Background: an optimization exercise with open tools, aiming at small area, a short achievable clock period and few clock cycles. Do not read the settings as production practice.
The RTL was checked by simulation tests, not by an equivalence proof against the original design.
Not every run is shown, and edits may drop behaviour that the tests do not exercise.

[design/flow/run.sh]
#!/bin/bash
# synth_recipe.tcl (not shown) runs the flow's synth.tcl, then flattens the netlist and writes it again
# the make line also repeats each setting of config.mk as NAME=value (left out here)
make -C /OpenROAD-flow-scripts/flow DESIGN_CONFIG=/design/flow/config.mk WORK_HOME=/design/flow/orfs CLKGATE_MAP_FILE= SYNTH_SCRIPT=/design/flow/synth_recipe.tcl finish
[design/flow/config.mk]
export PLATFORM = sky130hd
export DESIGN_NAME = lcd_ctrl
export DESIGN_NICKNAME = lcd_ctrl
export VERILOG_FILES = /design/flow/design.v
export SDC_FILE = /design/flow/constraint.sdc
export NUM_CORES = 4
export LEC_CHECK = 0
export CAP_MARGIN = 20
export CORE_MARGIN = 2
export CORE_UTILIZATION = 40
export SLEW_MARGIN = 20
[design/flow/constraint.sdc]
create_clock -name core_clock -period 4.5 [get_ports {clk}]
set_input_delay 0.9000 -clock core_clock [delete_from_list [all_inputs] [get_ports {clk}]]
set_output_delay 0.9000 -clock core_clock [all_outputs]
set_load 0.01 [all_outputs]
[design/flow/design.v]
module lcd_ctrl(clk, reset, datain, cmd, cmd_valid, dataout, output_valid, busy);
input           clk;
input           reset;
input   [7:0]   datain;
input   [2:0]   cmd;
input           cmd_valid;
output reg [7:0]   dataout;
output reg         output_valid;
output reg         busy;
reg cur_state,next_state;  
reg [5:0] img_counter;     
reg [2:0] row,col;         
reg [2:0] row_t,col_t;         
reg [5:0] out_pos;          
reg [2:0] cmd_reg;         
reg [7:0] data_buff[35:0];  
localparam REFLASH     = 3'd0;
localparam LOAD_DATA   = 3'd1;
localparam SHIFT_RIGHT = 3'd2;
localparam SHIFT_LEFT  = 3'd3;
localparam SHIFT_UP    = 3'd4;
localparam SHIFT_DOWN  = 3'd5;
localparam WAIT_CMD = 1'b0;
localparam PROCESS  = 1'b1;
always @ ( posedge clk or posedge reset ) begin    
    if (reset)  
        cur_state <= WAIT_CMD;
    else
        cur_state <= next_state;
end 
always @ ( * ) begin     
    case ( cur_state )
        WAIT_CMD : begin
            if ( cmd_valid )
                next_state = PROCESS;
            else
                next_state = WAIT_CMD;
        end
        PROCESS : begin
            if ( ( cmd_reg == REFLASH ) && img_counter[5:3] == 3'd2 && img_counter[2:0] == 3'd2 )
                next_state = WAIT_CMD;
            else
                next_state = PROCESS;
        end
    endcase
end
always @ (*) begin   
    row_t = row + img_counter[5:3];
    col_t = col + img_counter[2:0];
    out_pos = row_t * 6'd6 + col_t;
end
always @ ( posedge clk or posedge reset ) begin   
    if (reset) begin
        row <= 3'd2;
        col <= 3'd2;
        dataout <= 8'd0;
        output_valid <= 1'd0;
        busy <= 1'd0;
        cmd_reg <= REFLASH;
        img_counter <= 6'd0;
    end
    else begin
        if ( cur_state == WAIT_CMD ) begin
            if ( cmd_valid ) begin
                cmd_reg <= cmd;
                busy <= 1'd1;
            end
            img_counter <= 6'd0;
            output_valid <= 1'd0;
        end
        else begin
            case ( cmd_reg )
                REFLASH : begin
                    dataout <= data_buff[out_pos];
                    if ( img_counter[2:0] == 3'd2 ) begin
                        img_counter[5:3] <= img_counter[5:3] + 1'd1;
                        img_counter[2:0] <= 3'd0;
                    end
                    else begin
                        img_counter <= img_counter + 6'd1;
                    end
                    if ( img_counter[5:3] == 3'd2 && img_counter[2:0] == 3'd2 ) begin
                        busy <= 1'd0;
                    end
                    output_valid <= 1'd1;
                end
                LOAD_DATA : begin
                    if (img_counter == 6'd35) begin
                        img_counter <= 6'd0;
                        cmd_reg <= REFLASH;
                    end
                    else
                        img_counter <= img_counter + 6'd1;
                    data_buff[img_counter] <= datain;
                    row <= 3'd2;
                    col <= 3'd2;
                end
                SHIFT_RIGHT : begin
                    if ( col != 3'd3 )
                        col <= col + 3'd1;
                    cmd_reg <= REFLASH;
                end
                SHIFT_LEFT : begin
                    if ( col != 3'd0 )
                        col <= col - 3'd1;
                    cmd_reg <= REFLASH;
                end
                SHIFT_UP : begin
                    if ( row != 3'd0 )
                        row <= row - 3'd1;
                    cmd_reg <= REFLASH;
                end
                default : begin  
                    if ( row != 3'd3 )
                        row <= row + 3'd1;
                    cmd_reg <= REFLASH;
                end
            endcase
        end
    end
end
endmodule
run_1/class_map.png
Bar = 50 um.
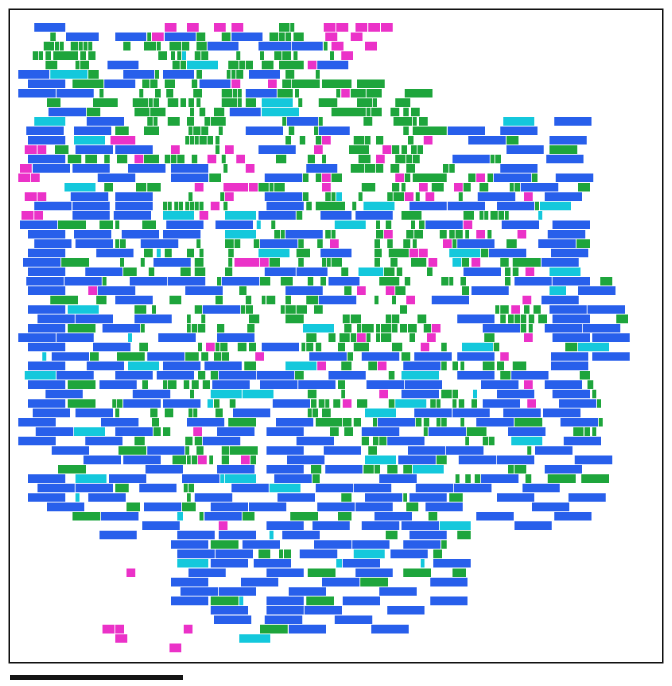
[registers] blue | cells: 314 | share of their area: 60%
[remaining buffers and delay cells] magenta | cells: 98 | share of their area: 5.4%
[remaining logic cells] green | cells: 564 | share of their area: 27%
[clock drivers and dummy loads] cyan | cells: 59 | share of their area: 7.3%

run_1/layers.png
Bar = 50 um. Only two layers are drawn.
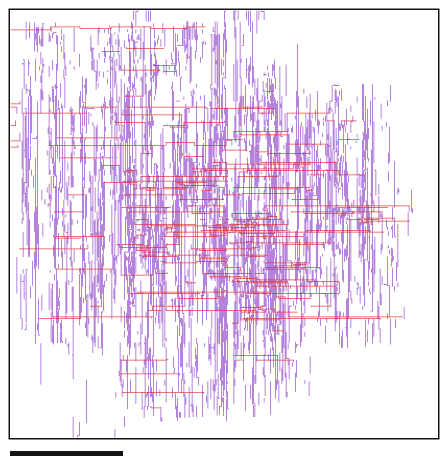
[M3] red | wire length: 3,220 um
[M2] purple | wire length: 17,900 um

run_1/m1.png
Bar = 50 um. Supply wires on this layer in grey.
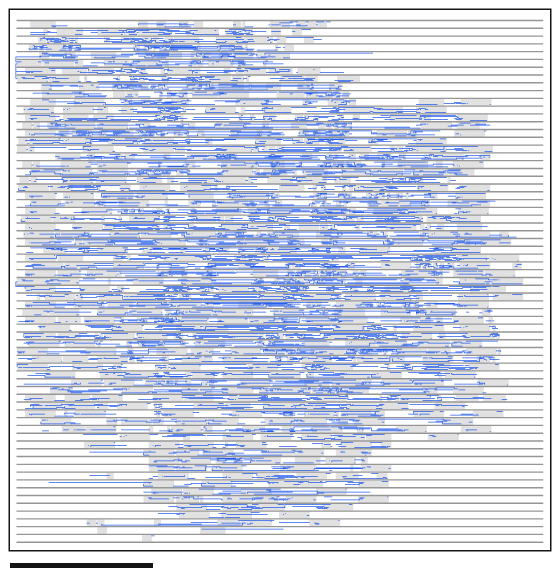
longest straight run: 55.7 um
nets with wire on the layer: 1,003
share of all routed wire: 43%
main direction: horizontal
via count: 8,573
drt total wl: 39,100 um
met1 GRT Util: 32.4%

==> summary.md, run 1 <==
| Metric | Value |
|---|---|
| Status | `no timing/DRC/antenna violations` |
| Crit path capture type | `register` |
| Largest net degree at the start of global routing | `39` |
| CTS tree | `built` |
| Drt first-iter violations | `about 1,000` |
| Flop-to-flop setup slack | `0.15 ns` |
| Worst R2R End | `dataout[7]` |
| Rel. slew slack | `39.5%` |
| Cells after Synth | `923` |
| I/O pin total | `24` |
| FILL cells | `2,954` |
| Crit-path max cell delay | `0.66 ns` |
| Net Count, Synth | `between 900 and 1,000` |
| Largest Register | `data_buff` |
| Routed Antenna Nets | `0` |
| Multi-input logic area | `a little over 4000 um2` |
| Die ar. | `35,600 um2` |
| Synth area leader | `edfxtp_1` |
| Clock sink count | `314` |
| Worst Tran Pin Value | `just over 0.9 ns` |
| Sequential element share of the synthesized area | `68.2%` |
| CP Data Arrival Time | `4.75 ns` |
| Final core utilization | `47.8%` |
| H-tree Lvls | `2` |
| Post-synth cell types | `77` |
| Clock-pin slew of the registers on the worst-case setup and hold paths | `roughly 0.060 ns` |
| Core Area | `33,500 um2` |
| Hold/Removal Path Class | `reg -> reg` |
| Cell depth of the worst flop-to-flop path | `14` |
| Period utilization | `96.7%` |
| Root buf cell | `clkbuf_16` |
| Hold_sp | `busy` |
| CP cell instances | `ha_4 > inv_1 > fa_1 > xor2_1 > xnor2_1 > fa_2 > buf_4 > nor3b_1 > a21boi_2 > a31o_1 > or4_4 > nor4b_1 > buf_4 > o21ai_1` |
| Synth warnings | `2` |
| Worst skew pair latency | `0.53 ns` |
| CP max FO | `22` |
| CP dominant cell by count | `buf_4` |
| Initial antenna violation count | `0` |
| Final Setup Violations | `0` |
| Remaining Overflow, GRT | `0` |
| Commonest register cell after synthesis | `edfxtp_1` |
| Syn Std Cell Area | `13,600 um2` |
| FFs w/ async S/R, synth | `under 10%` |
| Synth top cells by count | `edfxtp_1, nand2_1, nor2_1, nand3_1, clkbuf_1` |
| Most frequent cell after synthesis | `edfxtp_1` |
| Final slew viol count | `0` |
| Post-CTS Hold Fix Bufs | `0` |
| WP buf/inv | `3` |
| Vias in the first global route | `8,386` |
| DRC Markers | `0` |
| Router iterations before antenna repair | `5` |
| Rows | `between 60 and 70` |
| Starting Density | `roughly two fifths` |
| Storage cell area | `just over 9000 um2` |
| Largest registers | `data_buff x288, dataout x8, img_counter x6` |
| Post-DR wirelength/cell | `about 26 um` |
| First-pass GRT wire length | `57,500 um` |
| Post-Route Setup TNS | `0 ns` |
| RD Place Congestion | `around 0.93` |
| Final std cells w/o fill | `1,483` |
| Slowest-stage cell, CP | `nor3b_1` |
| Top post-synthesis cells by area | `edfxtp_1, dfrtp_1, mux4_2` |
| RSZ-0062 raised after global routing | `false` |
| Post-DR vias/cell | `5.78` |
| Ant diodes | `0` |
| R2r startpoint | `img_counter[0]` |
| DP HPWL | `26,400 um` |
| Hold Path Cell Cnt | `1` |
| Number of synthesized register bits | `314` |
| Nets@finish | `1,046` |
| Clk buf depth | `3` |
| Post-synth EDFFs | `between 200 and 300` |
| Max Freq | `0.230 GHz` |
| Share of layout cells above drive strength 1 | `20.0%` |
| Max reg flops | `288` |
Testbench counts for the RTL of run 1, summed over its fixed seeds: cycles 184,460.
## run 1: timing repair
item | in CTS | in global routing
setup buffers | 0 | 7
pin swaps | 0 | 1
gates resized for setup | 1 | 10
cloned | 0 | 0
setup endpoints to repair | 1 | 8
## run 1: worst reg2reg max path, stage by stage (launching register included)
cell	delay, ns
dfrtp_1	0.46
ha_4	0.16
inv_1	0.04
fa_1	0.37
xor2_1	0.18
xnor2_1	0.42
fa_2	0.57
buf_4	0.26
nor3b_1	0.67
a21boi_2	0.31
a31o_1	0.12
or4_4	0.21
nor4b_1	0.26
buf_4	0.16
o21ai_1	0.06
## run 1: how the worst max path moves through the flow
stage	from	to	slack, ns	cells past startpoint
3_3_place_gp	row[1]	dataout[3]	-0.09	14
2_1_floorplan	row[1]	dataout[1]	0.38	13
3_5_place_dp	row[1]	dataout[3]	-0.03	15
4_1_cts	row[1]	dataout[2]	0.009	16
5_1_grt	img_counter[0]	dataout[7]	0.02	14
6_report	img_counter[0]	dataout[7]	0.15	14
## run 1: per-stage QoR
stage	hold slack (ns)	cell area, um2	setup WS [ns]
after floorplan	0.488	13600	0.377
after global placement	0.469	14800	-0.0944
after detailed placement	0.487	14800	-0.0312
after CTS	0.501	15900	0.00870
after global routing	0.527	16000	0.0161
final	0.498	16000	0.147
## run 1: area by class of cell
type / count / area share [%]
repair buffers: 98 / 5.19
clock buffers: 43 / 5.98
well taps: 448 / 3.50
clock inverters: 16 / 1.02
flip-flops and latches: 314 / 58.1
inverters: 17 / 0.398
multi-input cells: 547 / 25.9
## run 1: per-layer routing
metal | vias to the layer above | share of wire (%) | global-route usage, %
li1 | 3789 | - | -
met1 | 4289 | 43 | 32.4
met2 | 425 | 46 | 34.3
met3 | 70 | 8.2 | 3.67
met4 | 0 | 2.6 | 6.52
met5 | - | 0 | 0
## run 1: cell families (layout without fill, tap and decap cells)
| group | count (synthesis) | in the layout | share of synthesized area (%) |
|---|---|---|---|
| multiplexers | 64 | 64 | 7.21 |
| adder cells (fa/ha/maj) | 19 | 19 | 2.07 |
| AO/OA/AOI/OAI | 165 | 165 | 8.28 |
| XOR/XNOR | 16 | 16 | 1.39 |
| buffers and inverters | 62 | 174 | 2.05 |
| flip-flops | 314 | 314 | 68.2 |
| AND/OR/NAND/NOR | 283 | 283 | 10.8 |
## run 1: layout by cell type (no fill, tap or decap), drive strengths merged, types with 18 or more instances in the layout
cell and n:
nor3 21, dfrtp 24, clkbuf 43, edfxtp 288, and3 18, mux4 25, nand4 18, mux2i 18
clkdlybuf4s50 23, mux2 21, nand2 84, nor2 46, nand3 39, a21oi 28, buf 75, o21ai 46
==> run 2: changes to the inputs <==
==> design/flow/design.v (replaced) <==
module lcd_ctrl(clk, reset, datain, cmd, cmd_valid, dataout, output_valid, busy);
input           clk;
input           reset;
input   [7:0]   datain;
input   [2:0]   cmd;
input           cmd_valid;
output reg [7:0]   dataout;
output reg         output_valid;
output reg         busy;
localparam REFLASH     = 3'd0;
localparam LOAD_DATA   = 3'd1;
localparam SHIFT_RIGHT = 3'd2;
localparam SHIFT_LEFT  = 3'd3;
localparam SHIFT_UP    = 3'd4;
localparam SHIFT_DOWN  = 3'd5;
reg [7:0] ring [0:35];
reg       loading;       
reg [5:0] wpos;          
reg [1:0] row, col;      
reg       active;        
reg [1:0] jr, jc;        
reg [5:0] rd;            
reg       pend;          
reg       lpend;         
wire accept  = cmd_valid & ~busy;
wire is_load = accept & (cmd == LOAD_DATA);
wire is_move = accept & (cmd != LOAD_DATA);
reg [6:0] wadd;
always @(*) begin
    wadd = 7'd35;
    if (is_move) begin
        case (cmd)
            SHIFT_RIGHT: if (col != 2'd3) wadd = 7'd36;
            SHIFT_LEFT : if (col != 2'd0) wadd = 7'd34;
            SHIFT_UP   : if (row != 2'd0) wadd = 7'd29;
            SHIFT_DOWN : if (row != 2'd3) wadd = 7'd41;
            default    : wadd = 7'd35;
        endcase
    end
end
wire [6:0] wsum = {1'b0, wpos} + wadd;
reg [5:0] wpos_next;
always @(*) begin
    if (is_load)
        wpos_next = 6'd14;
    else if (wsum >= 7'd72)
        wpos_next = wsum - 7'd72;
    else if (wsum >= 7'd36)
        wpos_next = wsum - 7'd36;
    else
        wpos_next = wsum[5:0];
end
wire last    = active & (jr == 2'd2) & (jc == 2'd2);
wire free    = ~active | last;
wire ld_rdy  = lpend & (wpos == 6'd30);
wire start   = free & (pend | ld_rdy | is_move);
reg       active_n;
reg [1:0] jr_n, jc_n;
reg [5:0] rd_n;
always @(*) begin
    active_n = active;
    jr_n = jr;
    jc_n = jc;
    rd_n = rd;
    if (active) begin
        if (jc == 2'd2) begin
            jc_n = 2'd0;
            jr_n = jr + 2'd1;
            rd_n = (rd >= 6'd33) ? rd - 6'd33 : rd + 6'd3;
        end else
            jc_n = jc + 2'd1;
        if (last)
            active_n = 1'b0;
    end
    if (start) begin
        active_n = 1'b1;
        jr_n = 2'd0;
        jc_n = 2'd0;
        rd_n = wpos_next;
    end
end
function safe_f(input [1:0] r, input [1:0] c, input [5:0] p);
    reg [6:0] q;
    reg [3:0] k;
    integer d;
    begin
        safe_f = 1'b1;
        for (d = 0; d < 3; d = d + 1) begin
            if (r + d <= 2) begin
                k = 3 * d + 2 - c;
                q = p + 3 * d;
                if (q >= 36) q = q - 36;
                if (k >= 1 && q + k > 36) safe_f = 1'b0;
            end
        end
    end
endfunction
wire pend_n  = (pend | (is_move & ~free)) & ~(free & pend);
wire lpend_n = is_load | (lpend & ~(free & ld_rdy));
wire loading_n = is_load | (loading & (wpos != 6'd15));
wire busy_n  = accept | loading_n | pend_n | lpend_n |
               (active_n & ~safe_f(jr_n, jc_n, rd_n));
always @(posedge clk or posedge reset) begin
    if (reset) begin
        active       <= 1'b0;
        pend         <= 1'b0;
        lpend        <= 1'b0;
        loading      <= 1'b0;
        busy         <= 1'b0;
        output_valid <= 1'b0;
    end else begin
        active       <= active_n;
        pend         <= pend_n;
        lpend        <= lpend_n;
        loading      <= loading_n;
        busy         <= busy_n;
        output_valid <= active;
    end
end
always @(posedge clk) begin
    jr   <= jr_n;
    jc   <= jc_n;
    rd   <= rd_n;
    wpos <= wpos_next;
    dataout <= ring[rd];
    if (is_load) begin
        row <= 2'd2;
        col <= 2'd2;
    end else if (is_move) begin
        case (cmd)
            SHIFT_RIGHT: if (col != 2'd3) col <= col + 2'd1;
            SHIFT_LEFT : if (col != 2'd0) col <= col - 2'd1;
            SHIFT_UP   : if (row != 2'd0) row <= row - 2'd1;
            SHIFT_DOWN : if (row != 2'd3) row <= row + 2'd1;
            default    : ;
        endcase
    end
end
integer i;
always @(posedge clk) begin
    for (i = 0; i < 35; i = i + 1)
        ring[i] <= ring[i + 1];
    ring[35] <= loading ? datain : ring[0];
end
endmodule
run_2/m1.png
Bar = 50 um. Supply wires on this layer in grey.
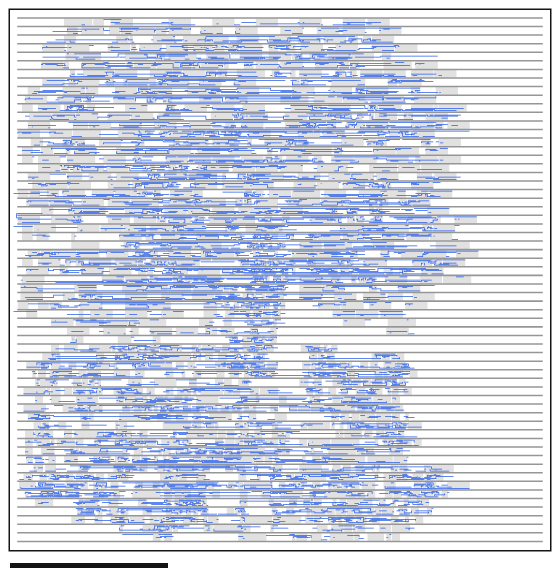
via count: 8,752
met1 GRT Util: 30.0%
drt total wl: 31,700 um

==> summary.md, run 2 <==
| Metric | Value |
|---|---|
| Status | `failed layout checks` |
| Failing Checks | `setup timing` |
| Slowest-stage cell, CP | `or4b_4` |
| WP buf/inv | `4` |
| Smallest setup slack after layout | `-1.88 ns` |
| Leading cell type in the layout, fill and taps excluded | `dfxtp_1` |
| Largest registers | `ring x288, dataout x8` |
| I/O pin total | `24` |
| Share of layout cells above drive strength 1 | `about a quarter` |
| Commonest cells after routing, fill and taps aside | `dfxtp_1, buf_4, nor2_1` |
| Post-synth cell types | `78` |
| Router iterations before antenna repair | `5` |
| Commonest register cell after synthesis | `dfxtp_1` |
| Crit path capture type | `register` |
| RSZ-0062 raised after global routing | `true` |
| Vias in the first global route | `between 8,000 and 9,000` |
| Period utilization | `142%` |
| Starting Density | `40.4%` |
| Net Count, Synth | `roughly 1,100` |
| Sequential element share of the synthesized area | `just under 60%` |
| Crit-path max cell delay | `0.47 ns` |
| Clock-pin slew of the registers on the worst-case setup and hold paths | `~0.07 ns` |
| CP Data Arrival Time | `6.82 ns` |
| Max Freq | `~0.16 GHz` |
| DP HPWL | `~22,000 um` |
| DRC Markers | `0` |
| Initial antenna violation count | `0` |
| Root buf cell | `clkbuf_16` |
| Syn Std Cell Area | `11,200 um2` |
| Number of synthesized register bits | `322` |
| Final slew viol count | `0` |
| Remaining Overflow, GRT | `0` |
| Routed Antenna Nets | `0` |
| Synth top cells by count | `dfxtp_1, nor2_1, a22oi_1, nand2_1, ha_1` |
| Post-DR vias/cell | `5.46` |
| CTS tree | `built` |
| RD Place Congestion | `about 0.85` |
| FFs w/ async S/R, synth | `1.86%` |
| H-tree Lvls | `1` |
| Post-Route Setup TNS | `-1.88 ns` |
| Hold/Removal Path Class | `reg -> reg` |
| Worst slack, placed | `-2.96 ns` |
| Post-DR wirelength/cell | `19.8 um` |
| Post-CTS Hold Fix Bufs | `0` |
| Final Setup Violations | `1` |
| Rel. slew slack | `14.7%` |
| Die ar. | `roughly 29,000 um2` |
| Largest net degree at the start of global routing | `18` |
| Post-synth EDFFs | `0` |
| Core Area | `27,600 um2` |
| Cells after Synth | `997` |
| Synth area leader | `dfxtp_1` |
| Synth warnings | `2` |
| Clock sink count | `322` |
| Most frequent cell after synthesis | `dfxtp_1` |
Testbench counts for the RTL of run 2, summed over its fixed seeds: cycles 142,024.
run_2/ff_map.png
Bar = 50 um. Other sequential cells in the stronger grey, the rest of the logic in the fainter grey.
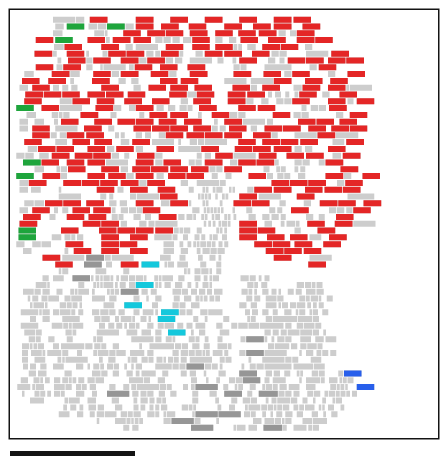
[row] blue | flops: 2
[ring] red | flops: 288
[dataout] green | flops: 8
[rd] cyan | flops: 6
final core utilization: 52.1%
Storage cell area: 6480 um2
Seq area share: 45.0%

## run 2: metrics by stage
step	std cells	instance area [um2]	hold WS [ns]	utilization [%]
floorplan	997	11300	0.330	-
global placement	1540	13100	0.332	47.6
detailed placement	1540	13100	0.337	47.6
CTS	1597	14300	0.349	51.6
global route	1601	14400	0.348	52.0
finish	1602	14400	0.346	52.1
## run 2: final cells by class
class / instances / share of cell area [%]
inverters: 36 / 0.957
diodes: 1 / 0.0174
repair buffers: 207 / 11.3
well taps: 378 / 3.29
flip-flops and latches: 322 / 45.0
clock buffers: 37 / 5.53
multi-input cells: 612 / 32.9
clock inverters: 9 / 0.966
## run 2: what timing repair did
action | 4_1_cts | 5_1_grt
cloned | 0 | 0
pin swaps | 29 | 16
resized for setup | 41 | 16
setup endpoints to repair | 1 | 1
buffers inserted | 11 | 3
endpoints found under the hold margin | 0 | 0
## run 2: cells by family after synthesis
logic type / Yosys count / synth area share [%]
AO/OA/AOI/OAI: 274 / 19.2
XOR/XNOR: 20 / 1.63
adder cells (fa/ha/maj): 44 / 5.19
buffers and inverters: 63 / 2.24
flip-flops: 322 / 57.9
multiplexers: 25 / 2.49
AND/OR/NAND/NOR: 249 / 11.3
## run 2: path summary, 6_finish.rpt
path                             from          to  slack, ns  cells past startpoint
hold / removal             ring[4][5]  ring[3][5]       0.35                      0
hold reg to reg            ring[4][5]  ring[3][5]       0.35                      0
setup / recovery            cmd_valid        busy      -1.88                     32
max in group asynchronous       reset      active       3.73                      2
setup reg to reg               col[1]        busy      -1.82                     31
min in group asynchronous       reset       lpend       0.57                      2
## run 2: metal layers
metal	GRT usage [%]	up-vias	wire, um
met2	34.1	283	14100
met5	0	-	0
met1	30.0	4243	14700
li1	-	4164	-
met3	4.77	62	2260
met4	6.04	0	738
## Run 3: files that changed since run 2, shown whole
==> design/flow/design.v <==
module lcd_ctrl(clk, reset, datain, cmd, cmd_valid, dataout, output_valid, busy);
input           clk;
input           reset;
input   [7:0]   datain;
input   [2:0]   cmd;
input           cmd_valid;
output reg [7:0]   dataout;
output reg         output_valid;
output reg         busy;
localparam REFLASH     = 3'd0;
localparam LOAD_DATA   = 3'd1;
localparam SHIFT_RIGHT = 3'd2;
localparam SHIFT_LEFT  = 3'd3;
localparam SHIFT_UP    = 3'd4;
localparam SHIFT_DOWN  = 3'd5;
reg [7:0] ring [0:35];
reg       loading;       
reg       mv_r;          
reg [2:0] cmd_r;         
reg [3:0] wq;            
reg [1:0] wm;            
reg [1:0] row, col;      
reg       active;        
reg [1:0] jr, jc;        
reg [3:0] rq;            
reg       pend;          
reg       lpend;         
wire [7:0] tap [0:11];
genvar t;
generate
    for (t = 0; t < 12; t = t + 1) begin : taps
        assign tap[t] = ring[3 * t];
    end
endgenerate
wire accept  = cmd_valid & ~busy;
wire is_load = accept & (cmd == LOAD_DATA);
function [3:0] qdec(input [3:0] q);
    qdec = (q == 4'd0) ? 4'd11 : q - 4'd1;
endfunction
function [3:0] qinc(input [3:0] q);
    qinc = (q == 4'd11) ? 4'd0 : q + 4'd1;
endfunction
wire [3:0] q_m2 = qdec(qdec(wq));
wire [3:0] q_p2 = qinc(qinc(wq));
reg  [3:0] nq;
reg  [1:0] nm;
always @(*) begin
    nq = (wm == 2'd0) ? qdec(wq) : wq;
    nm = (wm == 2'd0) ? 2'd2 : wm - 2'd1;
    if (mv_r) begin
        case (cmd_r)
            SHIFT_RIGHT: if (col != 2'd3) begin
                nq = wq;
                nm = wm;
            end
            SHIFT_LEFT : if (col != 2'd0) begin
                nq = (wm == 2'd2) ? wq : qdec(wq);
                nm = (wm == 2'd2) ? 2'd0 : wm + 2'd1;
            end
            SHIFT_UP   : if (row != 2'd0)
                nq = (wm == 2'd0) ? qdec(q_m2) : q_m2;
            SHIFT_DOWN : if (row != 2'd3)
                nq = (wm == 2'd0) ? qdec(q_p2) : q_p2;
            default    : ;
        endcase
    end
end
wire [3:0] wq_n = is_load ? 4'd4 : nq;    
wire [1:0] wm_n = is_load ? 2'd2 : nm;
wire last    = active & (jr == 2'd2) & (jc == 2'd2);
wire free    = ~active | last;
wire aligned = (nm == 2'd0);
wire ld_rdy  = lpend & (wq == 4'd9) & (wm == 2'd1);
wire ld_end  = (wq == 4'd5) & (wm == 2'd0);
wire start   = free & (ld_rdy | ((pend | mv_r) & aligned));
reg       active_n;
reg [1:0] jr_n, jc_n;
reg [3:0] rq_n;
always @(*) begin
    active_n = active;
    jr_n = jr;
    jc_n = jc;
    rq_n = rq;
    if (active) begin
        if (jc == 2'd2) begin
            jc_n = 2'd0;
            jr_n = jr + 2'd1;
            rq_n = qinc(rq);
        end else
            jc_n = jc + 2'd1;
        if (last)
            active_n = 1'b0;
    end
    if (start) begin
        active_n = 1'b1;
        jr_n = 2'd0;
        jc_n = 2'd0;
        rq_n = nq;
    end
end
function safe_f(input [1:0] r, input [1:0] c, input [3:0] q);
    reg [3:0] qq;
    reg [3:0] k;
    integer d;
    begin
        safe_f = 1'b1;
        qq = q;
        for (d = 0; d < 3; d = d + 1) begin
            if (r + d <= 2) begin
                k = 3 * d + 2 - c;
                if (k >= 1 && 3 * qq + k > 36) safe_f = 1'b0;
            end
            qq = qinc(qq);
        end
    end
endfunction
wire pend_n    = (pend | mv_r) & ~start;
wire lpend_n   = is_load | (lpend & ~ld_rdy);
wire loading_n = is_load | (loading & ~ld_end);
wire safe_start = ~((nq == 4'd8) | (nq == 4'd9) | (nq == 4'd10));
wire [1:0] jr_c = (jc == 2'd2) ? jr + 2'd1 : jr;
wire [1:0] jc_c = (jc == 2'd2) ? 2'd0 : jc + 2'd1;
wire [3:0] rq_c = (jc == 2'd2) ? qinc(rq) : rq;
wire safe_go = safe_f(jr_c, jc_c, rq_c);
wire busy_n    = accept | loading_n | pend_n | lpend_n |
                 (start ? ~safe_start : (active & ~last & ~safe_go));
always @(posedge clk or posedge reset) begin
    if (reset) begin
        active       <= 1'b0;
        pend         <= 1'b0;
        lpend        <= 1'b0;
        loading      <= 1'b0;
        mv_r         <= 1'b0;
        busy         <= 1'b0;
        output_valid <= 1'b0;
    end else begin
        active       <= active_n;
        pend         <= pend_n;
        lpend        <= lpend_n;
        loading      <= loading_n;
        mv_r         <= accept & (cmd != LOAD_DATA);
        busy         <= busy_n;
        output_valid <= active;
    end
end
always @(posedge clk) begin
    cmd_r <= cmd;
    jr    <= jr_n;
    jc    <= jc_n;
    rq    <= rq_n;
    wq    <= wq_n;
    wm    <= wm_n;
    dataout <= tap[rq];
    if (is_load) begin
        row <= 2'd2;
        col <= 2'd2;
    end else if (mv_r) begin
        case (cmd_r)
            SHIFT_RIGHT: if (col != 2'd3) col <= col + 2'd1;
            SHIFT_LEFT : if (col != 2'd0) col <= col - 2'd1;
            SHIFT_UP   : if (row != 2'd0) row <= row - 2'd1;
            SHIFT_DOWN : if (row != 2'd3) row <= row + 2'd1;
            default    : ;
        endcase
    end
end
integer i;
always @(posedge clk) begin
    for (i = 0; i < 35; i = i + 1)
        ring[i] <= ring[i + 1];
    ring[35] <= loading ? datain : ring[0];
end
endmodule
run_3/layers.png
Bar = 50 um. Only two layers are drawn.
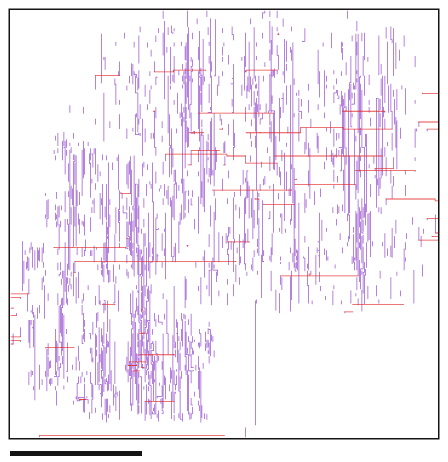
drt total wl: 18,500 um
post-DR wirelength/cell: 15.1 um

==> summary.md, run 3 <==
| Metric | Value |
|---|---|
| Status | `no timing/DRC/antenna violations` |
| Starting Density | `40.3%` |
| Post-DR vias/cell | `4.83` |
| Hold_sp | `ring[13][7]` |
| Routed Antenna Nets | `0` |
| Met1 GRT Util | `about a fifth` |
| R2r startpoint | `rq[0]` |
| Cells after Synth | `a little over 800` |
| Post-synth EDFFs | `4` |
| Post-synth cell types | `75` |
| CP dominant cell by count | `ha_1` |
| Flop-to-flop setup slack | `0.21 ns` |
| DP HPWL | `12,000 um` |
| Largest Register | `ring` |
| Net Count, Synth | `roughly 890` |
| Drt first-iter violations | `339` |
| Syn Std Cell Area | `about 10,000 um2` |
| Hold/Removal Path Class | `reg -> reg` |
| Share of layout cells above drive strength 1 | `12.8%` |
| Max Freq | `0.233 GHz` |
| DRC Markers | `0` |
| RD Place Congestion | `~0.78` |
| GRT met3 Usage | `roughly 2.4%` |
| H-tree Lvls | `1` |
| Synth top cells by count | `dfxtp_1, nand2_1, ha_1, a21oi_1, nor2_1` |
| Multi-input logic area | `3290 um2` |
| CP max FO | `5` |
| Cell depth of the worst flop-to-flop path | `20` |
| Max reg flops | `288` |
| Met2 usage | `21.5%` |
| Core Area | `25,000 um2` |
| Leading cell type in the layout, fill and taps excluded | `dfxtp_1` |
| CP Data Arrival Time | `4.71 ns` |
| Remaining Overflow, GRT | `0` |
| Via count | `5,923` |
| Post-CTS sizing | `0` |
| Most frequent cell after synthesis | `dfxtp_1` |
| WHS Endpoint | `ring[12][7]` |
| Top post-synthesis cells by area | `dfxtp_1, ha_1, a22oi_1` |
| Synth area leader | `dfxtp_1` |
| Crit path capture type | `register` |
| Clock-pin slew of the registers on the worst-case setup and hold paths | `0.07 ns` |
| I/O pin total | `24` |
| Crit-path max cell delay | `around 0.54 ns` |
| Rows | `between 50 and 60` |
| Root buf cell | `clkbuf_16` |
| Sequential element share of the synthesized area | `65.2%` |
| Slowest-stage cell, CP | `or4b_1` |
| Setup Buffers After CTS | `0` |
Testbench counts for the RTL of run 3, summed over its fixed seeds: cycles 148,278.
run_3/ff_map.png
Bar = 50 um. Other sequential cells in the stronger grey, the rest of the logic in the fainter grey.
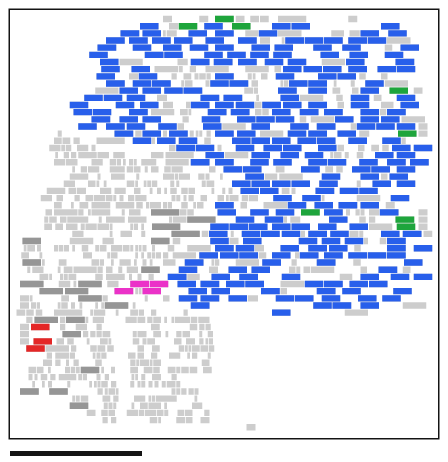
[cmd_r] red | flops: 3
[wq] magenta | flops: 4
[dataout] green | flops: 8
[ring] blue | flops: 288
Storage cell area: 6560 um2
Seq area share: 55.2%
final core utilization: 47.6%

## run 3: changes by cell type after synthesis, sizes merged, moves of 12 or more
cell and delta:
a221oi -32, a22o -35, a22oi -27, nand3 -15, nand4 -13, nor2 -26, nor3 -12, o21ai +12
## run 3: worst max-delay path, delay by kind of cell, from the launching register on
kind	cells	cell delay [ns]
compound gates	8	1.16
xor+xnor	1	0.15
mux	1	0.16
buf+inv	1	0.08
fa+ha+maj	5	1.25
simple gates	4	0.98
flops	1	0.39
## run 3: cell families (layout without fill, tap and decap cells)
logic type      count (synthesis)  count (layout)  synth area share (%)
compound gates                177             177                  12.3
simple gates                  174             174                  9.23
xor+xnor                       15              15                  1.31
flops                         324             324                  65.2
mux                            18              18                  2.04
fa+ha+maj                      51              51                  7.09
buf+inv                        67             138                  2.75
## run 3: stage by stage
stage / instance area [um2] / util (%) / hold WS, ns / setup WS [ns]
CTS: 11900 / 47.5 / 0.305 / 0.0203
global placement: 10800 / 43.2 / 0.310 / 0.100
global route: 11900 / 47.6 / 0.315 / -0.0167
floorplan: 10100 / - / 0.310 / 0.0126
detailed placement: 10800 / 43.2 / 0.312 / 0.0249
finish: 11900 / 47.6 / 0.308 / 0.211
## run 3: area by class of cell
class | count | share of cell area, %
clock inverter | 16 | 1.70
clock buffer | 40 | 7.40
multi-input combinational | 435 | 27.6
tap | 330 | 3.47
timing repair buffer | 49 | 3.58
sequential | 324 | 55.2
inverter | 33 | 1.04
## run 3: how the worst max path moves through the flow
stage	slack, ns	end	cells past startpoint
floorplan	0.01	busy	19
global placement	0.10	busy	18
CTS	0.02	busy	19
finish	0.21	busy	20
global route	-0.02	busy	20
detailed placement	0.02	busy	19
## run 3: layer usage
metal | part of all wire [%] | up-vias
met5 | 0 | -
met4 | 1.6 | 0
met3 | 3.8 | 27
met2 | 42 | 95
met1 | 52 | 2816
li1 | - | 2985
==> run 4: changes to the inputs <==
--- a/design/flow/design.v
+++ b/design/flow/design.v
@@ -99,20 +99,9 @@
     end
 end
 function safe_f(input [1:0] r, input [1:0] c, input [3:0] q);
-    reg [3:0] qq;
-    reg [3:0] k;
-    integer d;
-    begin
-        safe_f = 1'b1;
-        qq = q;
-        for (d = 0; d < 3; d = d + 1) begin
-            if (r + d <= 2) begin
-                k = 3 * d + 2 - c;
-                if (k >= 1 && 3 * qq + k > 36) safe_f = 1'b0;
-            end
-            qq = qinc(qq);
-        end
-    end
+    safe_f = ~(((r != 2'd2) & (c != 2'd2) & (q == 4'd10)) |
+               ((r == 2'd0) & (c != 2'd2) & (q == 4'd8)) |
+               ((r == 2'd0) & (q == 4'd9)));
 endfunction
 wire pend_n    = (pend | mv_r) & ~start;
 wire lpend_n   = is_load | (lpend & ~ld_rdy);
run_4/layers.png
Bar = 50 um. Only two layers are drawn.
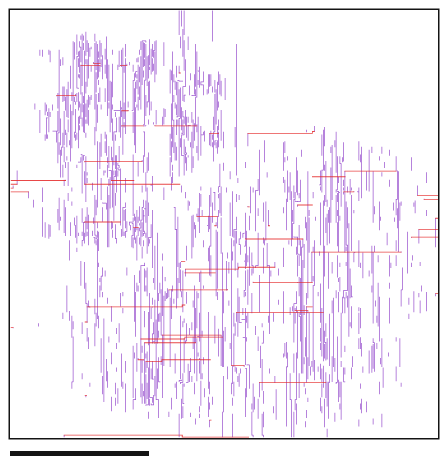
via count: 5,090
Global Route Usage Sum: 14.3%
post-DR wirelength/cell: 16.2 um

==> summary.md, run 4 <==
| Metric | Value |
|---|---|
| Status | `no timing/DRC/antenna violations` |
| Crit path capture type | `register` |
| Worst slack, placed | `1.57 ns` |
| First-pass GRT wire length | `27,500 um` |
| Nets@finish | `around 760` |
| I/O pin total | `24` |
| Vias in the first global route | `5,109` |
| H-tree Lvls | `1` |
| Sequential element share of the synthesized area | `72.6%` |
| Setup Buffers After CTS | `0` |
| CP max FO | `20` |
| Delay-heaviest family, CP | `compound AO/OA/AOI/OAI gates` |
| Post-Route Setup TNS | `0 ns` |
| Synth warnings | `2` |
| Drt total wl | `16,800 um` |
| Clock-pin slew of the registers on the worst-case setup and hold paths | `0.07 ns` |
| Period utilization | `65.7%` |
| FILL cells | `just under 2,000` |
| Final Setup Violations | `0` |
| Largest net degree at the start of global routing | `26` |
| Number of synthesized register bits | `between 300 and 400` |
| Commonest register cell after synthesis | `dfxtp_1` |
| WP buf/inv | `1` |
| Syn Std Cell Area | `9030 um2` |
| CTS tree | `built` |
| Routed Antenna Nets | `0` |
| Router iterations before antenna repair | `7` |
| Largest Register | `ring` |
| Post-CTS sizing | `0` |
| Largest registers | `ring x288, dataout x8` |
| Root buf cell | `clkbuf_16` |
| Storage cell area | `6560 um2` |
| Slowest-stage cell, CP | `dfxtp_1` |
| DP HPWL | `approximately 10,000 um` |
| Top post-synthesis cells by area | `dfxtp_1, ha_1, dfrtp_1` |
| Share of layout cells above drive strength 1 | `9.69%` |
| Net Count, Synth | `between 700 and 800` |
| Post-synth EDFFs | `4` |
| Max reg flops | `between 200 and 300` |
| Leading cell type in the layout, fill and taps excluded | `dfxtp_1` |
| Max Freq | `0.338 GHz` |
| FFs w/ async S/R, synth | `under 10%` |
| Worst skew pair latency | `roughly 0.53 ns` |
| DRC Markers | `0` |
| Die ar. | `23,800 um2` |
| Synth area leader | `dfxtp_1` |
| Post-DR vias/cell | `about 4.9` |
| Starting Density | `41.0%` |
| Most frequent cell after synthesis | `dfxtp_1` |
| RD Place Congestion | `0.828` |
Testbench counts for the RTL of run 4, summed over its fixed seeds: cycles 148,278.
run_4/m1.png
Bar = 50 um. Supply wires on this layer in grey.
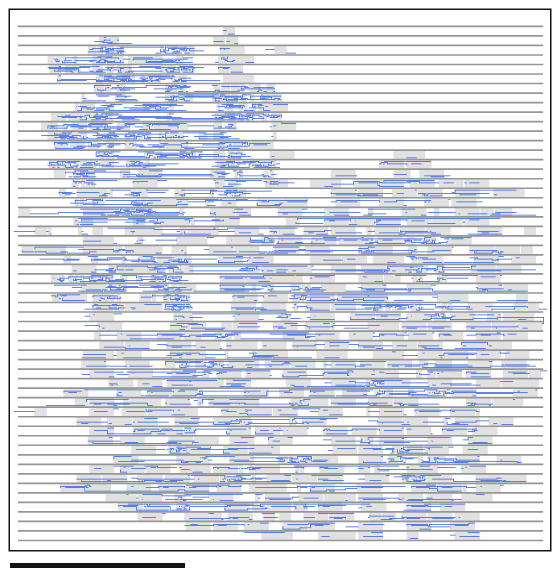
wire length on this layer: 8,400 um
longest straight run: 58.0 um
main direction: horizontal
share of all routed wire: 50%
nets with wire on the layer: 719

[run 4: cell types whose count changed after synthesis, sizes merged, moves of 7 or more]
| cell | change |
|---|---|
| a21oi | -14 |
| a222oi | +12 |
| fa | -10 |
| a21o | -7 |
| a22oi | -13 |
| inv | -12 |
| ha | -24 |
| a32oi | -7 |
| xnor2 | -8 |
| nand2 | -15 |
[run 4: final cells by class]
| class | count | area share [%] |
|---|---|---|
| flip-flops and latches | 324 | 62.6 |
| well taps | 280 | 3.34 |
| clock buffers | 40 | 7.89 |
| clock inverters | 13 | 1.46 |
| multi-input cells | 331 | 21.7 |
| repair buffers | 24 | 2.27 |
| inverters | 21 | 0.752 |
[run 4: path summary, 6_finish.rpt]
kind	from	endpoint	slack, ns	cells after the start
setup / recovery	wq[0]	rq[3]	1.54	8
hold / removal	ring[23][1]	ring[22][1]	0.33	0
setup reg to reg	wq[0]	rq[3]	1.54	8
hold reg to reg	ring[23][1]	ring[22][1]	0.33	0
max in group asynchronous	reset	mv_r	3.69	2
min in group asynchronous	reset	output_valid	0.59	2
[run 4: logic make-up (layout without fill, tap and decap cells)]
logic type / Yosys count / count (layout) / synth area share, %
mux: 13 / 13 / 1.55
flops: 324 / 324 / 72.6
xor+xnor: 3 / 3 / 0.291
fa+ha+maj: 17 / 17 / 2.35
compound gates: 142 / 142 / 11.8
simple gates: 156 / 156 / 9.13
buf+inv: 48 / 98 / 2.24
[run 4: metal layers]
metal | track usage [%] | wire (um) | up-vias
met5 | 0 | 0 | -
met4 | 4.19 | 320 | 0
met3 | 2.55 | 661 | 24
met2 | 21.9 | 7390 | 93
met1 | 20.7 | 8400 | 2430
li1 | - | - | 2543
[run 4: stage by stage]
step,instances,util (%)
global placement,980,43.1
floorplan,703,-
finish,1033,47.6
CTS,1033,47.6
detailed placement,980,43.1
global route,1033,47.6
==> run 5: changes to the inputs <==
--- a/design/flow/config.mk
+++ b/design/flow/config.mk
@@ -7,5 +7,6 @@
 export LEC_CHECK = 0
 export CAP_MARGIN = 20
 export CORE_MARGIN = 2
-export CORE_UTILIZATION = 40
+export CORE_UTILIZATION = 60
+export CTS_BUF_LIST = sky130_fd_sc_hd__clkbuf_4 sky130_fd_sc_hd__clkbuf_8
 export SLEW_MARGIN = 20
run_5/clock_nets.png
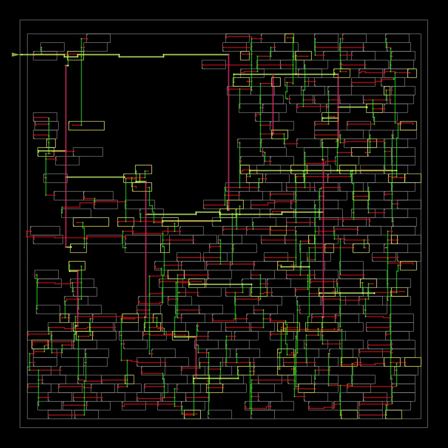
CLK BUF: 67
worst skew pair latency: 0.54 ns
clock sink count: 324

==> summary.md, run 5 <==
| Metric | Value |
|---|---|
| Worst R2R End | `rq[3]` |
| Largest Register | `ring` |
| H-tree Lvls | `2` |
| Status | `no timing/DRC/antenna violations` |
| Leading cell type in the layout, fill and taps excluded | `dfxtp_1` |
| Nets@finish | `a little under 800` |
| Clk buf depth | `3` |
| Router iterations before antenna repair | `6` |
| CP Data Arrival Time | `3.20 ns` |
| Max reg flops | `288` |
| Cells after Synth | `703` |
| FILL cells | `1,020` |
| Share of layout cells above drive strength 1 | `13.0%` |
| Final Setup Violations | `0` |
| Worst Tran Pin Value | `1.03 ns` |
| Top post-synthesis cells by area | `dfxtp_1, ha_1, dfrtp_1` |
| Largest net degree at the start of global routing | `25` |
| Delay-heaviest family, CP | `compound AO/OA/AOI/OAI gates` |
| Starting Density | `61.7%` |
| Flop-to-flop setup slack | `1.59 ns` |
| CP cell instances | `inv_1 > ha_1 > o311ai_0 > o31a_1 > o21a_1 > a21oi_1 > nor3_2 > mux2i_1` |
| Post-CTS sizing | `0` |
| Post-DR wirelength/cell | `17.4 um` |
| Post-DR vias/cell | `5.47` |
| RSZ-0062 raised after global routing | `false` |
| WP buf/inv | `1` |
| FFs w/ async S/R, synth | `2.16%` |
| Number of synthesized register bits | `324` |
| Final slew viol count | `0` |
| Commonest cells after routing, fill and taps aside | `dfxtp_1, clkbuf_8, nor2_1` |
| Largest registers | `ring x288, dataout x8` |
| Global Route Usage Sum | `approximately 22%` |
| CP max FO | `20` |
| DRC Markers | `0` |
| Most frequent cell after synthesis | `dfxtp_1` |
| Post-synth EDFFs | `4` |
| Crit path capture type | `register` |
| Post-Route Setup TNS | `0 ns` |
| Rows | `44` |
| Drt first-iter violations | `472` |
run_5/m1.png
Bar = 50 um. Supply wires on this layer in grey.
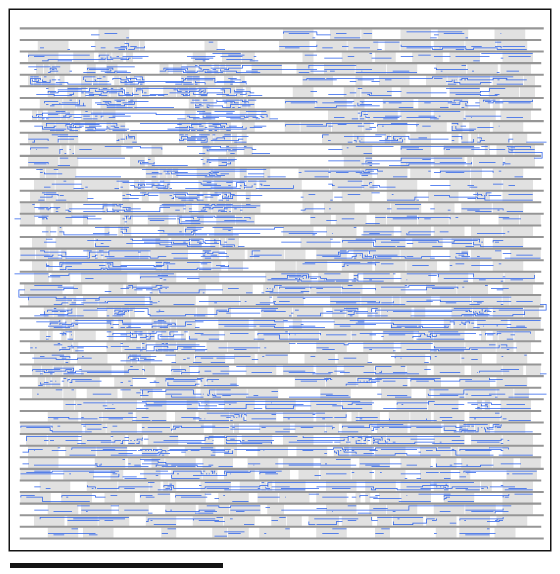
via count: 5,259
drt total wl: 16,800 um

run 5: how the worst min path moves through the flow:
stage | endpoint | slack, ns | cells past startpoint
2_1_floorplan | ring[0][0] | 0.31 | 0
3_3_place_gp | ring[16][4] | 0.31 | 0
3_5_place_dp | ring[27][3] | 0.31 | 0
4_1_cts | ring[22][3] | 0.31 | 0
5_1_grt | ring[22][3] | 0.31 | 0
6_report | ring[22][3] | 0.32 | 0
run 5: area by class of cell:
class,count,area [um2],area share [%]
repair buffers,26,253,2.44
flip-flops and latches,324,6560,63.3
clock buffers,67,853,8.24
multi-input cells,331,2270,21.9
inverters,21,78.8,0.761
well taps,184,230,2.22
clock inverters,9,111,1.08
run 5: logic make-up after synthesis:
| family | count (synthesis) | synth area share (%) |
|---|---|---|
| flops | 324 | 72.6 |
| simple gates | 156 | 9.13 |
| compound gates | 142 | 11.8 |
| buf+inv | 48 | 2.24 |
| fa+ha+maj | 17 | 2.35 |
| mux | 13 | 1.55 |
| xor+xnor | 3 | 0.291 |
run 5: metal layers:
metal | global-route usage, % | vias to the layer above | share of wire [%]
met5 | 0 | - | 0
met4 | 7.11 | 0 | 1.6
met3 | 4.22 | 22 | 4.7
met2 | 35.0 | 129 | 47
met1 | 30.1 | 2525 | 47
li1 | - | 2583 | -
run 5: per-stage QoR:
stage	util (%)	instance area [um2]	hold WS, ns	setup WS [ns]	instances
global route	70.7	10400	0.305	1.37	962
finish	70.7	10400	0.317	1.59	962
global placement	64.1	9390	0.311	1.74	886
detailed placement	64.1	9390	0.312	1.67	886
CTS	70.7	10400	0.314	1.62	962
floorplan	-	9030	0.310	2.02	703
==> run 6: changes to the inputs <==
==> design/flow/config.mk (replaced) <==
export PLATFORM = sky130hd
export DESIGN_NAME = lcd_ctrl
export DESIGN_NICKNAME = lcd_ctrl
export VERILOG_FILES = /design/flow/design.v
export SDC_FILE = /design/flow/constraint.sdc
export NUM_CORES = 4
export LEC_CHECK = 0
export ABC_CLOCK_PERIOD_IN_PS = 2000
export CAP_MARGIN = 20
export CORE_MARGIN = 2
export CORE_UTILIZATION = 60
export CTS_CLUSTER_DIAMETER = 100
export CTS_CLUSTER_SIZE = 30
export SETUP_SLACK_MARGIN = 2.5
export SLEW_MARGIN = 20
run_6/m1.png
Bar = 50 um. Supply wires on this layer in grey.
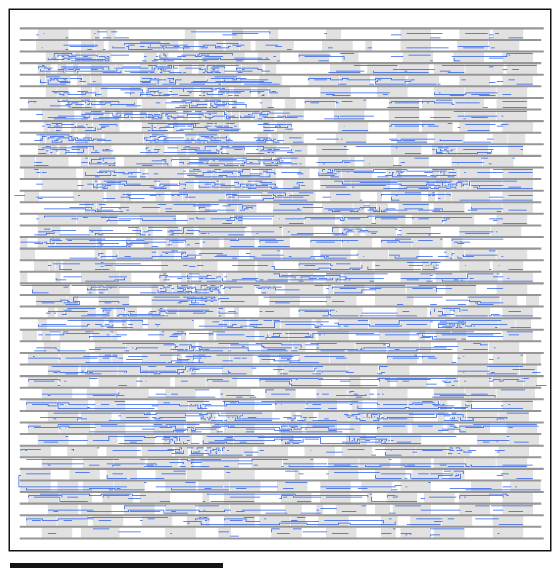
longest straight run: 58.4 um
main direction: horizontal
wire length on this layer: 8,100 um
nets with wire on the layer: 745
share of all routed wire: 46%

==> summary.md, run 6 <==
| Metric | Value |
|---|---|
| Hold/Removal Path Class | `reg -> reg` |
| Drt total wl | `17,700 um` |
| Flop-to-flop setup slack | `2.28 ns` |
| Synth area leader | `dfxtp_1` |
| Top post-synthesis cells by area | `dfxtp_1, ha_1, dfrtp_1` |
| Clock sink count | `between 300 and 400` |
| Post-DR vias/cell | `between 5 and 6` |
| Drt first-iter violations | `510` |
| Placed cells | `883` |
| Cell depth of the worst flop-to-flop path | `8` |
| Ant diodes | `0` |
| CP Data Arrival Time | `around 2.5 ns` |
| DP HPWL | `10,600 um` |
| Worst Tran Pin Value | `approximately 0.71 ns` |
| Period utilization | `49.4%` |
| Final slew viol count | `0` |
| Clk buf depth | `3` |
| Post-synth EDFFs | `4` |
| Top cell type's share of synthesized area | `69.4%` |
| CP Launch Type | `register` |
| Largest Register | `ring` |
| Root buf cell | `clkbuf_16` |
| Remaining Overflow, GRT | `0` |
| Status | `no timing/DRC/antenna violations` |
| WP buf/inv | `1` |
| Sequential element share of the synthesized area | `72.6%` |
| Post-CTS Hold Fix Bufs | `0` |
| Syn avg cell area | `about 13 um2` |
| Initial antenna violation count | `0` |
| CP endpoint | `rq[3]` |
| Crit path capture type | `register` |
| CP cell instances | `clkinvlp_4 > ha_2 > xor2_1 > o31a_1 > o31ai_1 > a21oi_1 > nor3_2 > mux2i_1` |
| CP max FO | `9` |
| FILL cells | `1,027` |
| Area growth, synth to finish | `16.1%` |
| Nets@finish | `787` |
| Global Route Usage Sum | `a little over a fifth` |
| Vias in the first global route | `5,344` |
| Crit-path max cell delay | `0.40 ns` |
| Max Freq | `0.450 GHz` |
| Max reg flops | `288` |
| Final hold vios | `0` |
| Synth top cells by count | `dfxtp_1, nor2_1, nand2_1, o21ai_0, a21oi_1` |
| Slowest-stage cell, CP | `dfxtp_4` |
| Net Count, Synth | `734` |
| Post-Route Setup TNS | `0 ns` |
| Synth warnings | `2` |
| Post-synth cell types | `73` |
| Via count | `5,464` |
| Largest registers | `ring x288, dataout x8` |
| First-pass GRT wire length | `27,900 um` |
| Worst skew pair latency | `0.49 ns` |
| Min Tclk post-route | `~2.2 ns` |
| Delay-heaviest family, CP | `compound AO/OA/AOI/OAI gates` |
| Max-cap violation count | `0` |
| H-tree Lvls | `1` |
| Final Setup Violations | `0` |
| Router iterations before antenna repair | `6` |
| Skew final | `around 0.016 ns` |
| Commonest register cell after synthesis | `dfxtp_1` |
| Worst setup path start | `wq[1]` |
| Rows | `44` |
| Die H | `127 um` |
| Number of synthesized register bits | `324` |
| Core Area | `around 15,000 um2` |
| RD Place Congestion | `slightly below 0.9` |
| FFs w/ async S/R, synth | `about 2.2%` |
| Quantity of I/O buffers inserted on ports | `23` |
| Die Wd | `127 um` |
| Clock-pin slew of the registers on the worst-case setup and hold paths | `0.11 ns` |
| Post-DR wirelength/cell | `18.8 um` |
| Starting Density | `61.7%` |
| Cells after Synth | `between 700 and 800` |
| Final std cells w/o fill | `around 940` |
| I/O pin total | `24` |
| Crit path required time | `4.74 ns` |
| Largest net degree at the start of global routing | `32` |
| Die ar. | `16,100 um2` |
| RSZ-0062 raised after global routing | `true` |
| CP Class | `reg -> reg` |
| Most frequent cell after synthesis | `dfxtp_1` |
| Clock buffer count from CTS | `14` |
| Worst R2R End | `rq[3]` |
| CTS tree | `built` |
| Leading cell type in the layout, fill and taps excluded | `dfxtp_1` |
| Crit. path cell count | `8` |
| R2r startpoint | `wq[1]` |
| Commonest cells after routing, fill and taps aside | `dfxtp_1, nor2_1, nand2_1` |
| DRC Markers | `0` |
| Routed Antenna Nets | `0` |
| Share of layout cells above drive strength 1 | `approximately a fifth` |
| Rel. slew slack | `52.9%` |
| Syn Std Cell Area | `9030 um2` |
run_6/class_map.png
Bar = 50 um.
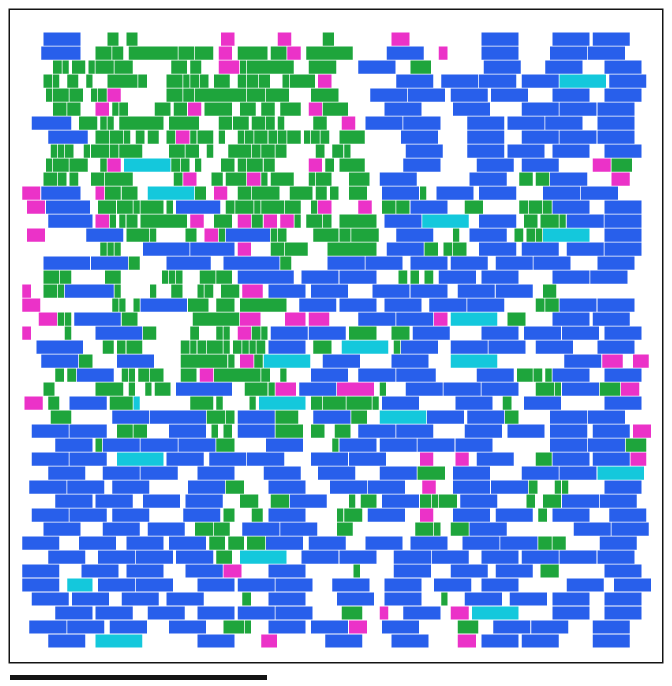
[remaining logic cells] green | cells: 352 | share of their area: 26%
[clock drivers and dummy loads] cyan | cells: 18 | share of their area: 4.1%
[remaining buffers and delay cells] magenta | cells: 64 | share of their area: 5.3%
[registers] blue | cells: 324 | share of their area: 64%

run 6: cell counts after synthesis:
No cell type changed its count.
run 6: through the flow:
stage	utilization, %	worst slack, ns	hold WS [ns]	cell area (um2)
final	71.7	2.28	0.330	10500
after global routing	71.7	2.16	0.333	10500
after CTS	70.1	2.29	0.333	10300
after detailed placement	64.3	1.79	0.312	9420
after global placement	64.3	1.88	0.310	9420
after floorplan	-	2.37	0.310	9100
run 6: area by class of cell:
cell class,instances,area (um2),area share (%)
Clock buffer,18,418,3.98
Inverter,21,92.6,0.882
Multi-Input combinational cell,331,2610,24.9
Sequential cell,324,6590,62.8
Tap cell,184,230,2.19
Timing Repair Buffer,64,548,5.22
run 6: per-layer routing:
| metal | track usage, % | vias up | share of wire [%] |
|---|---|---|---|
| met2 | 35.7 | 195 | 46 |
| met5 | 0 | - | 0 |
| met4 | 4.65 | 0 | 2.3 |
| met1 | 31.1 | 2671 | 46 |
| met3 | 2.87 | 37 | 5.8 |
| li1 | - | 2561 | - |
run 6: cells by family (layout without fill, tap and decap cells):
| logic type | after synthesis | in the layout | synth area share [%] |
|---|---|---|---|
| muxes | 13 | 13 | 1.55 |
| xor gates and xnor gates | 3 | 3 | 0.291 |
| and+or+nand+nor | 156 | 156 | 9.13 |
| buffers and inverters | 48 | 103 | 2.24 |
| adders and majority gates | 17 | 17 | 2.35 |
| DFF | 324 | 324 | 72.6 |
| AOI/OAI and AO/OA | 142 | 142 | 11.8 |
run 6: how the worst min path moves through the flow:
stage                             to  startpoint  slack, ns  depth (start not counted)
final                     ring[3][6]  ring[4][6]       0.33                          0
after global routing      ring[0][5]  ring[1][5]       0.33                          0
after CTS                 ring[6][5]  ring[7][5]       0.33                          0
after detailed placement  ring[0][7]  ring[1][7]       0.31                          0
after global placement    ring[0][5]  ring[1][5]       0.31                          0
after floorplan           ring[0][0]  ring[1][0]       0.31                          0
run 6: worst register-to-register path: cells and delay by family (launching register included):
| kind | cells | cell delay [ns] |
|---|---|---|
| AOI/OAI and AO/OA | 3 | 0.66 |
| buffers and inverters | 1 | 0.17 |
| and+or+nand+nor | 1 | 0.19 |
| xor gates and xnor gates | 1 | 0.18 |
| DFF | 1 | 0.40 |
| muxes | 1 | 0.11 |
| adders and majority gates | 1 | 0.28 |
run 6: repair_timing:
| action | CTS | global route |
|---|---|---|
| cloned | 0 | 0 |
| resized for setup | 82 | 34 |
| setup endpoints to repair | 34 | 26 |
| pin swaps | 18 | 12 |
| setup buffers | 29 | 12 |
==> run 7: a larger rewrite; changed files in full <==
==> design/flow/design.v <==
module lcd_ctrl(clk, reset, datain, cmd, cmd_valid, dataout, output_valid, busy);
input           clk;
input           reset;
input   [7:0]   datain;
input   [2:0]   cmd;
input           cmd_valid;
output reg [7:0]   dataout;
output reg         output_valid;
output reg         busy;
localparam REFLASH     = 3'd0;
localparam LOAD_DATA   = 3'd1;
localparam SHIFT_RIGHT = 3'd2;
localparam SHIFT_LEFT  = 3'd3;
localparam SHIFT_UP    = 3'd4;
localparam SHIFT_DOWN  = 3'd5;
reg [7:0] ring [0:35];
reg       loading;       
reg       mv_r;          
reg [2:0] cmd_r;         
reg [1:0] wa;            
reg [1:0] wb1, wb0;      
reg [1:0] row, col;      
reg       active;        
reg [1:0] jr, jc;        
reg [1:0] ra, rb;        
reg       pend;          
reg       lpend;         
wire accept  = cmd_valid & ~busy;
wire is_load = accept & (cmd == LOAD_DATA);
function [1:0] inc3(input [1:0] x);
    inc3 = (x == 2'd2) ? 2'd0 : x + 2'd1;
endfunction
reg [1:0] ka, k1, k0;
always @(*) begin
    ka = 2'd3; k1 = 2'd2; k0 = 2'd2;
    if (mv_r) begin
        case (cmd_r)
            SHIFT_RIGHT: if (col != 2'd3) begin ka = 2'd0; k1 = 2'd0; k0 = 2'd0; end
            SHIFT_LEFT : if (col != 2'd0) begin ka = 2'd2; k1 = 2'd2; k0 = 2'd1; end
            SHIFT_UP   : if (row != 2'd0) begin ka = 2'd1; k1 = 2'd0; k0 = 2'd2; end
            SHIFT_DOWN : if (row != 2'd3) begin ka = 2'd1; k1 = 2'd1; k0 = 2'd2; end
            default    : ;
        endcase
    end
end
wire [2:0] s0 = wb0 + k0;                        
wire       c0 = (s0 >= 3'd3);
wire [1:0] na  = wa + ka;
wire [1:0] nb0 = c0 ? s0[1:0] - 2'd3 : s0[1:0];
wire [2:0] s1 = wb1 + k1 + c0;                   
wire [1:0] nb1 = (s1 >= 3'd3) ? s1[1:0] - 2'd3 : s1[1:0];
wire [1:0] wa_n  = is_load ? 2'd2 : na;
wire [1:0] wb1_n = is_load ? 2'd1 : nb1;
wire [1:0] wb0_n = is_load ? 2'd2 : nb0;
wire last    = active & (jr == 2'd2) & (jc == 2'd2);
wire free    = ~active | last;
wire aligned = (nb0 == 2'd0);
wire ld_rdy  = lpend & (wa == 2'd0) & (wb1 == 2'd0) & (wb0 == 2'd1);
wire ld_end  = (wa == 2'd3) & (wb1 == 2'd2) & (wb0 == 2'd0);
wire start   = free & (ld_rdy | ((pend | mv_r) & aligned));
wire       nxt_row = (jc == 2'd2);
wire [1:0] jr_c = nxt_row ? jr + 2'd1 : jr;
wire [1:0] jc_c = nxt_row ? 2'd0 : jc + 2'd1;
wire [1:0] ra_c = nxt_row ? ra - 2'd1 : ra;       
wire [1:0] rb_c = nxt_row ? inc3(rb) : rb;        
wire t8_c  = (ra_c == 2'd0) & (rb_c == 2'd2);
wire t9_c  = (ra_c == 2'd3) & (rb_c == 2'd0);
wire t10_c = (ra_c == 2'd2) & (rb_c == 2'd1);
wire unsafe_go = ((jr_c != 2'd2) & (jc_c != 2'd2) & t10_c) |
                 ((jr_c == 2'd0) & (jc_c != 2'd2) & t8_c) |
                 ((jr_c == 2'd0) & t9_c);
wire unsafe_start = ((na == 2'd0) & (nb1 == 2'd2)) |
                    ((na == 2'd3) & (nb1 == 2'd0)) |
                    ((na == 2'd2) & (nb1 == 2'd1));
wire pend_n    = (pend | mv_r) & ~start;
wire lpend_n   = is_load | (lpend & ~ld_rdy);
wire loading_n = is_load | (loading & ~ld_end);
wire busy_n    = accept | loading_n | pend_n | lpend_n |
                 (start ? unsafe_start : (active & ~last & unsafe_go));
always @(posedge clk or posedge reset) begin
    if (reset) begin
        active       <= 1'b0;
        pend         <= 1'b0;
        lpend        <= 1'b0;
        loading      <= 1'b0;
        mv_r         <= 1'b0;
        busy         <= 1'b0;
        output_valid <= 1'b0;
    end else begin
        active       <= start | (active & ~last);
        pend         <= pend_n;
        lpend        <= lpend_n;
        loading      <= loading_n;
        mv_r         <= accept & (cmd != LOAD_DATA);
        busy         <= busy_n;
        output_valid <= active;
    end
end
reg [7:0] rdata;
integer t;
always @(*) begin
    rdata = 8'd0;
    for (t = 0; t < 12; t = t + 1)
        if (ra == ((3 * t) % 4) && rb == (t % 3))
            rdata = rdata | ring[3 * t];
end
always @(posedge clk) begin
    cmd_r <= cmd;
    wa    <= wa_n;
    wb1   <= wb1_n;
    wb0   <= wb0_n;
    dataout <= rdata;
    if (start) begin
        jr <= 2'd0;
        jc <= 2'd0;
        ra <= na;
        rb <= nb1;
    end else if (active) begin
        jr <= jr_c;
        jc <= jc_c;
        ra <= ra_c;
        rb <= rb_c;
    end
    if (is_load) begin
        row <= 2'd2;
        col <= 2'd2;
    end else if (mv_r) begin
        case (cmd_r)
            SHIFT_RIGHT: if (col != 2'd3) col <= col + 2'd1;
            SHIFT_LEFT : if (col != 2'd0) col <= col - 2'd1;
            SHIFT_UP   : if (row != 2'd0) row <= row - 2'd1;
            SHIFT_DOWN : if (row != 2'd3) row <= row + 2'd1;
            default    : ;
        endcase
    end
end
integer i;
always @(posedge clk) begin
    for (i = 0; i < 35; i = i + 1)
        ring[i] <= ring[i + 1];
    ring[35] <= loading ? datain : ring[0];
end
endmodule
run_7/clock_nets.png
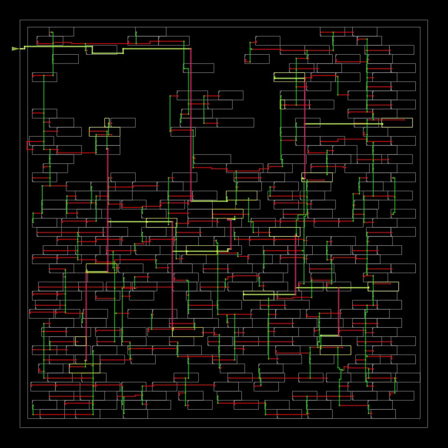
worst skew pair latency: 0.48 ns
CLK BUF: 17
clock buffer count from CTS: 14
skew final: 0.0108 ns
number of sequential cells: 324

==> summary.md, run 7 <==
| Metric | Value |
|---|---|
| Crit path required time | `4.92 ns` |
| Post-CTS Hold Fix Bufs | `0` |
| Post-synth EDFFs | `4` |
| Ant diodes | `0` |
| Status | `no timing/DRC/antenna violations` |
| DRC Markers | `0` |
| Worst Tran Pin Value | `0.690 ns` |
| Cell depth of the worst flop-to-flop path | `15` |
| Largest net degree at the start of global routing | `32` |
| Area growth, synth to finish | `15.4%` |
| Min Tclk post-route | `4.19 ns` |
| Root buf cell | `clkbuf_16` |
| FFs w/ async S/R, synth | `2.16%` |
| Storage cell area | `6570 um2` |
| Max Freq | `approximately 0.24 GHz` |
| CP Launch Type | `register` |
| Die ar. | `14,800 um2` |
| Synth area leader | `dfxtp_1` |
| Hold_sp | `ring[28][4]` |
| Net Count, Synth | `600` |
| Die Wd | `122 um` |
| Synth warnings | `2` |
| Synth top cells by count | `dfxtp_1, nand2_1, inv_1, mux2_2, o21ai_0` |
| CP Data Arrival Time | `4.61 ns` |
| Most frequent cell after synthesis | `dfxtp_1` |
| Sequential element share of the synthesized area | `78.8%` |
| Clock-pin slew of the registers on the worst-case setup and hold paths | `roughly 0.11 ns` |
| Final Setup Violations | `0` |
| CP cell instances | `nor2_1 > nor2_2 > ha_2 > fa_1 > ha_2 > a211oi_2 > fa_2 > fa_1 > inv_2 > ha_4 > and3b_2 > o2bb2ai_2 > or3b_4 > or4b_1 > nand4_1` |
| CP Class | `reg -> reg` |
| DP HPWL | `about 8500 um` |
| Slowest-stage cell, CP | `fa_1` |
| Post-DR vias/cell | `5.34` |
| WHS Endpoint | `ring[27][4]` |
| H-tree Lvls | `1` |
| Period utilization | `93.1%` |
| Quantity of I/O buffers inserted on ports | `23` |
| Crit path capture type | `register` |
| Via count | `4,399` |
| Vias in the first global route | `roughly 4,400` |
| Die H | `122 um` |
| First-pass GRT wire length | `23,300 um` |
Testbench counts for the RTL of run 7, summed over its fixed seeds: cycles 148,278.
run_7/ff_map.png
Bar = 20 um. Other sequential cells in the stronger grey, the rest of the logic in the fainter grey.
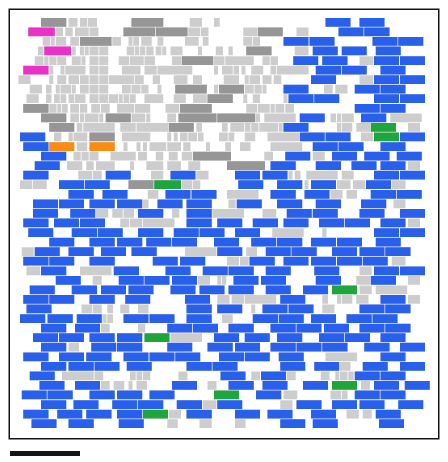
[ring] blue | flops: 288 | where: spread over the die
[wa] orange | flops: 2
[dataout] green | flops: 8
[cmd_r] magenta | flops: 3

run 7: worst max path at each step:
stage                        start    to  slack (ns)  depth (start not counted)
final                       col[1]  busy        0.31                         15
after global routing      cmd_r[1]  busy        0.15                         17
after CTS                     mv_r  busy        0.38                         17
after detailed placement      mv_r  busy        0.06                         15
after global placement        mv_r  busy        0.24                         15
after floorplan               mv_r  busy        0.37                         17
run 7: stage by stage:
step                util [%]  cell area (um2)  setup WS [ns]  hold slack [ns]  cells
global route            70.0             9610          0.149            0.337    824
CTS                     69.3             9510          0.378            0.330    820
global placement        63.9             8770          0.235            0.310    762
floorplan                  -             8370          0.375            0.310    574
detailed placement      63.9             8770         0.0628            0.312    762
finish                  70.0             9610          0.309            0.328    824
run 7: layout make-up:
class                           count  share of cell area (%)
Clock buffer                       17                    3.99
Clock inverter                      1                  0.0912
Inverter                           14                   0.573
Multi-Input combinational cell    219                    18.4
Sequential cell                   324                    68.3
Tap cell                          180                    2.34
Timing Repair Buffer               69                    6.23
run 7: cell families after synthesis:
logic type | synth area share [%]
buffers and inverters | 1.41
AND/OR/NAND/NOR | 5.72
XOR/XNOR | 0.526
adder cells (fa/ha/maj) | 2.07
flip-flops | 78.8
multiplexers | 3.00
AO/OA/AOI/OAI | 8.47
run 7: metal layers:
metal | part of all wire [%] | vias up | GRT usage, %
met1 | 48 | 2131 | 29.5
met2 | 45 | 105 | 31.7
li1 | - | 2121 | -
met3 | 3.4 | 42 | 2.43
met4 | 3.3 | 0 | 6.54
met5 | 0 | - | 0
run 7: repair_timing:
action,CTS,global route
cloned,0,1
setup endpoints to repair,37,29
setup buffers,40,3
resized for setup,32,23
pin swaps,5,4
run 7: worst reg2reg max path, cell delays in order (launching register included):
cell and delay [ns]:
dfxtp_1 0.37, nor2_1 0.24, nor2_2 0.10, ha_2 0.20, fa_1 0.56, ha_2 0.20
a211oi_2 0.05, fa_2 0.34, fa_1 0.52, inv_2 0.06, ha_4 0.16, and3b_2 0.25
o2bb2ai_2 0.10, or3b_4 0.40, or4b_1 0.48, nand4_1 0.10
==> run 8: changes to the inputs <==
--- a/design/flow/config.mk
+++ b/design/flow/config.mk
@@ -5,7 +5,7 @@
 export SDC_FILE = /design/flow/constraint.sdc
 export NUM_CORES = 4
 export LEC_CHECK = 0
-export ABC_CLOCK_PERIOD_IN_PS = 2000
+export ABC_AREA = 1
 export CAP_MARGIN = 20
 export CORE_MARGIN = 2
 export CORE_UTILIZATION = 60
run_8/layers.png
Bar = 20 um. Only two layers are drawn.
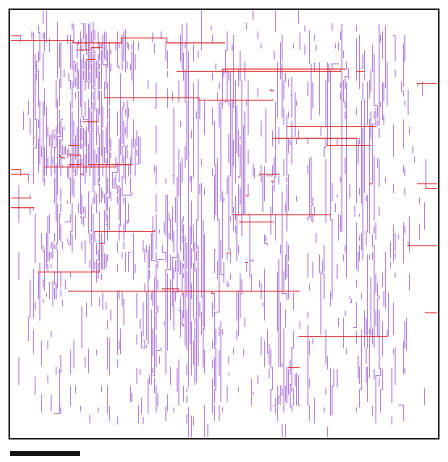
[M3] red | wire length: 541 um
[M2] purple | wire length: 6,850 um
post-DR wirelength/cell: 15.9 um
via count: 4,450

==> summary.md, run 8 <==
| Metric | Value |
|---|---|
| Status | `no timing/DRC/antenna violations` |
| Largest registers | `ring x288, dataout x8, cmd_r x3` |
| DRC Markers | `0` |
| Syn avg cell area | `about 13 um2` |
| FFs w/ async S/R, synth | `2.16%` |
| Period utilization | `79.4%` |
| Clock buffer count from CTS | `14` |
| Sequential element share of the synthesized area | `78.7%` |
| I/O pin total | `24` |
| RSZ-0062 raised after global routing | `true` |
| Drt first-iter violations | `228` |
| WP buf/inv | `4` |
| Smallest setup slack after layout | `0.926 ns` |
| Drt total wl | `between 10,000 and 15,000 um` |
| First-pass GRT wire length | `23,200 um` |
| CP Data Arrival Time | `between 3 and 4 ns` |
| Die ar. | `14,900 um2` |
| Final Setup Violations | `0` |
| Share of layout cells above drive strength 1 | `14.1%` |
| Worst slack, placed | `0.666 ns` |
| DP HPWL | `~8900 um` |
| Largest net degree at the start of global routing | `32` |
| Post-CTS Hold Fix Bufs | `0` |
| Crit path required time | `4.89 ns` |
| Synth top cells by count | `dfxtp_1, nand2_1, inv_1, nor2_1, nand3_1` |
| Area growth, synth to finish | `13.5%` |
| Max Freq | `0.280 GHz` |
| Crit path capture type | `register` |
| Clk buf depth | `3` |
| Rows | `43` |
| Flop-to-flop setup slack | `about 0.93 ns` |
| Router iterations before antenna repair | `4` |
| Crit-path max cell delay | `0.58 ns` |
| Largest Register | `ring` |
| Nets@finish | `748` |
| CP max FO | `3` |
| Initial antenna violation count | `0` |
| Top post-synthesis cells by area | `dfxtp_1, nand2_1, inv_1` |
| Post-synth cell types | `37` |
| Cells after Synth | `665` |
| Starting Density | `60.8%` |
| Min Tclk post-route | `approximately 3.6 ns` |
| Hold/Removal Path Class | `reg -> reg` |
| Net Count, Synth | `691` |
| Synth area leader | `dfxtp_1` |
| Post-DR vias/cell | `4.93` |
| Max reg flops | `288` |
| WHS | `0.332 ns` |
| Worst Tran Pin Value | `0.741 ns` |
| Die H | `about 120 um` |
| Vias in the first global route | `4,564` |
| Syn Std Cell Area | `between 8000 and 9000 um2` |
| Most frequent cell after synthesis | `dfxtp_1` |
| Core Area | `13,700 um2` |
| H-tree Lvls | `1` |
| Clock-pin slew of the registers on the worst-case setup and hold paths | `0.11 ns` |
| Final core utilization | `69.0%` |
| Clock sink count | `324` |
| Remaining Overflow, GRT | `0` |
| CP Class | `reg -> reg` |
| Synth warnings | `2` |
| Leading cell type in the layout, fill and taps excluded | `dfxtp_1` |
| RD Place Congestion | `0.827` |
| Final hold vios | `0` |
| Delay-heaviest family, CP | `adder cells` |
| Post-synth EDFFs | `4` |
| Worst skew pair latency | `0.48 ns` |
| Max-cap violation count | `0` |
| Quantity of I/O buffers inserted on ports | `23` |
| Top cell type's share of synthesized area | `75.1%` |
| Post-Route Setup TNS | `0 ns` |
| Commonest cells after routing, fill and taps aside | `dfxtp_1, nand2_1, inv_1` |
| Routed Antenna Nets | `0` |
| Root buf cell | `clkbuf_16` |
| Slowest-stage cell, CP | `fa_2` |
| Number of synthesized register bits | `around 320` |
| Global Route Usage Sum | `20.2%` |
| CP Launch Type | `register` |
| Ant diodes | `0` |
| CTS tree | `built` |
| Die Wd | `122 um` |
| Rel. slew slack | `between 50% and 60%` |
| Final slew viol count | `0` |
| Commonest register cell after synthesis | `dfxtp_1` |
| CP cell instances | `or2_4 > nand2_2 > nor2_1 > ha_2 > fa_2 > ha_4 > nor2_4 > nand2_2 > inv_2 > fa_2 > fa_1 > inv_1 > ha_2 > inv_2 > nand3_2 > nand2_2 > nand2_4 > nand2_2 > inv_2 > nand2_1 > nand2_1 > nand2_1 > nand2_1` |
run_8/clock_nets.png
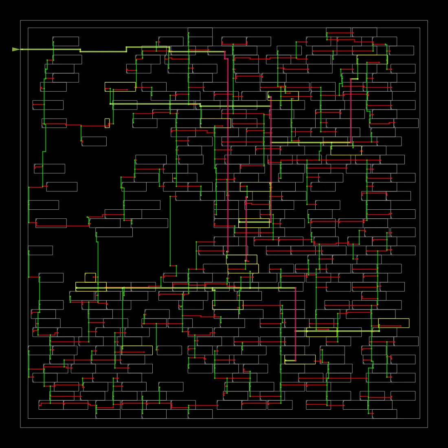
skew final: 0.0178 ns
CLK BUF: 16

-- run 8: cell types whose count changed in the layout (fill, tap and decap cells not counted), moves of 8 or more --
cell,previous run,this run
a22oi_1,13,0
nor2_2,1,9
nor2b_1,8,0
o21ai_0,11,19
nand3_1,6,21
nand2_1,25,97
nor2_1,12,23
a221oi_1,8,18
nand2_2,1,12
mux2_2,14,0
inv_1,10,52
a222oi_1,12,0
buf_4,37,17
-- run 8: metal layers --
metal / vias up / global-route usage, % / share of wire [%]
met2: 69 / 33.1 / 48
met1: 2126 / 28.6 / 47
met4: 0 / 5.24 / 1.3
li1: 2237 / - / -
met5: - / 0 / 0
met3: 18 / 2.67 / 3.8
-- run 8: cells by family (layout without fill, tap and decap cells) --
group           Yosys count  after routing  synth area share (%)
xor+xnor                  5              5                 0.615
flops                   324            324                  78.7
fa+ha+maj                12             12                  2.07
simple gates            184            184                  9.45
buf+inv                  66            124                  3.06
compound gates           74             74                  6.14
-- run 8: timing repair --
item | 4_1_cts | 5_1_grt
endpoints found under the hold margin | 0 | 0
gates resized for setup | 40 | 22
pin swaps | 14 | 2
cloned | 0 | 0
endpoints found under the setup margin | 41 | 28
buffers inserted | 16 | 4
-- run 8: final cells by class --
type                            count  area (um2)
Sequential cell                   324        6570
Fill cell                         999        4250
Multi-Input combinational cell    275        1650
Clock buffer                       16         379
Timing Repair Buffer               43         375
Inverter                           64         253
Tap cell                          180         225
Clock inverter                      1        8.76
-- run 8: per-stage QoR --
stage	instance area, um2	cells
6_report	9470	903
3_3_place_gp	8820	866
3_5_place_dp	8820	866
5_1_grt	9470	903
2_1_floorplan	8380	665
4_1_cts	9370	899
-- run 8: worst paths after layout --
kind | to | cells after the start | startpoint
hold reg to reg | ring[31][7] | 0 | ring[32][7]
max in group asynchronous | mv_r | 2 | reset
min in group asynchronous | loading | 2 | reset
setup / recovery | busy | 23 | col[1]
setup reg to reg | busy | 23 | col[1]
hold / removal | ring[31][7] | 0 | ring[32][7]
==> run 9: changes to the inputs <==
--- a/design/flow/design.v
+++ b/design/flow/design.v
@@ -16,7 +16,7 @@
 reg [7:0] ring [0:35];
 reg       loading;       
 reg       mv_r;          
-reg [2:0] cmd_r;         
+reg       mr, ml, mu, md;  
 reg [1:0] wa;            
 reg [1:0] wb1, wb0;      
 reg [1:0] row, col;      
@@ -30,31 +30,34 @@
 function [1:0] inc3(input [1:0] x);
     inc3 = (x == 2'd2) ? 2'd0 : x + 2'd1;
 endfunction
-reg [1:0] ka, k1, k0;
-always @(*) begin
-    ka = 2'd3; k1 = 2'd2; k0 = 2'd2;
-    if (mv_r) begin
-        case (cmd_r)
-            SHIFT_RIGHT: if (col != 2'd3) begin ka = 2'd0; k1 = 2'd0; k0 = 2'd0; end
-            SHIFT_LEFT : if (col != 2'd0) begin ka = 2'd2; k1 = 2'd2; k0 = 2'd1; end
-            SHIFT_UP   : if (row != 2'd0) begin ka = 2'd1; k1 = 2'd0; k0 = 2'd2; end
-            SHIFT_DOWN : if (row != 2'd3) begin ka = 2'd1; k1 = 2'd1; k0 = 2'd2; end
-            default    : ;
-        endcase
-    end
-end
-wire [2:0] s0 = wb0 + k0;                        
-wire       c0 = (s0 >= 3'd3);
-wire [1:0] na  = wa + ka;
-wire [1:0] nb0 = c0 ? s0[1:0] - 2'd3 : s0[1:0];
-wire [2:0] s1 = wb1 + k1 + c0;                   
-wire [1:0] nb1 = (s1 >= 3'd3) ? s1[1:0] - 2'd3 : s1[1:0];
+function [1:0] dec3(input [1:0] x);
+    dec3 = (x == 2'd0) ? 2'd2 : x - 2'd1;
+endfunction
+wire acc_mv = accept & (cmd != LOAD_DATA);
+wire mr_n = acc_mv & (cmd == SHIFT_RIGHT) & (col != 2'd3);
+wire ml_n = acc_mv & (cmd == SHIFT_LEFT)  & (col != 2'd0);
+wire mu_n = acc_mv & (cmd == SHIFT_UP)    & (row != 2'd0);
+wire md_n = acc_mv & (cmd == SHIFT_DOWN)  & (row != 2'd3);
+wire mv_n = mu | md;      
+wire m0   = ~(mr | ml | mu | md);
+wire       b0z = (wb0 == 2'd0);
+wire [1:0] wb1_dec = dec3(wb1);
+wire [1:0] wb1_inc = inc3(wb1);
+wire [1:0] na  = ({2{m0}} & (wa - 2'd1)) | ({2{mr}} & wa) |
+                 ({2{ml}} & (wa - 2'd2)) | ({2{mv_n}} & (wa + 2'd1));
+wire [1:0] nb0 = ({2{mr}} & wb0) | ({2{ml}} & inc3(wb0)) |
+                 ({2{~(mr | ml)}} & dec3(wb0));
+wire [1:0] nb1 = ({2{m0}} & (b0z ? wb1_dec : wb1)) |
+                 ({2{mr}} & wb1) |
+                 ({2{ml}} & ((wb0 == 2'd2) ? wb1 : wb1_dec)) |
+                 ({2{mu}} & (b0z ? wb1 : wb1_inc)) |
+                 ({2{md}} & (b0z ? wb1_inc : wb1_dec));
 wire [1:0] wa_n  = is_load ? 2'd2 : na;
 wire [1:0] wb1_n = is_load ? 2'd1 : nb1;
 wire [1:0] wb0_n = is_load ? 2'd2 : nb0;
 wire last    = active & (jr == 2'd2) & (jc == 2'd2);
 wire free    = ~active | last;
-wire aligned = (nb0 == 2'd0);
+wire aligned = mr ? (wb0 == 2'd0) : ml ? (wb0 == 2'd2) : (wb0 == 2'd1);
 wire ld_rdy  = lpend & (wa == 2'd0) & (wb1 == 2'd0) & (wb0 == 2'd1);
 wire ld_end  = (wa == 2'd3) & (wb1 == 2'd2) & (wb0 == 2'd0);
 wire start   = free & (ld_rdy | ((pend | mv_r) & aligned));
@@ -91,7 +94,7 @@
         pend         <= pend_n;
         lpend        <= lpend_n;
         loading      <= loading_n;
-        mv_r         <= accept & (cmd != LOAD_DATA);
+        mv_r         <= acc_mv;
         busy         <= busy_n;
         output_valid <= active;
     end
@@ -105,7 +108,10 @@
             rdata = rdata | ring[3 * t];
 end
 always @(posedge clk) begin
-    cmd_r <= cmd;
+    mr    <= mr_n;
+    ml    <= ml_n;
+    mu    <= mu_n;
+    md    <= md_n;
     wa    <= wa_n;
     wb1   <= wb1_n;
     wb0   <= wb0_n;
@@ -115,7 +121,7 @@
         jc <= 2'd0;
         ra <= na;
         rb <= nb1;
-    end else if (active) begin
+    end else begin
         jr <= jr_c;
         jc <= jc_c;
         ra <= ra_c;
@@ -124,14 +130,11 @@
     if (is_load) begin
         row <= 2'd2;
         col <= 2'd2;
-    end else if (mv_r) begin
-        case (cmd_r)
-            SHIFT_RIGHT: if (col != 2'd3) col <= col + 2'd1;
-            SHIFT_LEFT : if (col != 2'd0) col <= col - 2'd1;
-            SHIFT_UP   : if (row != 2'd0) row <= row - 2'd1;
-            SHIFT_DOWN : if (row != 2'd3) row <= row + 2'd1;
-            default    : ;
-        endcase
+    end else begin
+        if (mr) col <= col + 2'd1;
+        if (ml) col <= col - 2'd1;
+        if (mu) row <= row - 2'd1;
+        if (md) row <= row + 2'd1;
     end
 end
 integer i;
run_9/ff_map.png
Bar = 20 um. Other sequential cells in the stronger grey, the rest of the logic in the fainter grey.
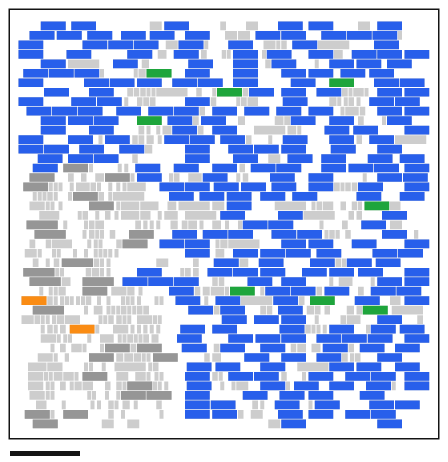
[ring] blue | flops: 288 | where: spread over the die
[wa] orange | flops: 2
[dataout] green | flops: 8

==> summary.md, run 9 <==
| Metric | Value |
|---|---|
| Synth area leader | `dfxtp_1` |
| Most frequent cell after synthesis | `dfxtp_1` |
| DP HPWL | `9040 um` |
| Post-DR wirelength/cell | `15.7 um` |
| Initial antenna violation count | `0` |
| RD Place Congestion | `0.826` |
| Min Tclk post-route | `1.96 ns` |
| Die H | `123 um` |
| Number of synthesized register bits | `around 330` |
| CTS tree | `built` |
| FFs w/ async S/R, synth | `2.15%` |
| Ant diodes | `0` |
| Top cell type's share of synthesized area | `75.1%` |
| Clk buf depth | `3` |
| Slowest-stage cell, CP | `dfxtp_1` |
| Max Freq | `0.509 GHz` |
| Final slew viol count | `0` |
| WP buf/inv | `1` |
| I/O pin total | `24` |
| Router iterations before antenna repair | `4` |
| Cells after Synth | `711` |
| Starting Density | `about three fifths` |
| Leading cell type in the layout, fill and taps excluded | `dfxtp_1` |
| Period utilization | `43.7%` |
| Post-synth EDFFs | `0` |
| CP Launch Type | `register` |
| H-tree Lvls | `1` |
| CP max FO | `1` |
| Remaining Overflow, GRT | `0` |
| CP Class | `reg -> out` |
| Area growth, synth to finish | `10.2%` |
| Crit path required time | `3.60 ns` |
| First-pass GRT wire length | `22,900 um` |
| Syn avg cell area | `about 12 um2` |
| Top post-synthesis cells by area | `dfxtp_1, nand2_1, nand3_1` |
| CP cell instances | `clkdlybuf4s15_1` |
| Syn Std Cell Area | `8480 um2` |
| Status | `no timing/DRC/antenna violations` |
| Final hold vios | `0` |
| Share of layout cells above drive strength 1 | `just over 7%` |
| Routed length on met1 | `7160 um` |
| Crit-path max cell delay | `approximately 0.34 ns` |
| Net Count, Synth | `approximately 740` |
| Routed Antenna Nets | `0` |
| DR WL met2 | `6320 um` |
| Top Metal Used | `met4` |
| Max reg flops | `288` |
| Rel. slew slack | `roughly half` |
| Rows | `43` |
| Drt total wl | `14,600 um` |
| Via count | `4,683` |
| Crit path capture type | `output pin` |
| Max-cap violation count | `0` |
| FILL cells | `between 1,000 and 1,500` |
| RSZ-0062 raised after global routing | `true` |
| Vias in the first global route | `4,491` |
| Worst Tran Pin Value | `0.722 ns` |
| Post-Route Setup TNS | `0 ns` |
| Post-synth cell types | `34` |
| Final core utilization | `approximately 68%` |
| Drt first-iter violations | `259` |
| Post-DR vias/cell | `5.04` |
| Wire length on met3 | `roughly 700 um` |
| Root buf cell | `clkbuf_16` |
| Largest net degree at the start of global routing | `32` |
| Die ar. | `around 15,000 um2` |
| Delay-heaviest family, CP | `flip-flops` |
| Commonest register cell after synthesis | `dfxtp_1` |
| Hold/Removal Path Class | `reg -> reg` |
| Clock-pin slew of the registers on the worst-case setup and hold paths | `0.11 ns` |
| Clock buffer count from CTS | `14` |
| Commonest cells after routing, fill and taps aside | `dfxtp_1, nand2_1, inv_1` |
| Largest Register | `ring` |
| Synth warnings | `2` |
| CP Data Arrival Time | `1.06 ns` |
| Largest registers | `ring x288, dataout x8` |
| Die Wd | `123 um` |
| Sequential element share of the synthesized area | `between 70% and 80%` |
| Quantity of I/O buffers inserted on ports | `23` |
| Final Setup Violations | `0` |
| Core Area | `13,800 um2` |
| Nets@finish | `778` |
| Global Route Usage Sum | `19.6%` |
| DRC Markers | `0` |
| Synth top cells by count | `dfxtp_1, nand2_1, inv_1, nand3_1, o21ai_0` |
Testbench counts for the RTL of run 9, summed over its fixed seeds: cycles 148,278.
run_9/clock_nets.png
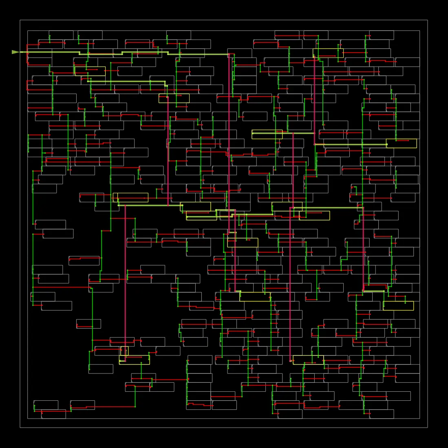
skew final: 0.0123 ns
number of sequential cells: 325
worst skew pair latency: 0.49 ns
clock sink count: 325

## run 9: cell types whose count changed after synthesis, moves of 5 or more
cell / before / now
o2bb2ai_1: 6 / 0
nand4_1: 3 / 8
o21ai_0: 22 / 32
nand3_1: 24 / 58
ha_1: 9 / 16
a22o_1: 5 / 0
a221oi_1: 19 / 2
buf_2: 0 / 6
dfxtp_1: 313 / 318
a31oi_1: 0 / 5
## run 9: area by class of cell
| cell class | instances | area [um2] | area share, % |
|---|---|---|---|
| clock buffer | 16 | 379 | 4.06 |
| clock inverter | 1 | 6.26 | 0.0669 |
| inverter | 67 | 255 | 2.73 |
| multi-input combinational | 308 | 1670 | 17.9 |
| sequential | 325 | 6540 | 70.0 |
| tap | 180 | 225 | 2.41 |
| timing repair buffer | 32 | 270 | 2.89 |
## run 9: final timing paths
check                           depth (start not counted)  slack [ns]     endpoint        start
min in group asynchronous                               2        0.62       active        reset
worst min register to register                          0        0.33  ring[18][0]  ring[19][0]
worst min-delay path                                    0        0.33  ring[18][0]  ring[19][0]
worst max-delay path                                    1        2.54   dataout[0]   dataout[0]
max in group asynchronous                               2        3.67        lpend        reset
worst max register to register                          8        2.59   dataout[3]        ra[0]
## run 9: cells by family (layout without fill, tap and decap cells)
group                    after synthesis  count (layout)  share of synthesized area [%]
AO/OA/AOI/OAI                         71              71                           5.36
AND/OR/NAND/NOR                      219             219                           11.3
flip-flops                           325             325                           77.1
buffers and inverters                 78             116                           3.63
XOR/XNOR                               2               2                          0.207
adder cells (fa/ha/maj)               16              16                           2.36
## run 9: per-layer routing
layer,vias up,global-route usage [%]
li1,2345,-
met1,2224,28.4
met2,90,30.0
met3,24,3.64
met4,0,6.39
met5,-,0
## run 9: what timing repair did
item / in CTS / in global routing
setup endpoints to repair: 26 / 16
pin swaps: 0 / 2
buffers inserted: 1 / 8
hold endpoints to repair: 0 / 0
hold buffers: 0 / 0
gates resized for setup: 25 / 12
## run 9: metrics by stage
stage / hold WS [ns] / instance area (um2) / setup WS [ns] / std cells
2_1_floorplan: 0.310 / 8480 / 2.68 / 711
6_report: 0.328 / 9350 / 2.54 / 929
4_1_cts: 0.332 / 9290 / 2.50 / 921
5_1_grt: 0.335 / 9350 / 2.48 / 929
3_3_place_gp: 0.309 / 8880 / 1.93 / 903
3_5_place_dp: 0.312 / 8880 / 1.84 / 903
==> run 10: changes to the inputs <==
--- a/design/flow/config.mk
+++ b/design/flow/config.mk
@@ -5,7 +5,7 @@
 export SDC_FILE = /design/flow/constraint.sdc
 export NUM_CORES = 4
 export LEC_CHECK = 0
-export ABC_AREA = 1
+export ABC_CLOCK_PERIOD_IN_PS = 2000
 export CAP_MARGIN = 20
 export CORE_MARGIN = 2
 export CORE_UTILIZATION = 60
run_10/ff_map.png
Bar = 20 um. Other sequential cells in the stronger grey, the rest of the logic in the fainter grey.
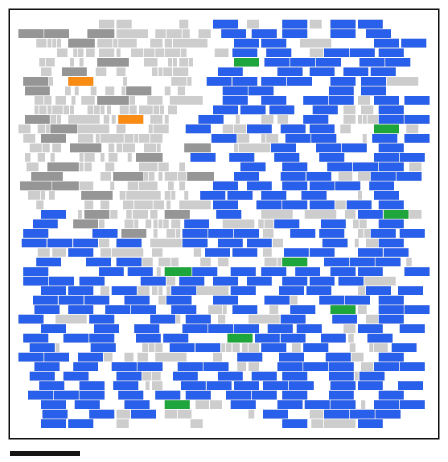
Seq area share: 70.7%
final core utilization: 67.3%

==> summary.md, run 10 <==
| Metric | Value |
|---|---|
| DR WL met2 | `6260 um` |
| CP cell instances | `clkdlybuf4s15_2` |
| Largest registers | `ring x288, dataout x8` |
| Top cell type's share of synthesized area | `75.7%` |
| Min Tclk post-route | `~1.9 ns` |
| Clock-pin slew of the registers on the worst-case setup and hold paths | `0.10 ns` |
| RSZ-0062 raised after global routing | `false` |
| Delay-heaviest family, CP | `flip-flops` |
| Commonest register cell after synthesis | `dfxtp_1` |
| R2r startpoint | `ra[0]` |
| Via count | `roughly 4,300` |
| H-tree Lvls | `1` |
| Die ar. | `15,000 um2` |
| Post-Route Setup TNS | `0 ns` |
| Flop-to-flop setup slack | `approximately 2.6 ns` |
| Worst Tran Pin Value | `0.686 ns` |
| Quantity of I/O buffers inserted on ports | `23` |
| Final slew viol count | `0` |
| Crit-path max cell delay | `approximately 0.34 ns` |
| Top post-synthesis cells by area | `dfxtp_1, ha_1, dfrtp_1` |
| Share of layout cells above drive strength 1 | `11.3%` |
| Die H | `122 um` |
| Ant diodes | `0` |
| CP Class | `reg -> out` |
| Largest Register | `ring` |
| Worst setup path start | `dataout[3]` |
| CP Data Arrival Time | `1.04 ns` |
| RD Place Congestion | `0.808` |
| Area growth, synth to finish | `10.2%` |
| Post-synth EDFFs | `0` |
| FFs w/ async S/R, synth | `2.15%` |
| Final hold vios | `0` |
| WHS Endpoint | `ring[18][3]` |
| Vias in the first global route | `4,355` |
| Slowest-stage cell, CP | `dfxtp_2` |
| Commonest cells after routing, fill and taps aside | `dfxtp_1, nand2_1, nor2_1` |
| Starting Density | `61.0%` |
| DP Area | `8740 um2` |
| Root buf cell | `clkbuf_16` |
| Cells after Synth | `592` |
| CP max FO | `1` |
| Leading cell type in the layout, fill and taps excluded | `dfxtp_1` |
| Largest net degree at the start of global routing | `31` |
| Clock buffer count from CTS | `14` |
| Storage cell area | `roughly 6600 um2` |
| Number of synthesized register bits | `between 300 and 400` |
| Smallest setup slack after layout | `2.56 ns` |
| Drt total wl | `13,800 um` |
| FILL cells | `1,019` |
| Synth area leader | `dfxtp_1` |
| First-pass GRT wire length | `between 20,000 and 25,000 um` |
| CTS tree | `built` |
| DRC Markers | `0` |
| Post-DR wirelength/cell | `17.3 um` |
| Top Metal Used | `met4` |
| Status | `no timing/DRC/antenna violations` |
| Net Count, Synth | `approximately 620` |
| Crit path required time | `around 3.6 ns` |
| Hold Path Cell Cnt | `0` |
| I/O pin total | `24` |
| Hold_sp | `ring[19][3]` |
| Period utilization | `43.1%` |
| CP Launch Type | `register` |
| Synth warnings | `2` |
| Syn Std Cell Area | `8410 um2` |
| Remaining Overflow, GRT | `0` |
| Post-synth cell types | `58` |
| WP buf/inv | `1` |
| Final Setup Violations | `0` |
| Max-cap violation count | `0` |
| Syn avg cell area | `14.2 um2` |
| Router iterations before antenna repair | `8` |
| Post-route cell area | `9270 um2` |
| Core Area | `13,800 um2` |
| Worst slack, placed | `2.20 ns` |
| Initial antenna violation count | `0` |
| Rows | `43` |
| Routed length on met1 | `6780 um` |
| Most frequent cell after synthesis | `dfxtp_1` |
| Hold/Removal Path Class | `reg -> reg` |
| Global Route Usage Sum | `between 10% and 20%` |
| Rel. slew slack | `54.3%` |
| Crit path capture type | `output pin` |
| Sequential element share of the synthesized area | `just under 80%` |
| Die Wd | `122 um` |
| Post-DR vias/cell | `5.38` |
| Max Freq | `0.516 GHz` |
| Routed Antenna Nets | `0` |
| Clock sink count | `325` |
run_10/clock_nets.png
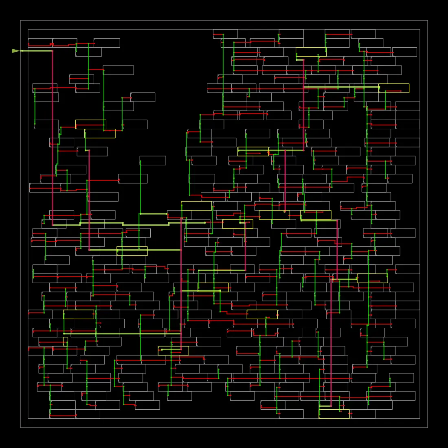
worst skew pair latency: 0.48 ns

run 10: kinds of logic after synthesis:
| kind of cell | share of synthesized area (%) |
|---|---|
| fa+ha+maj | 2.38 |
| compound gates | 9.24 |
| flops | 77.8 |
| mux | 1.93 |
| xor+xnor | 0.521 |
| buf+inv | 2.14 |
| simple gates | 5.98 |
run 10: how the worst max path moves through the flow:
stage | to | slack, ns | cells past startpoint
after floorplan | ra[1] | 2.69 | 8
after global placement | wb0[1] | 2.32 | 4
after detailed placement | wb0[1] | 2.20 | 4
after CTS | dataout[6] | 2.39 | 5
after global routing | dataout[2] | 2.50 | 1
final | dataout[3] | 2.56 | 1
run 10: per-layer routing:
| metal | up-vias | global-route usage, % |
|---|---|---|
| met5 | - | 0 |
| met4 | 0 | 5.53 |
| met3 | 25 | 2.65 |
| met2 | 72 | 30.8 |
| met1 | 2119 | 27.4 |
| li1 | 2080 | - |
run 10: layout make-up:
cell class	count	share of cell area, %
sequential	325	70.7
multi-input combinational	230	18.9
clock buffer	17	4.36
timing repair buffer	31	2.93
tap	180	2.43
inverter	16	0.648
run 10: through the flow:
step           cells  hold slack (ns)  util (%)
2_1_floorplan    592            0.310         -
3_3_place_gp     774            0.310      63.5
3_5_place_dp     774            0.312      63.5
4_1_cts          797            0.330      66.8
5_1_grt          799            0.336      67.3
6_report         799            0.327      67.3
run 10: timing repair:
action                                  4_1_cts  5_1_grt
hold endpoints to repair                      0        0
buffers inserted                              6        2
endpoints found under the setup margin       27       24
resized for setup                            21       31
pin swaps                                     2        2
==> run 11: changes to the inputs <==
==> design/flow/config.mk (replaced) <==
export PLATFORM = sky130hd
export DESIGN_NAME = lcd_ctrl
export DESIGN_NICKNAME = lcd_ctrl
export VERILOG_FILES = /design/flow/design.v
export SDC_FILE = /design/flow/constraint.sdc
export NUM_CORES = 4
export LEC_CHECK = 0
export ABC_CLOCK_PERIOD_IN_PS = 1700
export CAP_MARGIN = 20
export CORE_MARGIN = 2
export CORE_UTILIZATION = 60
export CTS_CLUSTER_DIAMETER = 100
export CTS_CLUSTER_SIZE = 30
export SETUP_SLACK_MARGIN = 2.8
export SLEW_MARGIN = 20
run_11/clock_nets.png
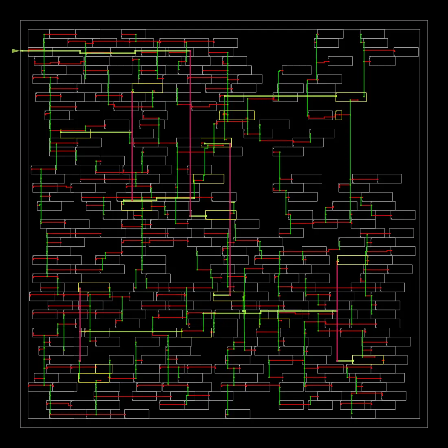
CLK BUF: 17
skew final: 0.0131 ns

==> summary.md, run 11 <==
| Metric | Value |
|---|---|
| Status | `no timing/DRC/antenna violations` |
| Largest Register | `ring` |
| Area growth, synth to finish | `16.1%` |
| Post-DR wirelength/cell | `17.8 um` |
| Die ar. | `approximately 15,000 um2` |
| Min Tclk post-route | `between 1.5 and 2 ns` |
| Worst Tran Pin Value | `between 0.6 and 0.7 ns` |
| Initial antenna violation count | `0` |
| Delay-heaviest family, CP | `flip-flops` |
| Crit path capture type | `output pin` |
| Starting Density | `61.0%` |
| Worst skew pair latency | `roughly 0.48 ns` |
| Max reg flops | `288` |
| Crit-path max cell delay | `between 0.4 and 0.5 ns` |
| FFs w/ async S/R, synth | `2.15%` |
| Final hold vios | `0` |
| RSZ-0062 raised after global routing | `true` |
| Period utilization | `43.2%` |
| Net Count, Synth | `approximately 620` |
| Die H | `122 um` |
| Post-synth cell types | `58` |
| Post-route cell area | `9760 um2` |
| Clock-pin slew of the registers on the worst-case setup and hold paths | `between 0.1 and 0.15 ns` |
| CP Data Arrival Time | `1.04 ns` |
| Max-cap violation count | `0` |
| Largest net degree at the start of global routing | `32` |
| CP Class | `reg -> out` |
| Vias in the first global route | `4,209` |
| DP HPWL | `around 8400 um` |
| Share of layout cells above drive strength 1 | `approximately a fifth` |
| Clock buffer count from CTS | `14` |
| Leading cell type in the layout, fill and taps excluded | `dfxtp_1` |
| CP cell instances | `buf_2` |
| Slowest-stage cell, CP | `dfrtp_1` |
| Synth top cells by count | `dfxtp_1, nand2_1, nor2_1, ha_1, inv_1` |
| Routed Antenna Nets | `0` |
| First-pass GRT wire length | `22,100 um` |
| DRC Markers | `0` |
| Remaining Overflow, GRT | `0` |
| Commonest cells after routing, fill and taps aside | `dfxtp_1, nand2_1, buf_4` |
| Global Route Usage Sum | `19.2%` |
| Drt total wl | `14,800 um` |
| RD Place Congestion | `roughly 0.80` |
| Top cell type's share of synthesized area | `75.7%` |
| Top post-synthesis cells by area | `dfxtp_1, ha_1, dfrtp_1` |
| CTS tree | `built` |
| Router iterations before antenna repair | `5` |
| Syn avg cell area | `around 14 um2` |
| Post-Route Setup TNS | `0 ns` |
| Core Area | `13,800 um2` |
| Post-synth EDFFs | `0` |
| Sequential element share of the synthesized area | `77.8%` |
| Drt first-iter violations | `330` |
| Post-DR vias/cell | `5.22` |
| Ant diodes | `0` |
| CP max FO | `3` |
| Hold/Removal Path Class | `reg -> reg` |
| Root buf cell | `clkbuf_16` |
| Cells after Synth | `roughly 590` |
| Commonest register cell after synthesis | `dfxtp_1` |
| Clk buf depth | `3` |
| CP Launch Type | `register` |
| Nets@finish | `675` |
| Quantity of I/O buffers inserted on ports | `23` |
| Number of synthesized register bits | `325` |
| Rows | `between 40 and 50` |
| Crit path required time | `about 3.6 ns` |
| Die Wd | `122 um` |
| Clock sink count | `approximately 330` |
| DP Area | `8790 um2` |
| Final Setup Violations | `0` |
| Synth warnings | `2` |
| WP buf/inv | `1` |
| Largest registers | `ring x288, dataout x8` |
| Most frequent cell after synthesis | `dfxtp_1` |
| Rel. slew slack | `58.4%` |
| Via count | `around 4,300` |
| Synth area leader | `dfxtp_1` |
| Syn Std Cell Area | `8410 um2` |
| Max Freq | `between 0.5 and 0.6 GHz` |
| H-tree Lvls | `1` |
| FILL cells | `954` |
| I/O pin total | `24` |
| Final slew viol count | `0` |
run_11/ff_map.png
Bar = 20 um. Other sequential cells in the stronger grey, the rest of the logic in the fainter grey.
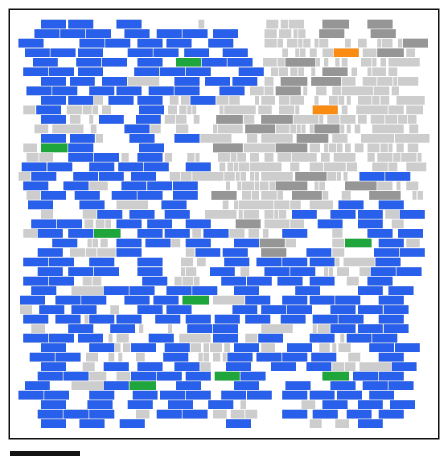
Seq area share: 67.3%
final core utilization: 70.9%

## run 11: cell types whose count changed in the layout (fill, tap and decap cells not counted), moves of 3 or more
cell	delta
a211oi_1	-4
dfxtp_4	+4
buf_4	+13
clkbuf_2	-3
inv_4	+3
ha_4	+5
ha_2	-4
dfxtp_1	-6
buf_12	+3
buf_2	+3
buf_6	+16
clkdlybuf4s15_1	-5
a211oi_2	+3
## run 11: what timing repair did
action / 4_1_cts / 5_1_grt
pin swaps: 10 / 20
endpoints found under the setup margin: 29 / 28
gates resized for setup: 85 / 33
hold buffers: 0 / 0
buffers inserted: 18 / 15
## run 11: logic make-up after synthesis
logic type | after synthesis | synth area share, %
buf+inv | 37 | 2.14
mux | 15 | 1.93
xor+xnor | 5 | 0.521
simple gates | 100 | 5.98
flops | 325 | 77.8
compound gates | 94 | 9.24
fa+ha+maj | 16 | 2.38
## run 11: layout make-up
class                           count  area (um2)  share of cell area (%)
Sequential cell                   325        6570                    67.3
Multi-Input combinational cell    230        1940                    19.9
Timing Repair Buffer               58         556                    5.69
Clock buffer                       17         393                    4.02
Tap cell                          180         225                    2.31
Inverter                           16        71.3                   0.730
Clock inverter                      1        5.00                  0.0513
## run 11: worst paths after layout
| check | startpoint | end | slack (ns) | cells after the start |
|---|---|---|---|---|
| max | busy | busy | 2.56 | 1 |
| min | ring[23][3] | ring[22][3] | 0.32 | 0 |
| max reg2reg | ra[0] | dataout[6] | 2.68 | 7 |
| min reg2reg | ring[23][3] | ring[22][3] | 0.32 | 0 |
| max in group asynchronous | reset | active | 3.65 | 2 |
| min in group asynchronous | reset | lpend | 0.63 | 2 |
## run 11: routing by layer
| layer | vias to the layer above | wire length, um | global-route usage, % |
|---|---|---|---|
| li1 | 2134 | - | - |
| met1 | 2072 | 6850 | 26.3 |
| met2 | 86 | 6890 | 31.7 |
| met3 | 26 | 658 | 3.44 |
| met4 | 0 | 356 | 4.96 |
| met5 | - | 0 | 0 |
## run 11: per-stage QoR
stage | utilization, % | std cells | setup slack [ns] | hold WS [ns]
floorplan | - | 592 | 2.82 | 0.310
global placement | 63.8 | 776 | 2.31 | 0.310
detailed placement | 63.8 | 776 | 2.28 | 0.312
CTS | 68.6 | 812 | 2.54 | 0.323
global route | 70.9 | 827 | 2.52 | 0.337
finish | 70.9 | 827 | 2.56 | 0.322
==> run 12: changes to the inputs <==
==> design/flow/flow/run.sh (new file) <==
#!/bin/bash
# The standard layout (standard.sh: standard synthesis, floorplan,
# placement, CTS, routing), with two settings changed:
#  - port buffers are buf_2 cells instead of the default delay-buffer choice;
#  - CTS clusters sinks 30 at a time within 100 um and adds no dummy loads.
# All of standard.sh's output goes to standard.log in this folder.
set -euo pipefail
export BUFFER_PORTS_ARGS="-buffer_cell sky130_fd_sc_hd__buf_2"
export CTS_ARGS="-sink_clustering_enable -repair_clock_nets -sink_clustering_size 30 -sink_clustering_max_diameter 100 -dont_use_dummy_load"
bash standard.sh > standard.log 2>&1
==> design/flow/standard.sh (new file) <==
#!/bin/bash
# synth_recipe.tcl (not shown) runs the flow's synth.tcl, then flattens the netlist and writes it again
# the make line also repeats each setting of config.mk as NAME=value (left out here)
make -C /OpenROAD-flow-scripts/flow DESIGN_CONFIG=/design/flow/config.mk WORK_HOME=/design/flow/orfs CLKGATE_MAP_FILE= SYNTH_SCRIPT=/design/flow/synth_recipe.tcl "${@:-finish}"
==> design/flow/config.mk (replaced) <==
export PLATFORM = sky130hd
export DESIGN_NAME = lcd_ctrl
export DESIGN_NICKNAME = lcd_ctrl
export VERILOG_FILES = /design/flow/design.v
export SDC_FILE = /design/flow/constraint.sdc
export NUM_CORES = 4
export LEC_CHECK = 0
export ABC_CLOCK_PERIOD_IN_PS = 2000
export CAP_MARGIN = 20
export CORE_MARGIN = 2
export CORE_UTILIZATION = 60
export CTS_CLUSTER_DIAMETER = 100
export CTS_CLUSTER_SIZE = 30
export SETUP_SLACK_MARGIN = 2.65
export SLEW_MARGIN = 20
removed: design/flow/run.sh
run_12/layers.png
Bar = 20 um. Only two layers are drawn.
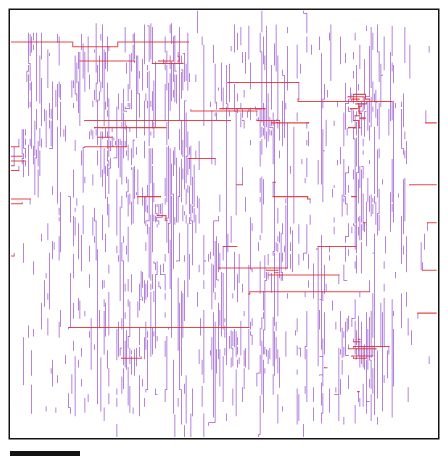
[M2] purple | wire length: 6,330 um
[M3] red | wire length: 546 um

==> summary.md, run 12 <==
| Metric | Value |
|---|---|
| Synth warnings | `2` |
| Status | `no timing/DRC/antenna violations` |
| Most frequent cell after synthesis | `dfxtp_1` |
| DP HPWL | `roughly 8500 um` |
| Number of synthesized register bits | `325` |
| Worst R2R End | `busy` |
| Worst Tran Pin Value | `0.671 ns` |
| CTS tree | `built` |
| Largest Register | `ring` |
| Skew final | `0.0193 ns` |
| Period utilization | `42.4%` |
| Top cell type's share of synthesized area | `75.7%` |
| Area growth, synth to finish | `10.0%` |
| Post-DR wirelength/cell | `17.3 um` |
| CP Class | `reg -> out` |
| Net Count, Synth | `about 620` |
| Min Tclk post-route | `1.91 ns` |
| Crit path capture type | `output pin` |
| Worst setup path start | `busy` |
| Post-DR vias/cell | `5.40` |
| Die ar. | `15,000 um2` |
| Worst skew pair latency | `~0.47 ns` |
| Cells after Synth | `592` |
| Final Setup Violations | `0` |
| Synth top cells by count | `dfxtp_1, nand2_1, nor2_1, ha_1, inv_1` |
| Vias in the first global route | `between 4,000 and 5,000` |
| Hold_sp | `ring[10][4]` |
| Ant diodes | `0` |
| Synth area leader | `dfxtp_1` |
| Hold Path Cell Cnt | `0` |
| Final core utilization | `67.2%` |
| Post-Route Setup TNS | `0 ns` |
| CP Data Arrival Time | `between 1 and 1.5 ns` |
| Compound-Gate Fraction of Synth Area | `9.24%` |
| Router iterations before antenna repair | `5` |
| Remaining Overflow, GRT | `0` |
| I/O pin total | `24` |
| Routed Antenna Nets | `0` |
| Starting Density | `61.0%` |
| Nets@finish | `approximately 650` |
| Die H | `122 um` |
| Rel. slew slack | `55.3%` |
| WHS | `0.314 ns` |
| Post-synth cell types | `58` |
| Largest net degree at the start of global routing | `31` |
| Leading cell type in the layout, fill and taps excluded | `dfxtp_1` |
| Crit. path cell count | `1` |
| RSZ-0062 raised after global routing | `true` |
| Commonest register cell after synthesis | `dfxtp_1` |
| Global Route Usage Sum | `a little under a fifth` |
| Synth Area in XOR/XNOR | `0.521%` |
| Clock sink count | `325` |
| Final slew viol count | `0` |
| Max Freq | `0.524 GHz` |
| Hold/Removal Path Class | `reg -> reg` |
| Root buf cell | `clkbuf_16` |
| Adder-cell area share of the yosys netlist | `2.38%` |
| FFs w/ async S/R, synth | `2.15%` |
| Max-cap violation count | `0` |
| Quantity of I/O buffers inserted on ports | `23` |
| Core Area | `13,800 um2` |
| Delay-heaviest family, CP | `flip-flops` |
| Commonest cells after routing, fill and taps aside | `dfxtp_1, nand2_1, nor2_1` |
| Post-synthesis simple-gate area fraction | `between 5 and 6%` |
| Post-CTS Hold Fix Bufs | `0` |
| Rows | `43` |
| Sequential element share of the synthesized area | `approximately 78%` |
| WP buf/inv | `1` |
| Top post-synthesis cells by area | `dfxtp_1, ha_1, dfrtp_1` |
| CP Launch Type | `register` |
| Share of layout cells above drive strength 1 | `between 10% and 20%` |
| Crit-path max cell delay | `0.40 ns` |
| Cell depth of the worst flop-to-flop path | `7` |
| Die Wd | `122 um` |
| Final hold vios | `0` |
| Drt total wl | `13,900 um` |
| Post-synth EDFFs | `0` |
| H-tree Lvls | `1` |
| Slowest-stage cell, CP | `dfrtp_1` |
| DRC Markers | `0` |
| Clock-pin slew of the registers on the worst-case setup and hold paths | `0.11 ns` |
| CP max FO | `2` |
| Drt first-iter violations | `305` |
| Largest family of logic cells by synthesized area | `compound AO/OA/AOI/OAI gates` |
| Mux cell area share after synthesis | `1.93%` |
| WHS Endpoint | `ring[9][4]` |
| CP cell instances | `buf_2` |
| RD Place Congestion | `0.815` |
| Largest registers | `ring x288, dataout x8` |
run_12/ff_map.png
Bar = 20 um. Other sequential cells in the stronger grey, the rest of the logic in the fainter grey.
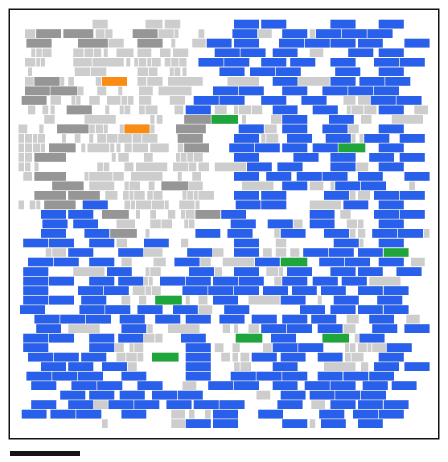
[wa] orange | flops: 2
[dataout] green | flops: 8
[ring] blue | flops: 288 | where: spread over the die
not coloured: 27

## run 12: cell counts after synthesis
No cell type changed its count.
## run 12: worst max path at each step
| stage | endpoint |
|---|---|
| final | busy |
| after detailed placement | dataout[1] |
| after CTS | busy |
| after global placement | busy |
| after floorplan | ra[1] |
| after global routing | busy |
## run 12: layout make-up
| class | count | area, um2 |
|---|---|---|
| Clock buffer | 14 | 350 |
| Fill cell | 1032 | 4520 |
| Inverter | 16 | 65.1 |
| Multi-Input combinational cell | 230 | 1760 |
| Timing Repair Buffer | 35 | 283 |
| Sequential cell | 325 | 6570 |
| Tap cell | 180 | 225 |
## run 12: per-layer routing
layer  up-vias  wire length, um  part of all wire, %  GRT usage [%]
li1       2081                -                    -              -
met1      2115             6790                   49           26.9
met2       100             6330                   46           30.1
met3        22              545                  3.9           2.70
met4         0              201                  1.4           4.67
met5         -                0                    0              0
## run 12: cells by family after synthesis
group	Yosys count
flip-flops	325
AND/OR/NAND/NOR	100
AO/OA/AOI/OAI	94
buffers and inverters	37
adder cells (fa/ha/maj)	16
multiplexers	15
XOR/XNOR	5
## run 12: timing repair
action / 4_1_cts / 5_1_grt
pin swaps: 2 / 8
gates resized for setup: 14 / 36
endpoints found under the setup margin: 25 / 23
gates cloned: 0 / 1
hold endpoints to repair: 0 / 0
setup buffers: 4 / 5
## run 12: per-stage QoR
stage	area (um2)	std cells	worst slack (ns)
detailed placement	8640	776	2.37
finish	9250	800	2.59
floorplan	8410	592	2.69
global route	9250	800	2.55
global placement	8640	776	2.44
CTS	9080	794	2.50
==> run 13: changes to the inputs <==
--- a/design/flow/config.mk
+++ b/design/flow/config.mk
@@ -11,5 +11,5 @@
 export CORE_UTILIZATION = 60
 export CTS_CLUSTER_DIAMETER = 100
 export CTS_CLUSTER_SIZE = 30
-export SETUP_SLACK_MARGIN = 2.65
+export SETUP_SLACK_MARGIN = 2.5
 export SLEW_MARGIN = 20
run_13/layers.png
Bar = 20 um. Only two layers are drawn.
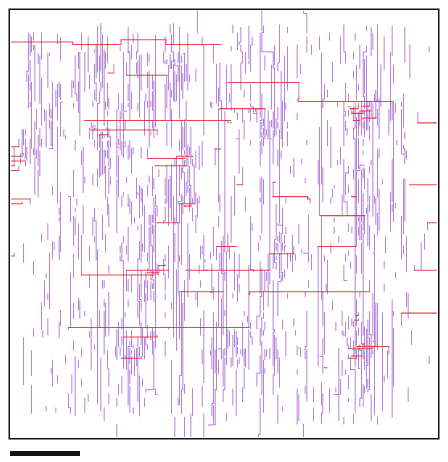
via count: 4,282
drt total wl: 13,700 um

==> summary.md, run 13 <==
| Metric | Value |
|---|---|
| Net Count, Synth | `622` |
| Placed cells | `slightly below 800` |
| Synth top cells by count | `dfxtp_1, nand2_1, nor2_1, ha_1, inv_1` |
| Top post-synthesis cells by area | `dfxtp_1, ha_1, dfrtp_1` |
| Final core utilization | `between 60% and 70%` |
| RD Place Congestion | `between 0.8 and 0.9` |
| Hold/Removal Path Class | `reg -> reg` |
| Rel. slew slack | `55.9%` |
| Worst R2R End | `busy` |
| Syn avg cell area | `14.2 um2` |
| CTS tree | `built` |
| Router iterations before antenna repair | `5` |
| Rows | `43` |
| Crit path capture type | `output pin` |
| Final hold vios | `0` |
| Worst Tran Pin Value | `0.661 ns` |
| Hold_sp | `ring[10][4]` |
| Status | `no timing/DRC/antenna violations` |
| Routed Antenna Nets | `0` |
| Vias in the first global route | `4,305` |
| CP Class | `reg -> out` |
| WHS Endpoint | `ring[9][4]` |
| DP Area | `~8600 um2` |
| I/O pin total | `24` |
| Commonest register cell after synthesis | `dfxtp_1` |
| Most used routing layer | `met2` |
| Share of layout cells above drive strength 1 | `13.5%` |
| Crit-path max cell delay | `0.41 ns` |
| Largest net degree at the start of global routing | `31` |
| DP HPWL | `8510 um` |
| Flop-to-flop setup slack | `2.61 ns` |
| Crit path required time | `3.60 ns` |
| First-pass GRT wire length | `21,900 um` |
| Leading cell type in the layout, fill and taps excluded | `dfxtp_1` |
| Synth warnings | `2` |
| Post-synth cell types | `58` |
| Met2 usage | `30.3%` |
| Delay-heaviest family, CP | `flip-flops` |
| Sequential element share of the synthesized area | `77.8%` |
| Drt first-iter violations | `276` |
| Period utilization | `42.7%` |
| CP cell instances | `buf_2` |
run_13/clock_nets.png
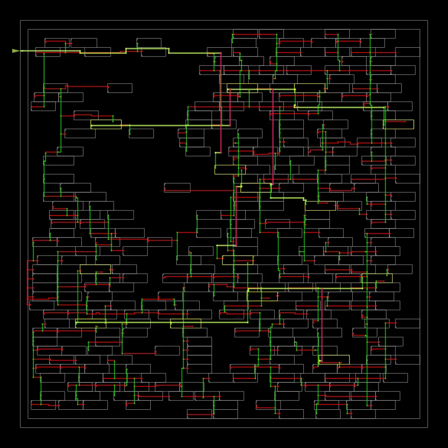
skew final: 0.0186 ns
worst skew pair latency: 0.47 ns

run 13: cell count changes in the layout (fill, tap and decap cells not counted), sizes merged:
cell,change
buf,-3
clkbuf,-1
run 13: metal layers:
layer,up-vias,part of all wire (%)
li1,2071,-
met1,2094,49
met2,95,46
met3,22,4.1
met4,0,1.5
met5,-,0
run 13: stage by stage:
| stage | setup slack [ns] |
|---|---|
| after CTS | 2.43 |
| final | 2.58 |
| after global routing | 2.50 |
| after detailed placement | 2.37 |
| after floorplan | 2.69 |
| after global placement | 2.44 |
run 13: worst max-delay path by stage:
stage	from	endpoint	slack (ns)	cells after the start
final	busy	busy	2.58	1
after global routing	ml	busy	2.50	6
after CTS	wb0[0]	busy	2.43	7
after detailed placement	ra[0]	dataout[1]	2.37	5
after global placement	wb0[0]	busy	2.44	7
after floorplan	wb0[0]	ra[1]	2.69	8
run 13: cell families (layout without fill, tap and decap cells):
group / Yosys count / count (layout) / share of synthesized area, %
fa+ha+maj: 16 / 16 / 2.38
xor+xnor: 5 / 5 / 0.521
simple gates: 100 / 100 / 5.98
mux: 15 / 15 / 1.93
flops: 325 / 325 / 77.8
buf+inv: 37 / 61 / 2.14
compound gates: 94 / 94 / 9.24
run 13: area by class of cell:
cell class,count,area (um2)
well taps,180,225
inverters,16,60.1
flip-flops and latches,325,6550
clock buffers,14,350
fillers,1054,4670
multi-input cells,230,1720
repair buffers,31,188
run 13: repair_timing:
item	CTS	global route
gates cloned	0	0
pin swaps	2	3
endpoints found under the setup margin	17	5
setup buffers	2	4
gates resized for setup	4	17

==> notes/layouts.md <==
Pictures saved along the way, in no particular order.

Met1 routing.
image #1
Bar = 20 um. Supply wires on this layer in grey.
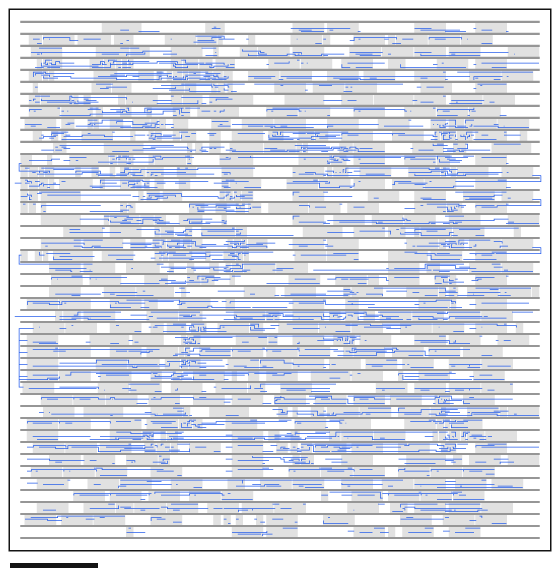
image #2
Bar = 20 um. Supply wires on this layer in grey.
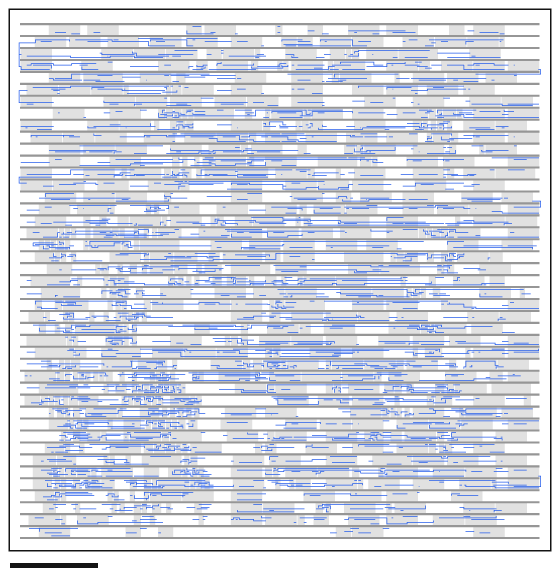
image #3
Bar = 20 um. Supply wires on this layer in grey.
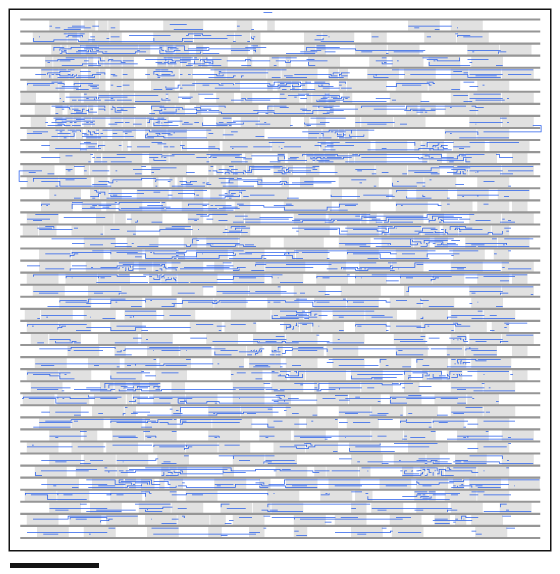
image #4
Bar = 50 um. Supply wires on this layer in grey.
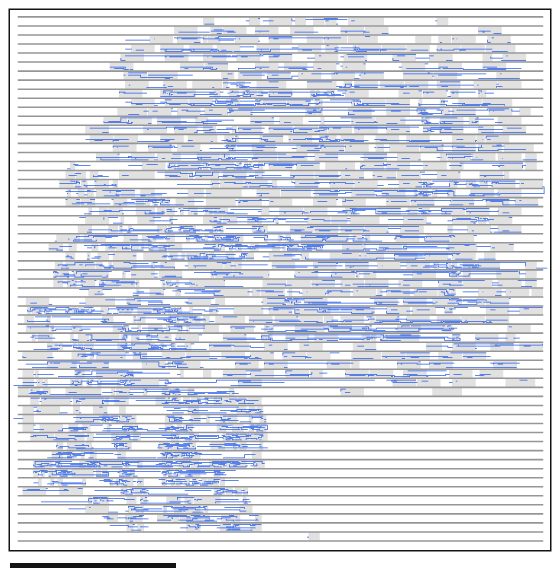
image #5
Bar = 20 um. Supply wires on this layer in grey.
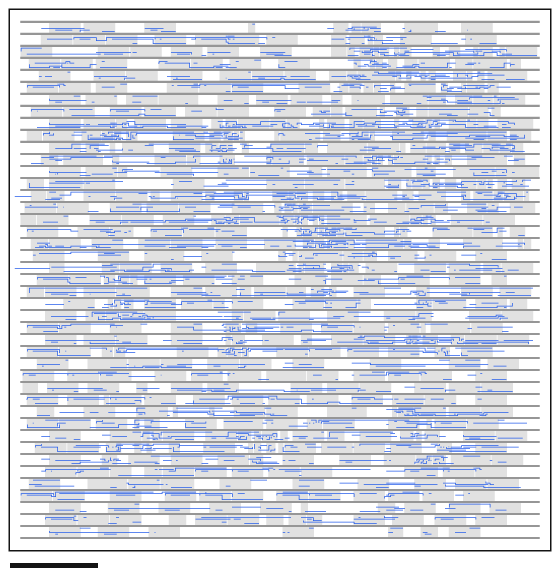
Image #5 is run 11.
Image #4 is run 3.
Image #2 is run 9.
Image #3 is run 7.
Image #1 is run 13.
Of these, largest die: image #4


==> notes/layouts.md <==
Pictures saved along the way, in no particular order.

Register map, names as in the netlist.
(a)
Bar = 20 um. Other sequential cells in the stronger grey, the rest of the logic in the fainter grey.
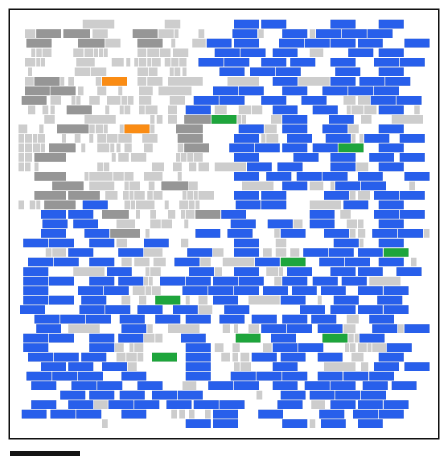
(b)
Bar = 50 um. Other sequential cells in the stronger grey, the rest of the logic in the fainter grey.
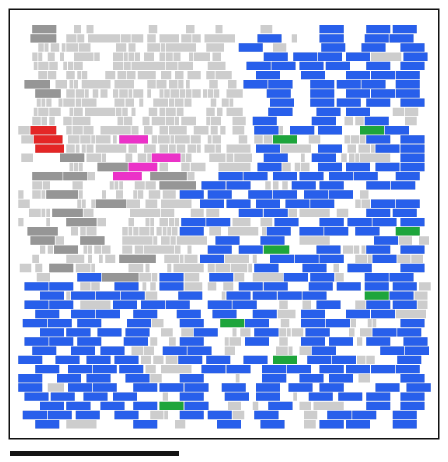
(c)
Bar = 50 um. Other sequential cells in the stronger grey, the rest of the logic in the fainter grey.
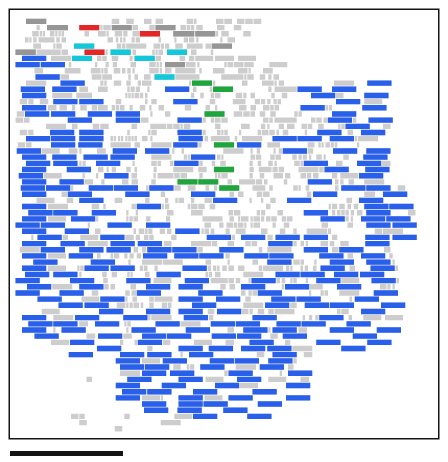
(d)
Bar = 50 um. Other sequential cells in the stronger grey, the rest of the logic in the fainter grey.
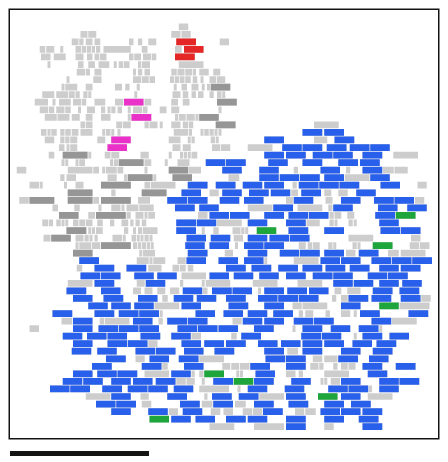
(b) comes from run 6.
(a) comes from run 13.
(d) comes from run 4.
(c) comes from run 1.
Of these, largest die: (c)
Of these, fewest cells: (a)

Key to (b):
[cmd_r] red | flops: 3
[wq] magenta | flops: 4
[ring] blue | flops: 288 | where: spread over the die
[dataout] green | flops: 8
not coloured: 21

## port drivers added, routing unchanged
No port has a modelled driver above. Below, the same layouts with a new extraction and two added sets of constraints.
Step 1, drivers: a clkbuf_16 drives clk and a buf_2 each remaining input, both assumed.
Step 2, shift: input delay + t, output delay - t, t = (earliest + latest rising clock arrival at the registers) / 2. This alone moves slack from input paths to output paths.
Three values: ideal ports, drivers, drivers and shift; two values: the first two.
run | t (ns) | setup WS [ns] | clock arrival spread, ns | slew at the worst register clock pin (ns) | worst slew at a driven data input, ns
run 1 | 0.569 | 0.147 / 0.147 / 0.147 | 0.028 / 0.028 | 0.06 / 0.06 | 0.04
run 2 | 0.601 | -1.881 / -1.855 / -2.456 | 0.020 / 0.019 | 0.07 / 0.07 | 0.05
run 3 | 0.589 | 0.211 / 0.211 / 0.211 | 0.021 / 0.021 | 0.07 / 0.07 | 0.03
run 4 | 0.576 | 1.543 / 1.543 / 1.543 | 0.014 / 0.014 | 0.07 / 0.07 | 0.04
run 5 | 0.571 | 1.587 / 1.587 / 1.587 | 0.021 / 0.021 | 0.07 / 0.07 | 0.04
run 6 | 0.522 | 2.278 / 2.278 / 2.172 | 0.020 / 0.020 | 0.11 / 0.11 | 0.03
run 7 | 0.517 | 0.309 / 0.309 / 0.309 | 0.015 / 0.016 | 0.11 / 0.11 | 0.03
run 8 | 0.519 | 0.926 / 0.926 / 0.926 | 0.018 / 0.018 | 0.11 / 0.11 | 0.03
run 9 | 0.524 | 2.535 / 2.491 / 2.138 | 0.015 / 0.016 | 0.11 / 0.11 | 0.03
run 10 | 0.518 | 2.561 / 2.519 / 2.188 | 0.015 / 0.016 | 0.11 / 0.11 | 0.03
run 11 | 0.518 | 2.556 / 2.516 / 2.330 | 0.014 / 0.014 | 0.11 / 0.11 | 0.03
run 12 | 0.497 | 2.593 / 2.554 / 2.629 | 0.020 / 0.021 | 0.11 / 0.11 | 0.03
run 13 | 0.497 | 2.578 / 2.540 / 2.613 | 0.019 / 0.019 | 0.11 / 0.11 | 0.03
For run 2, which loses most, drivers alone change the setup slack by +0.026 ns; drivers and shift together by -0.575 ns.
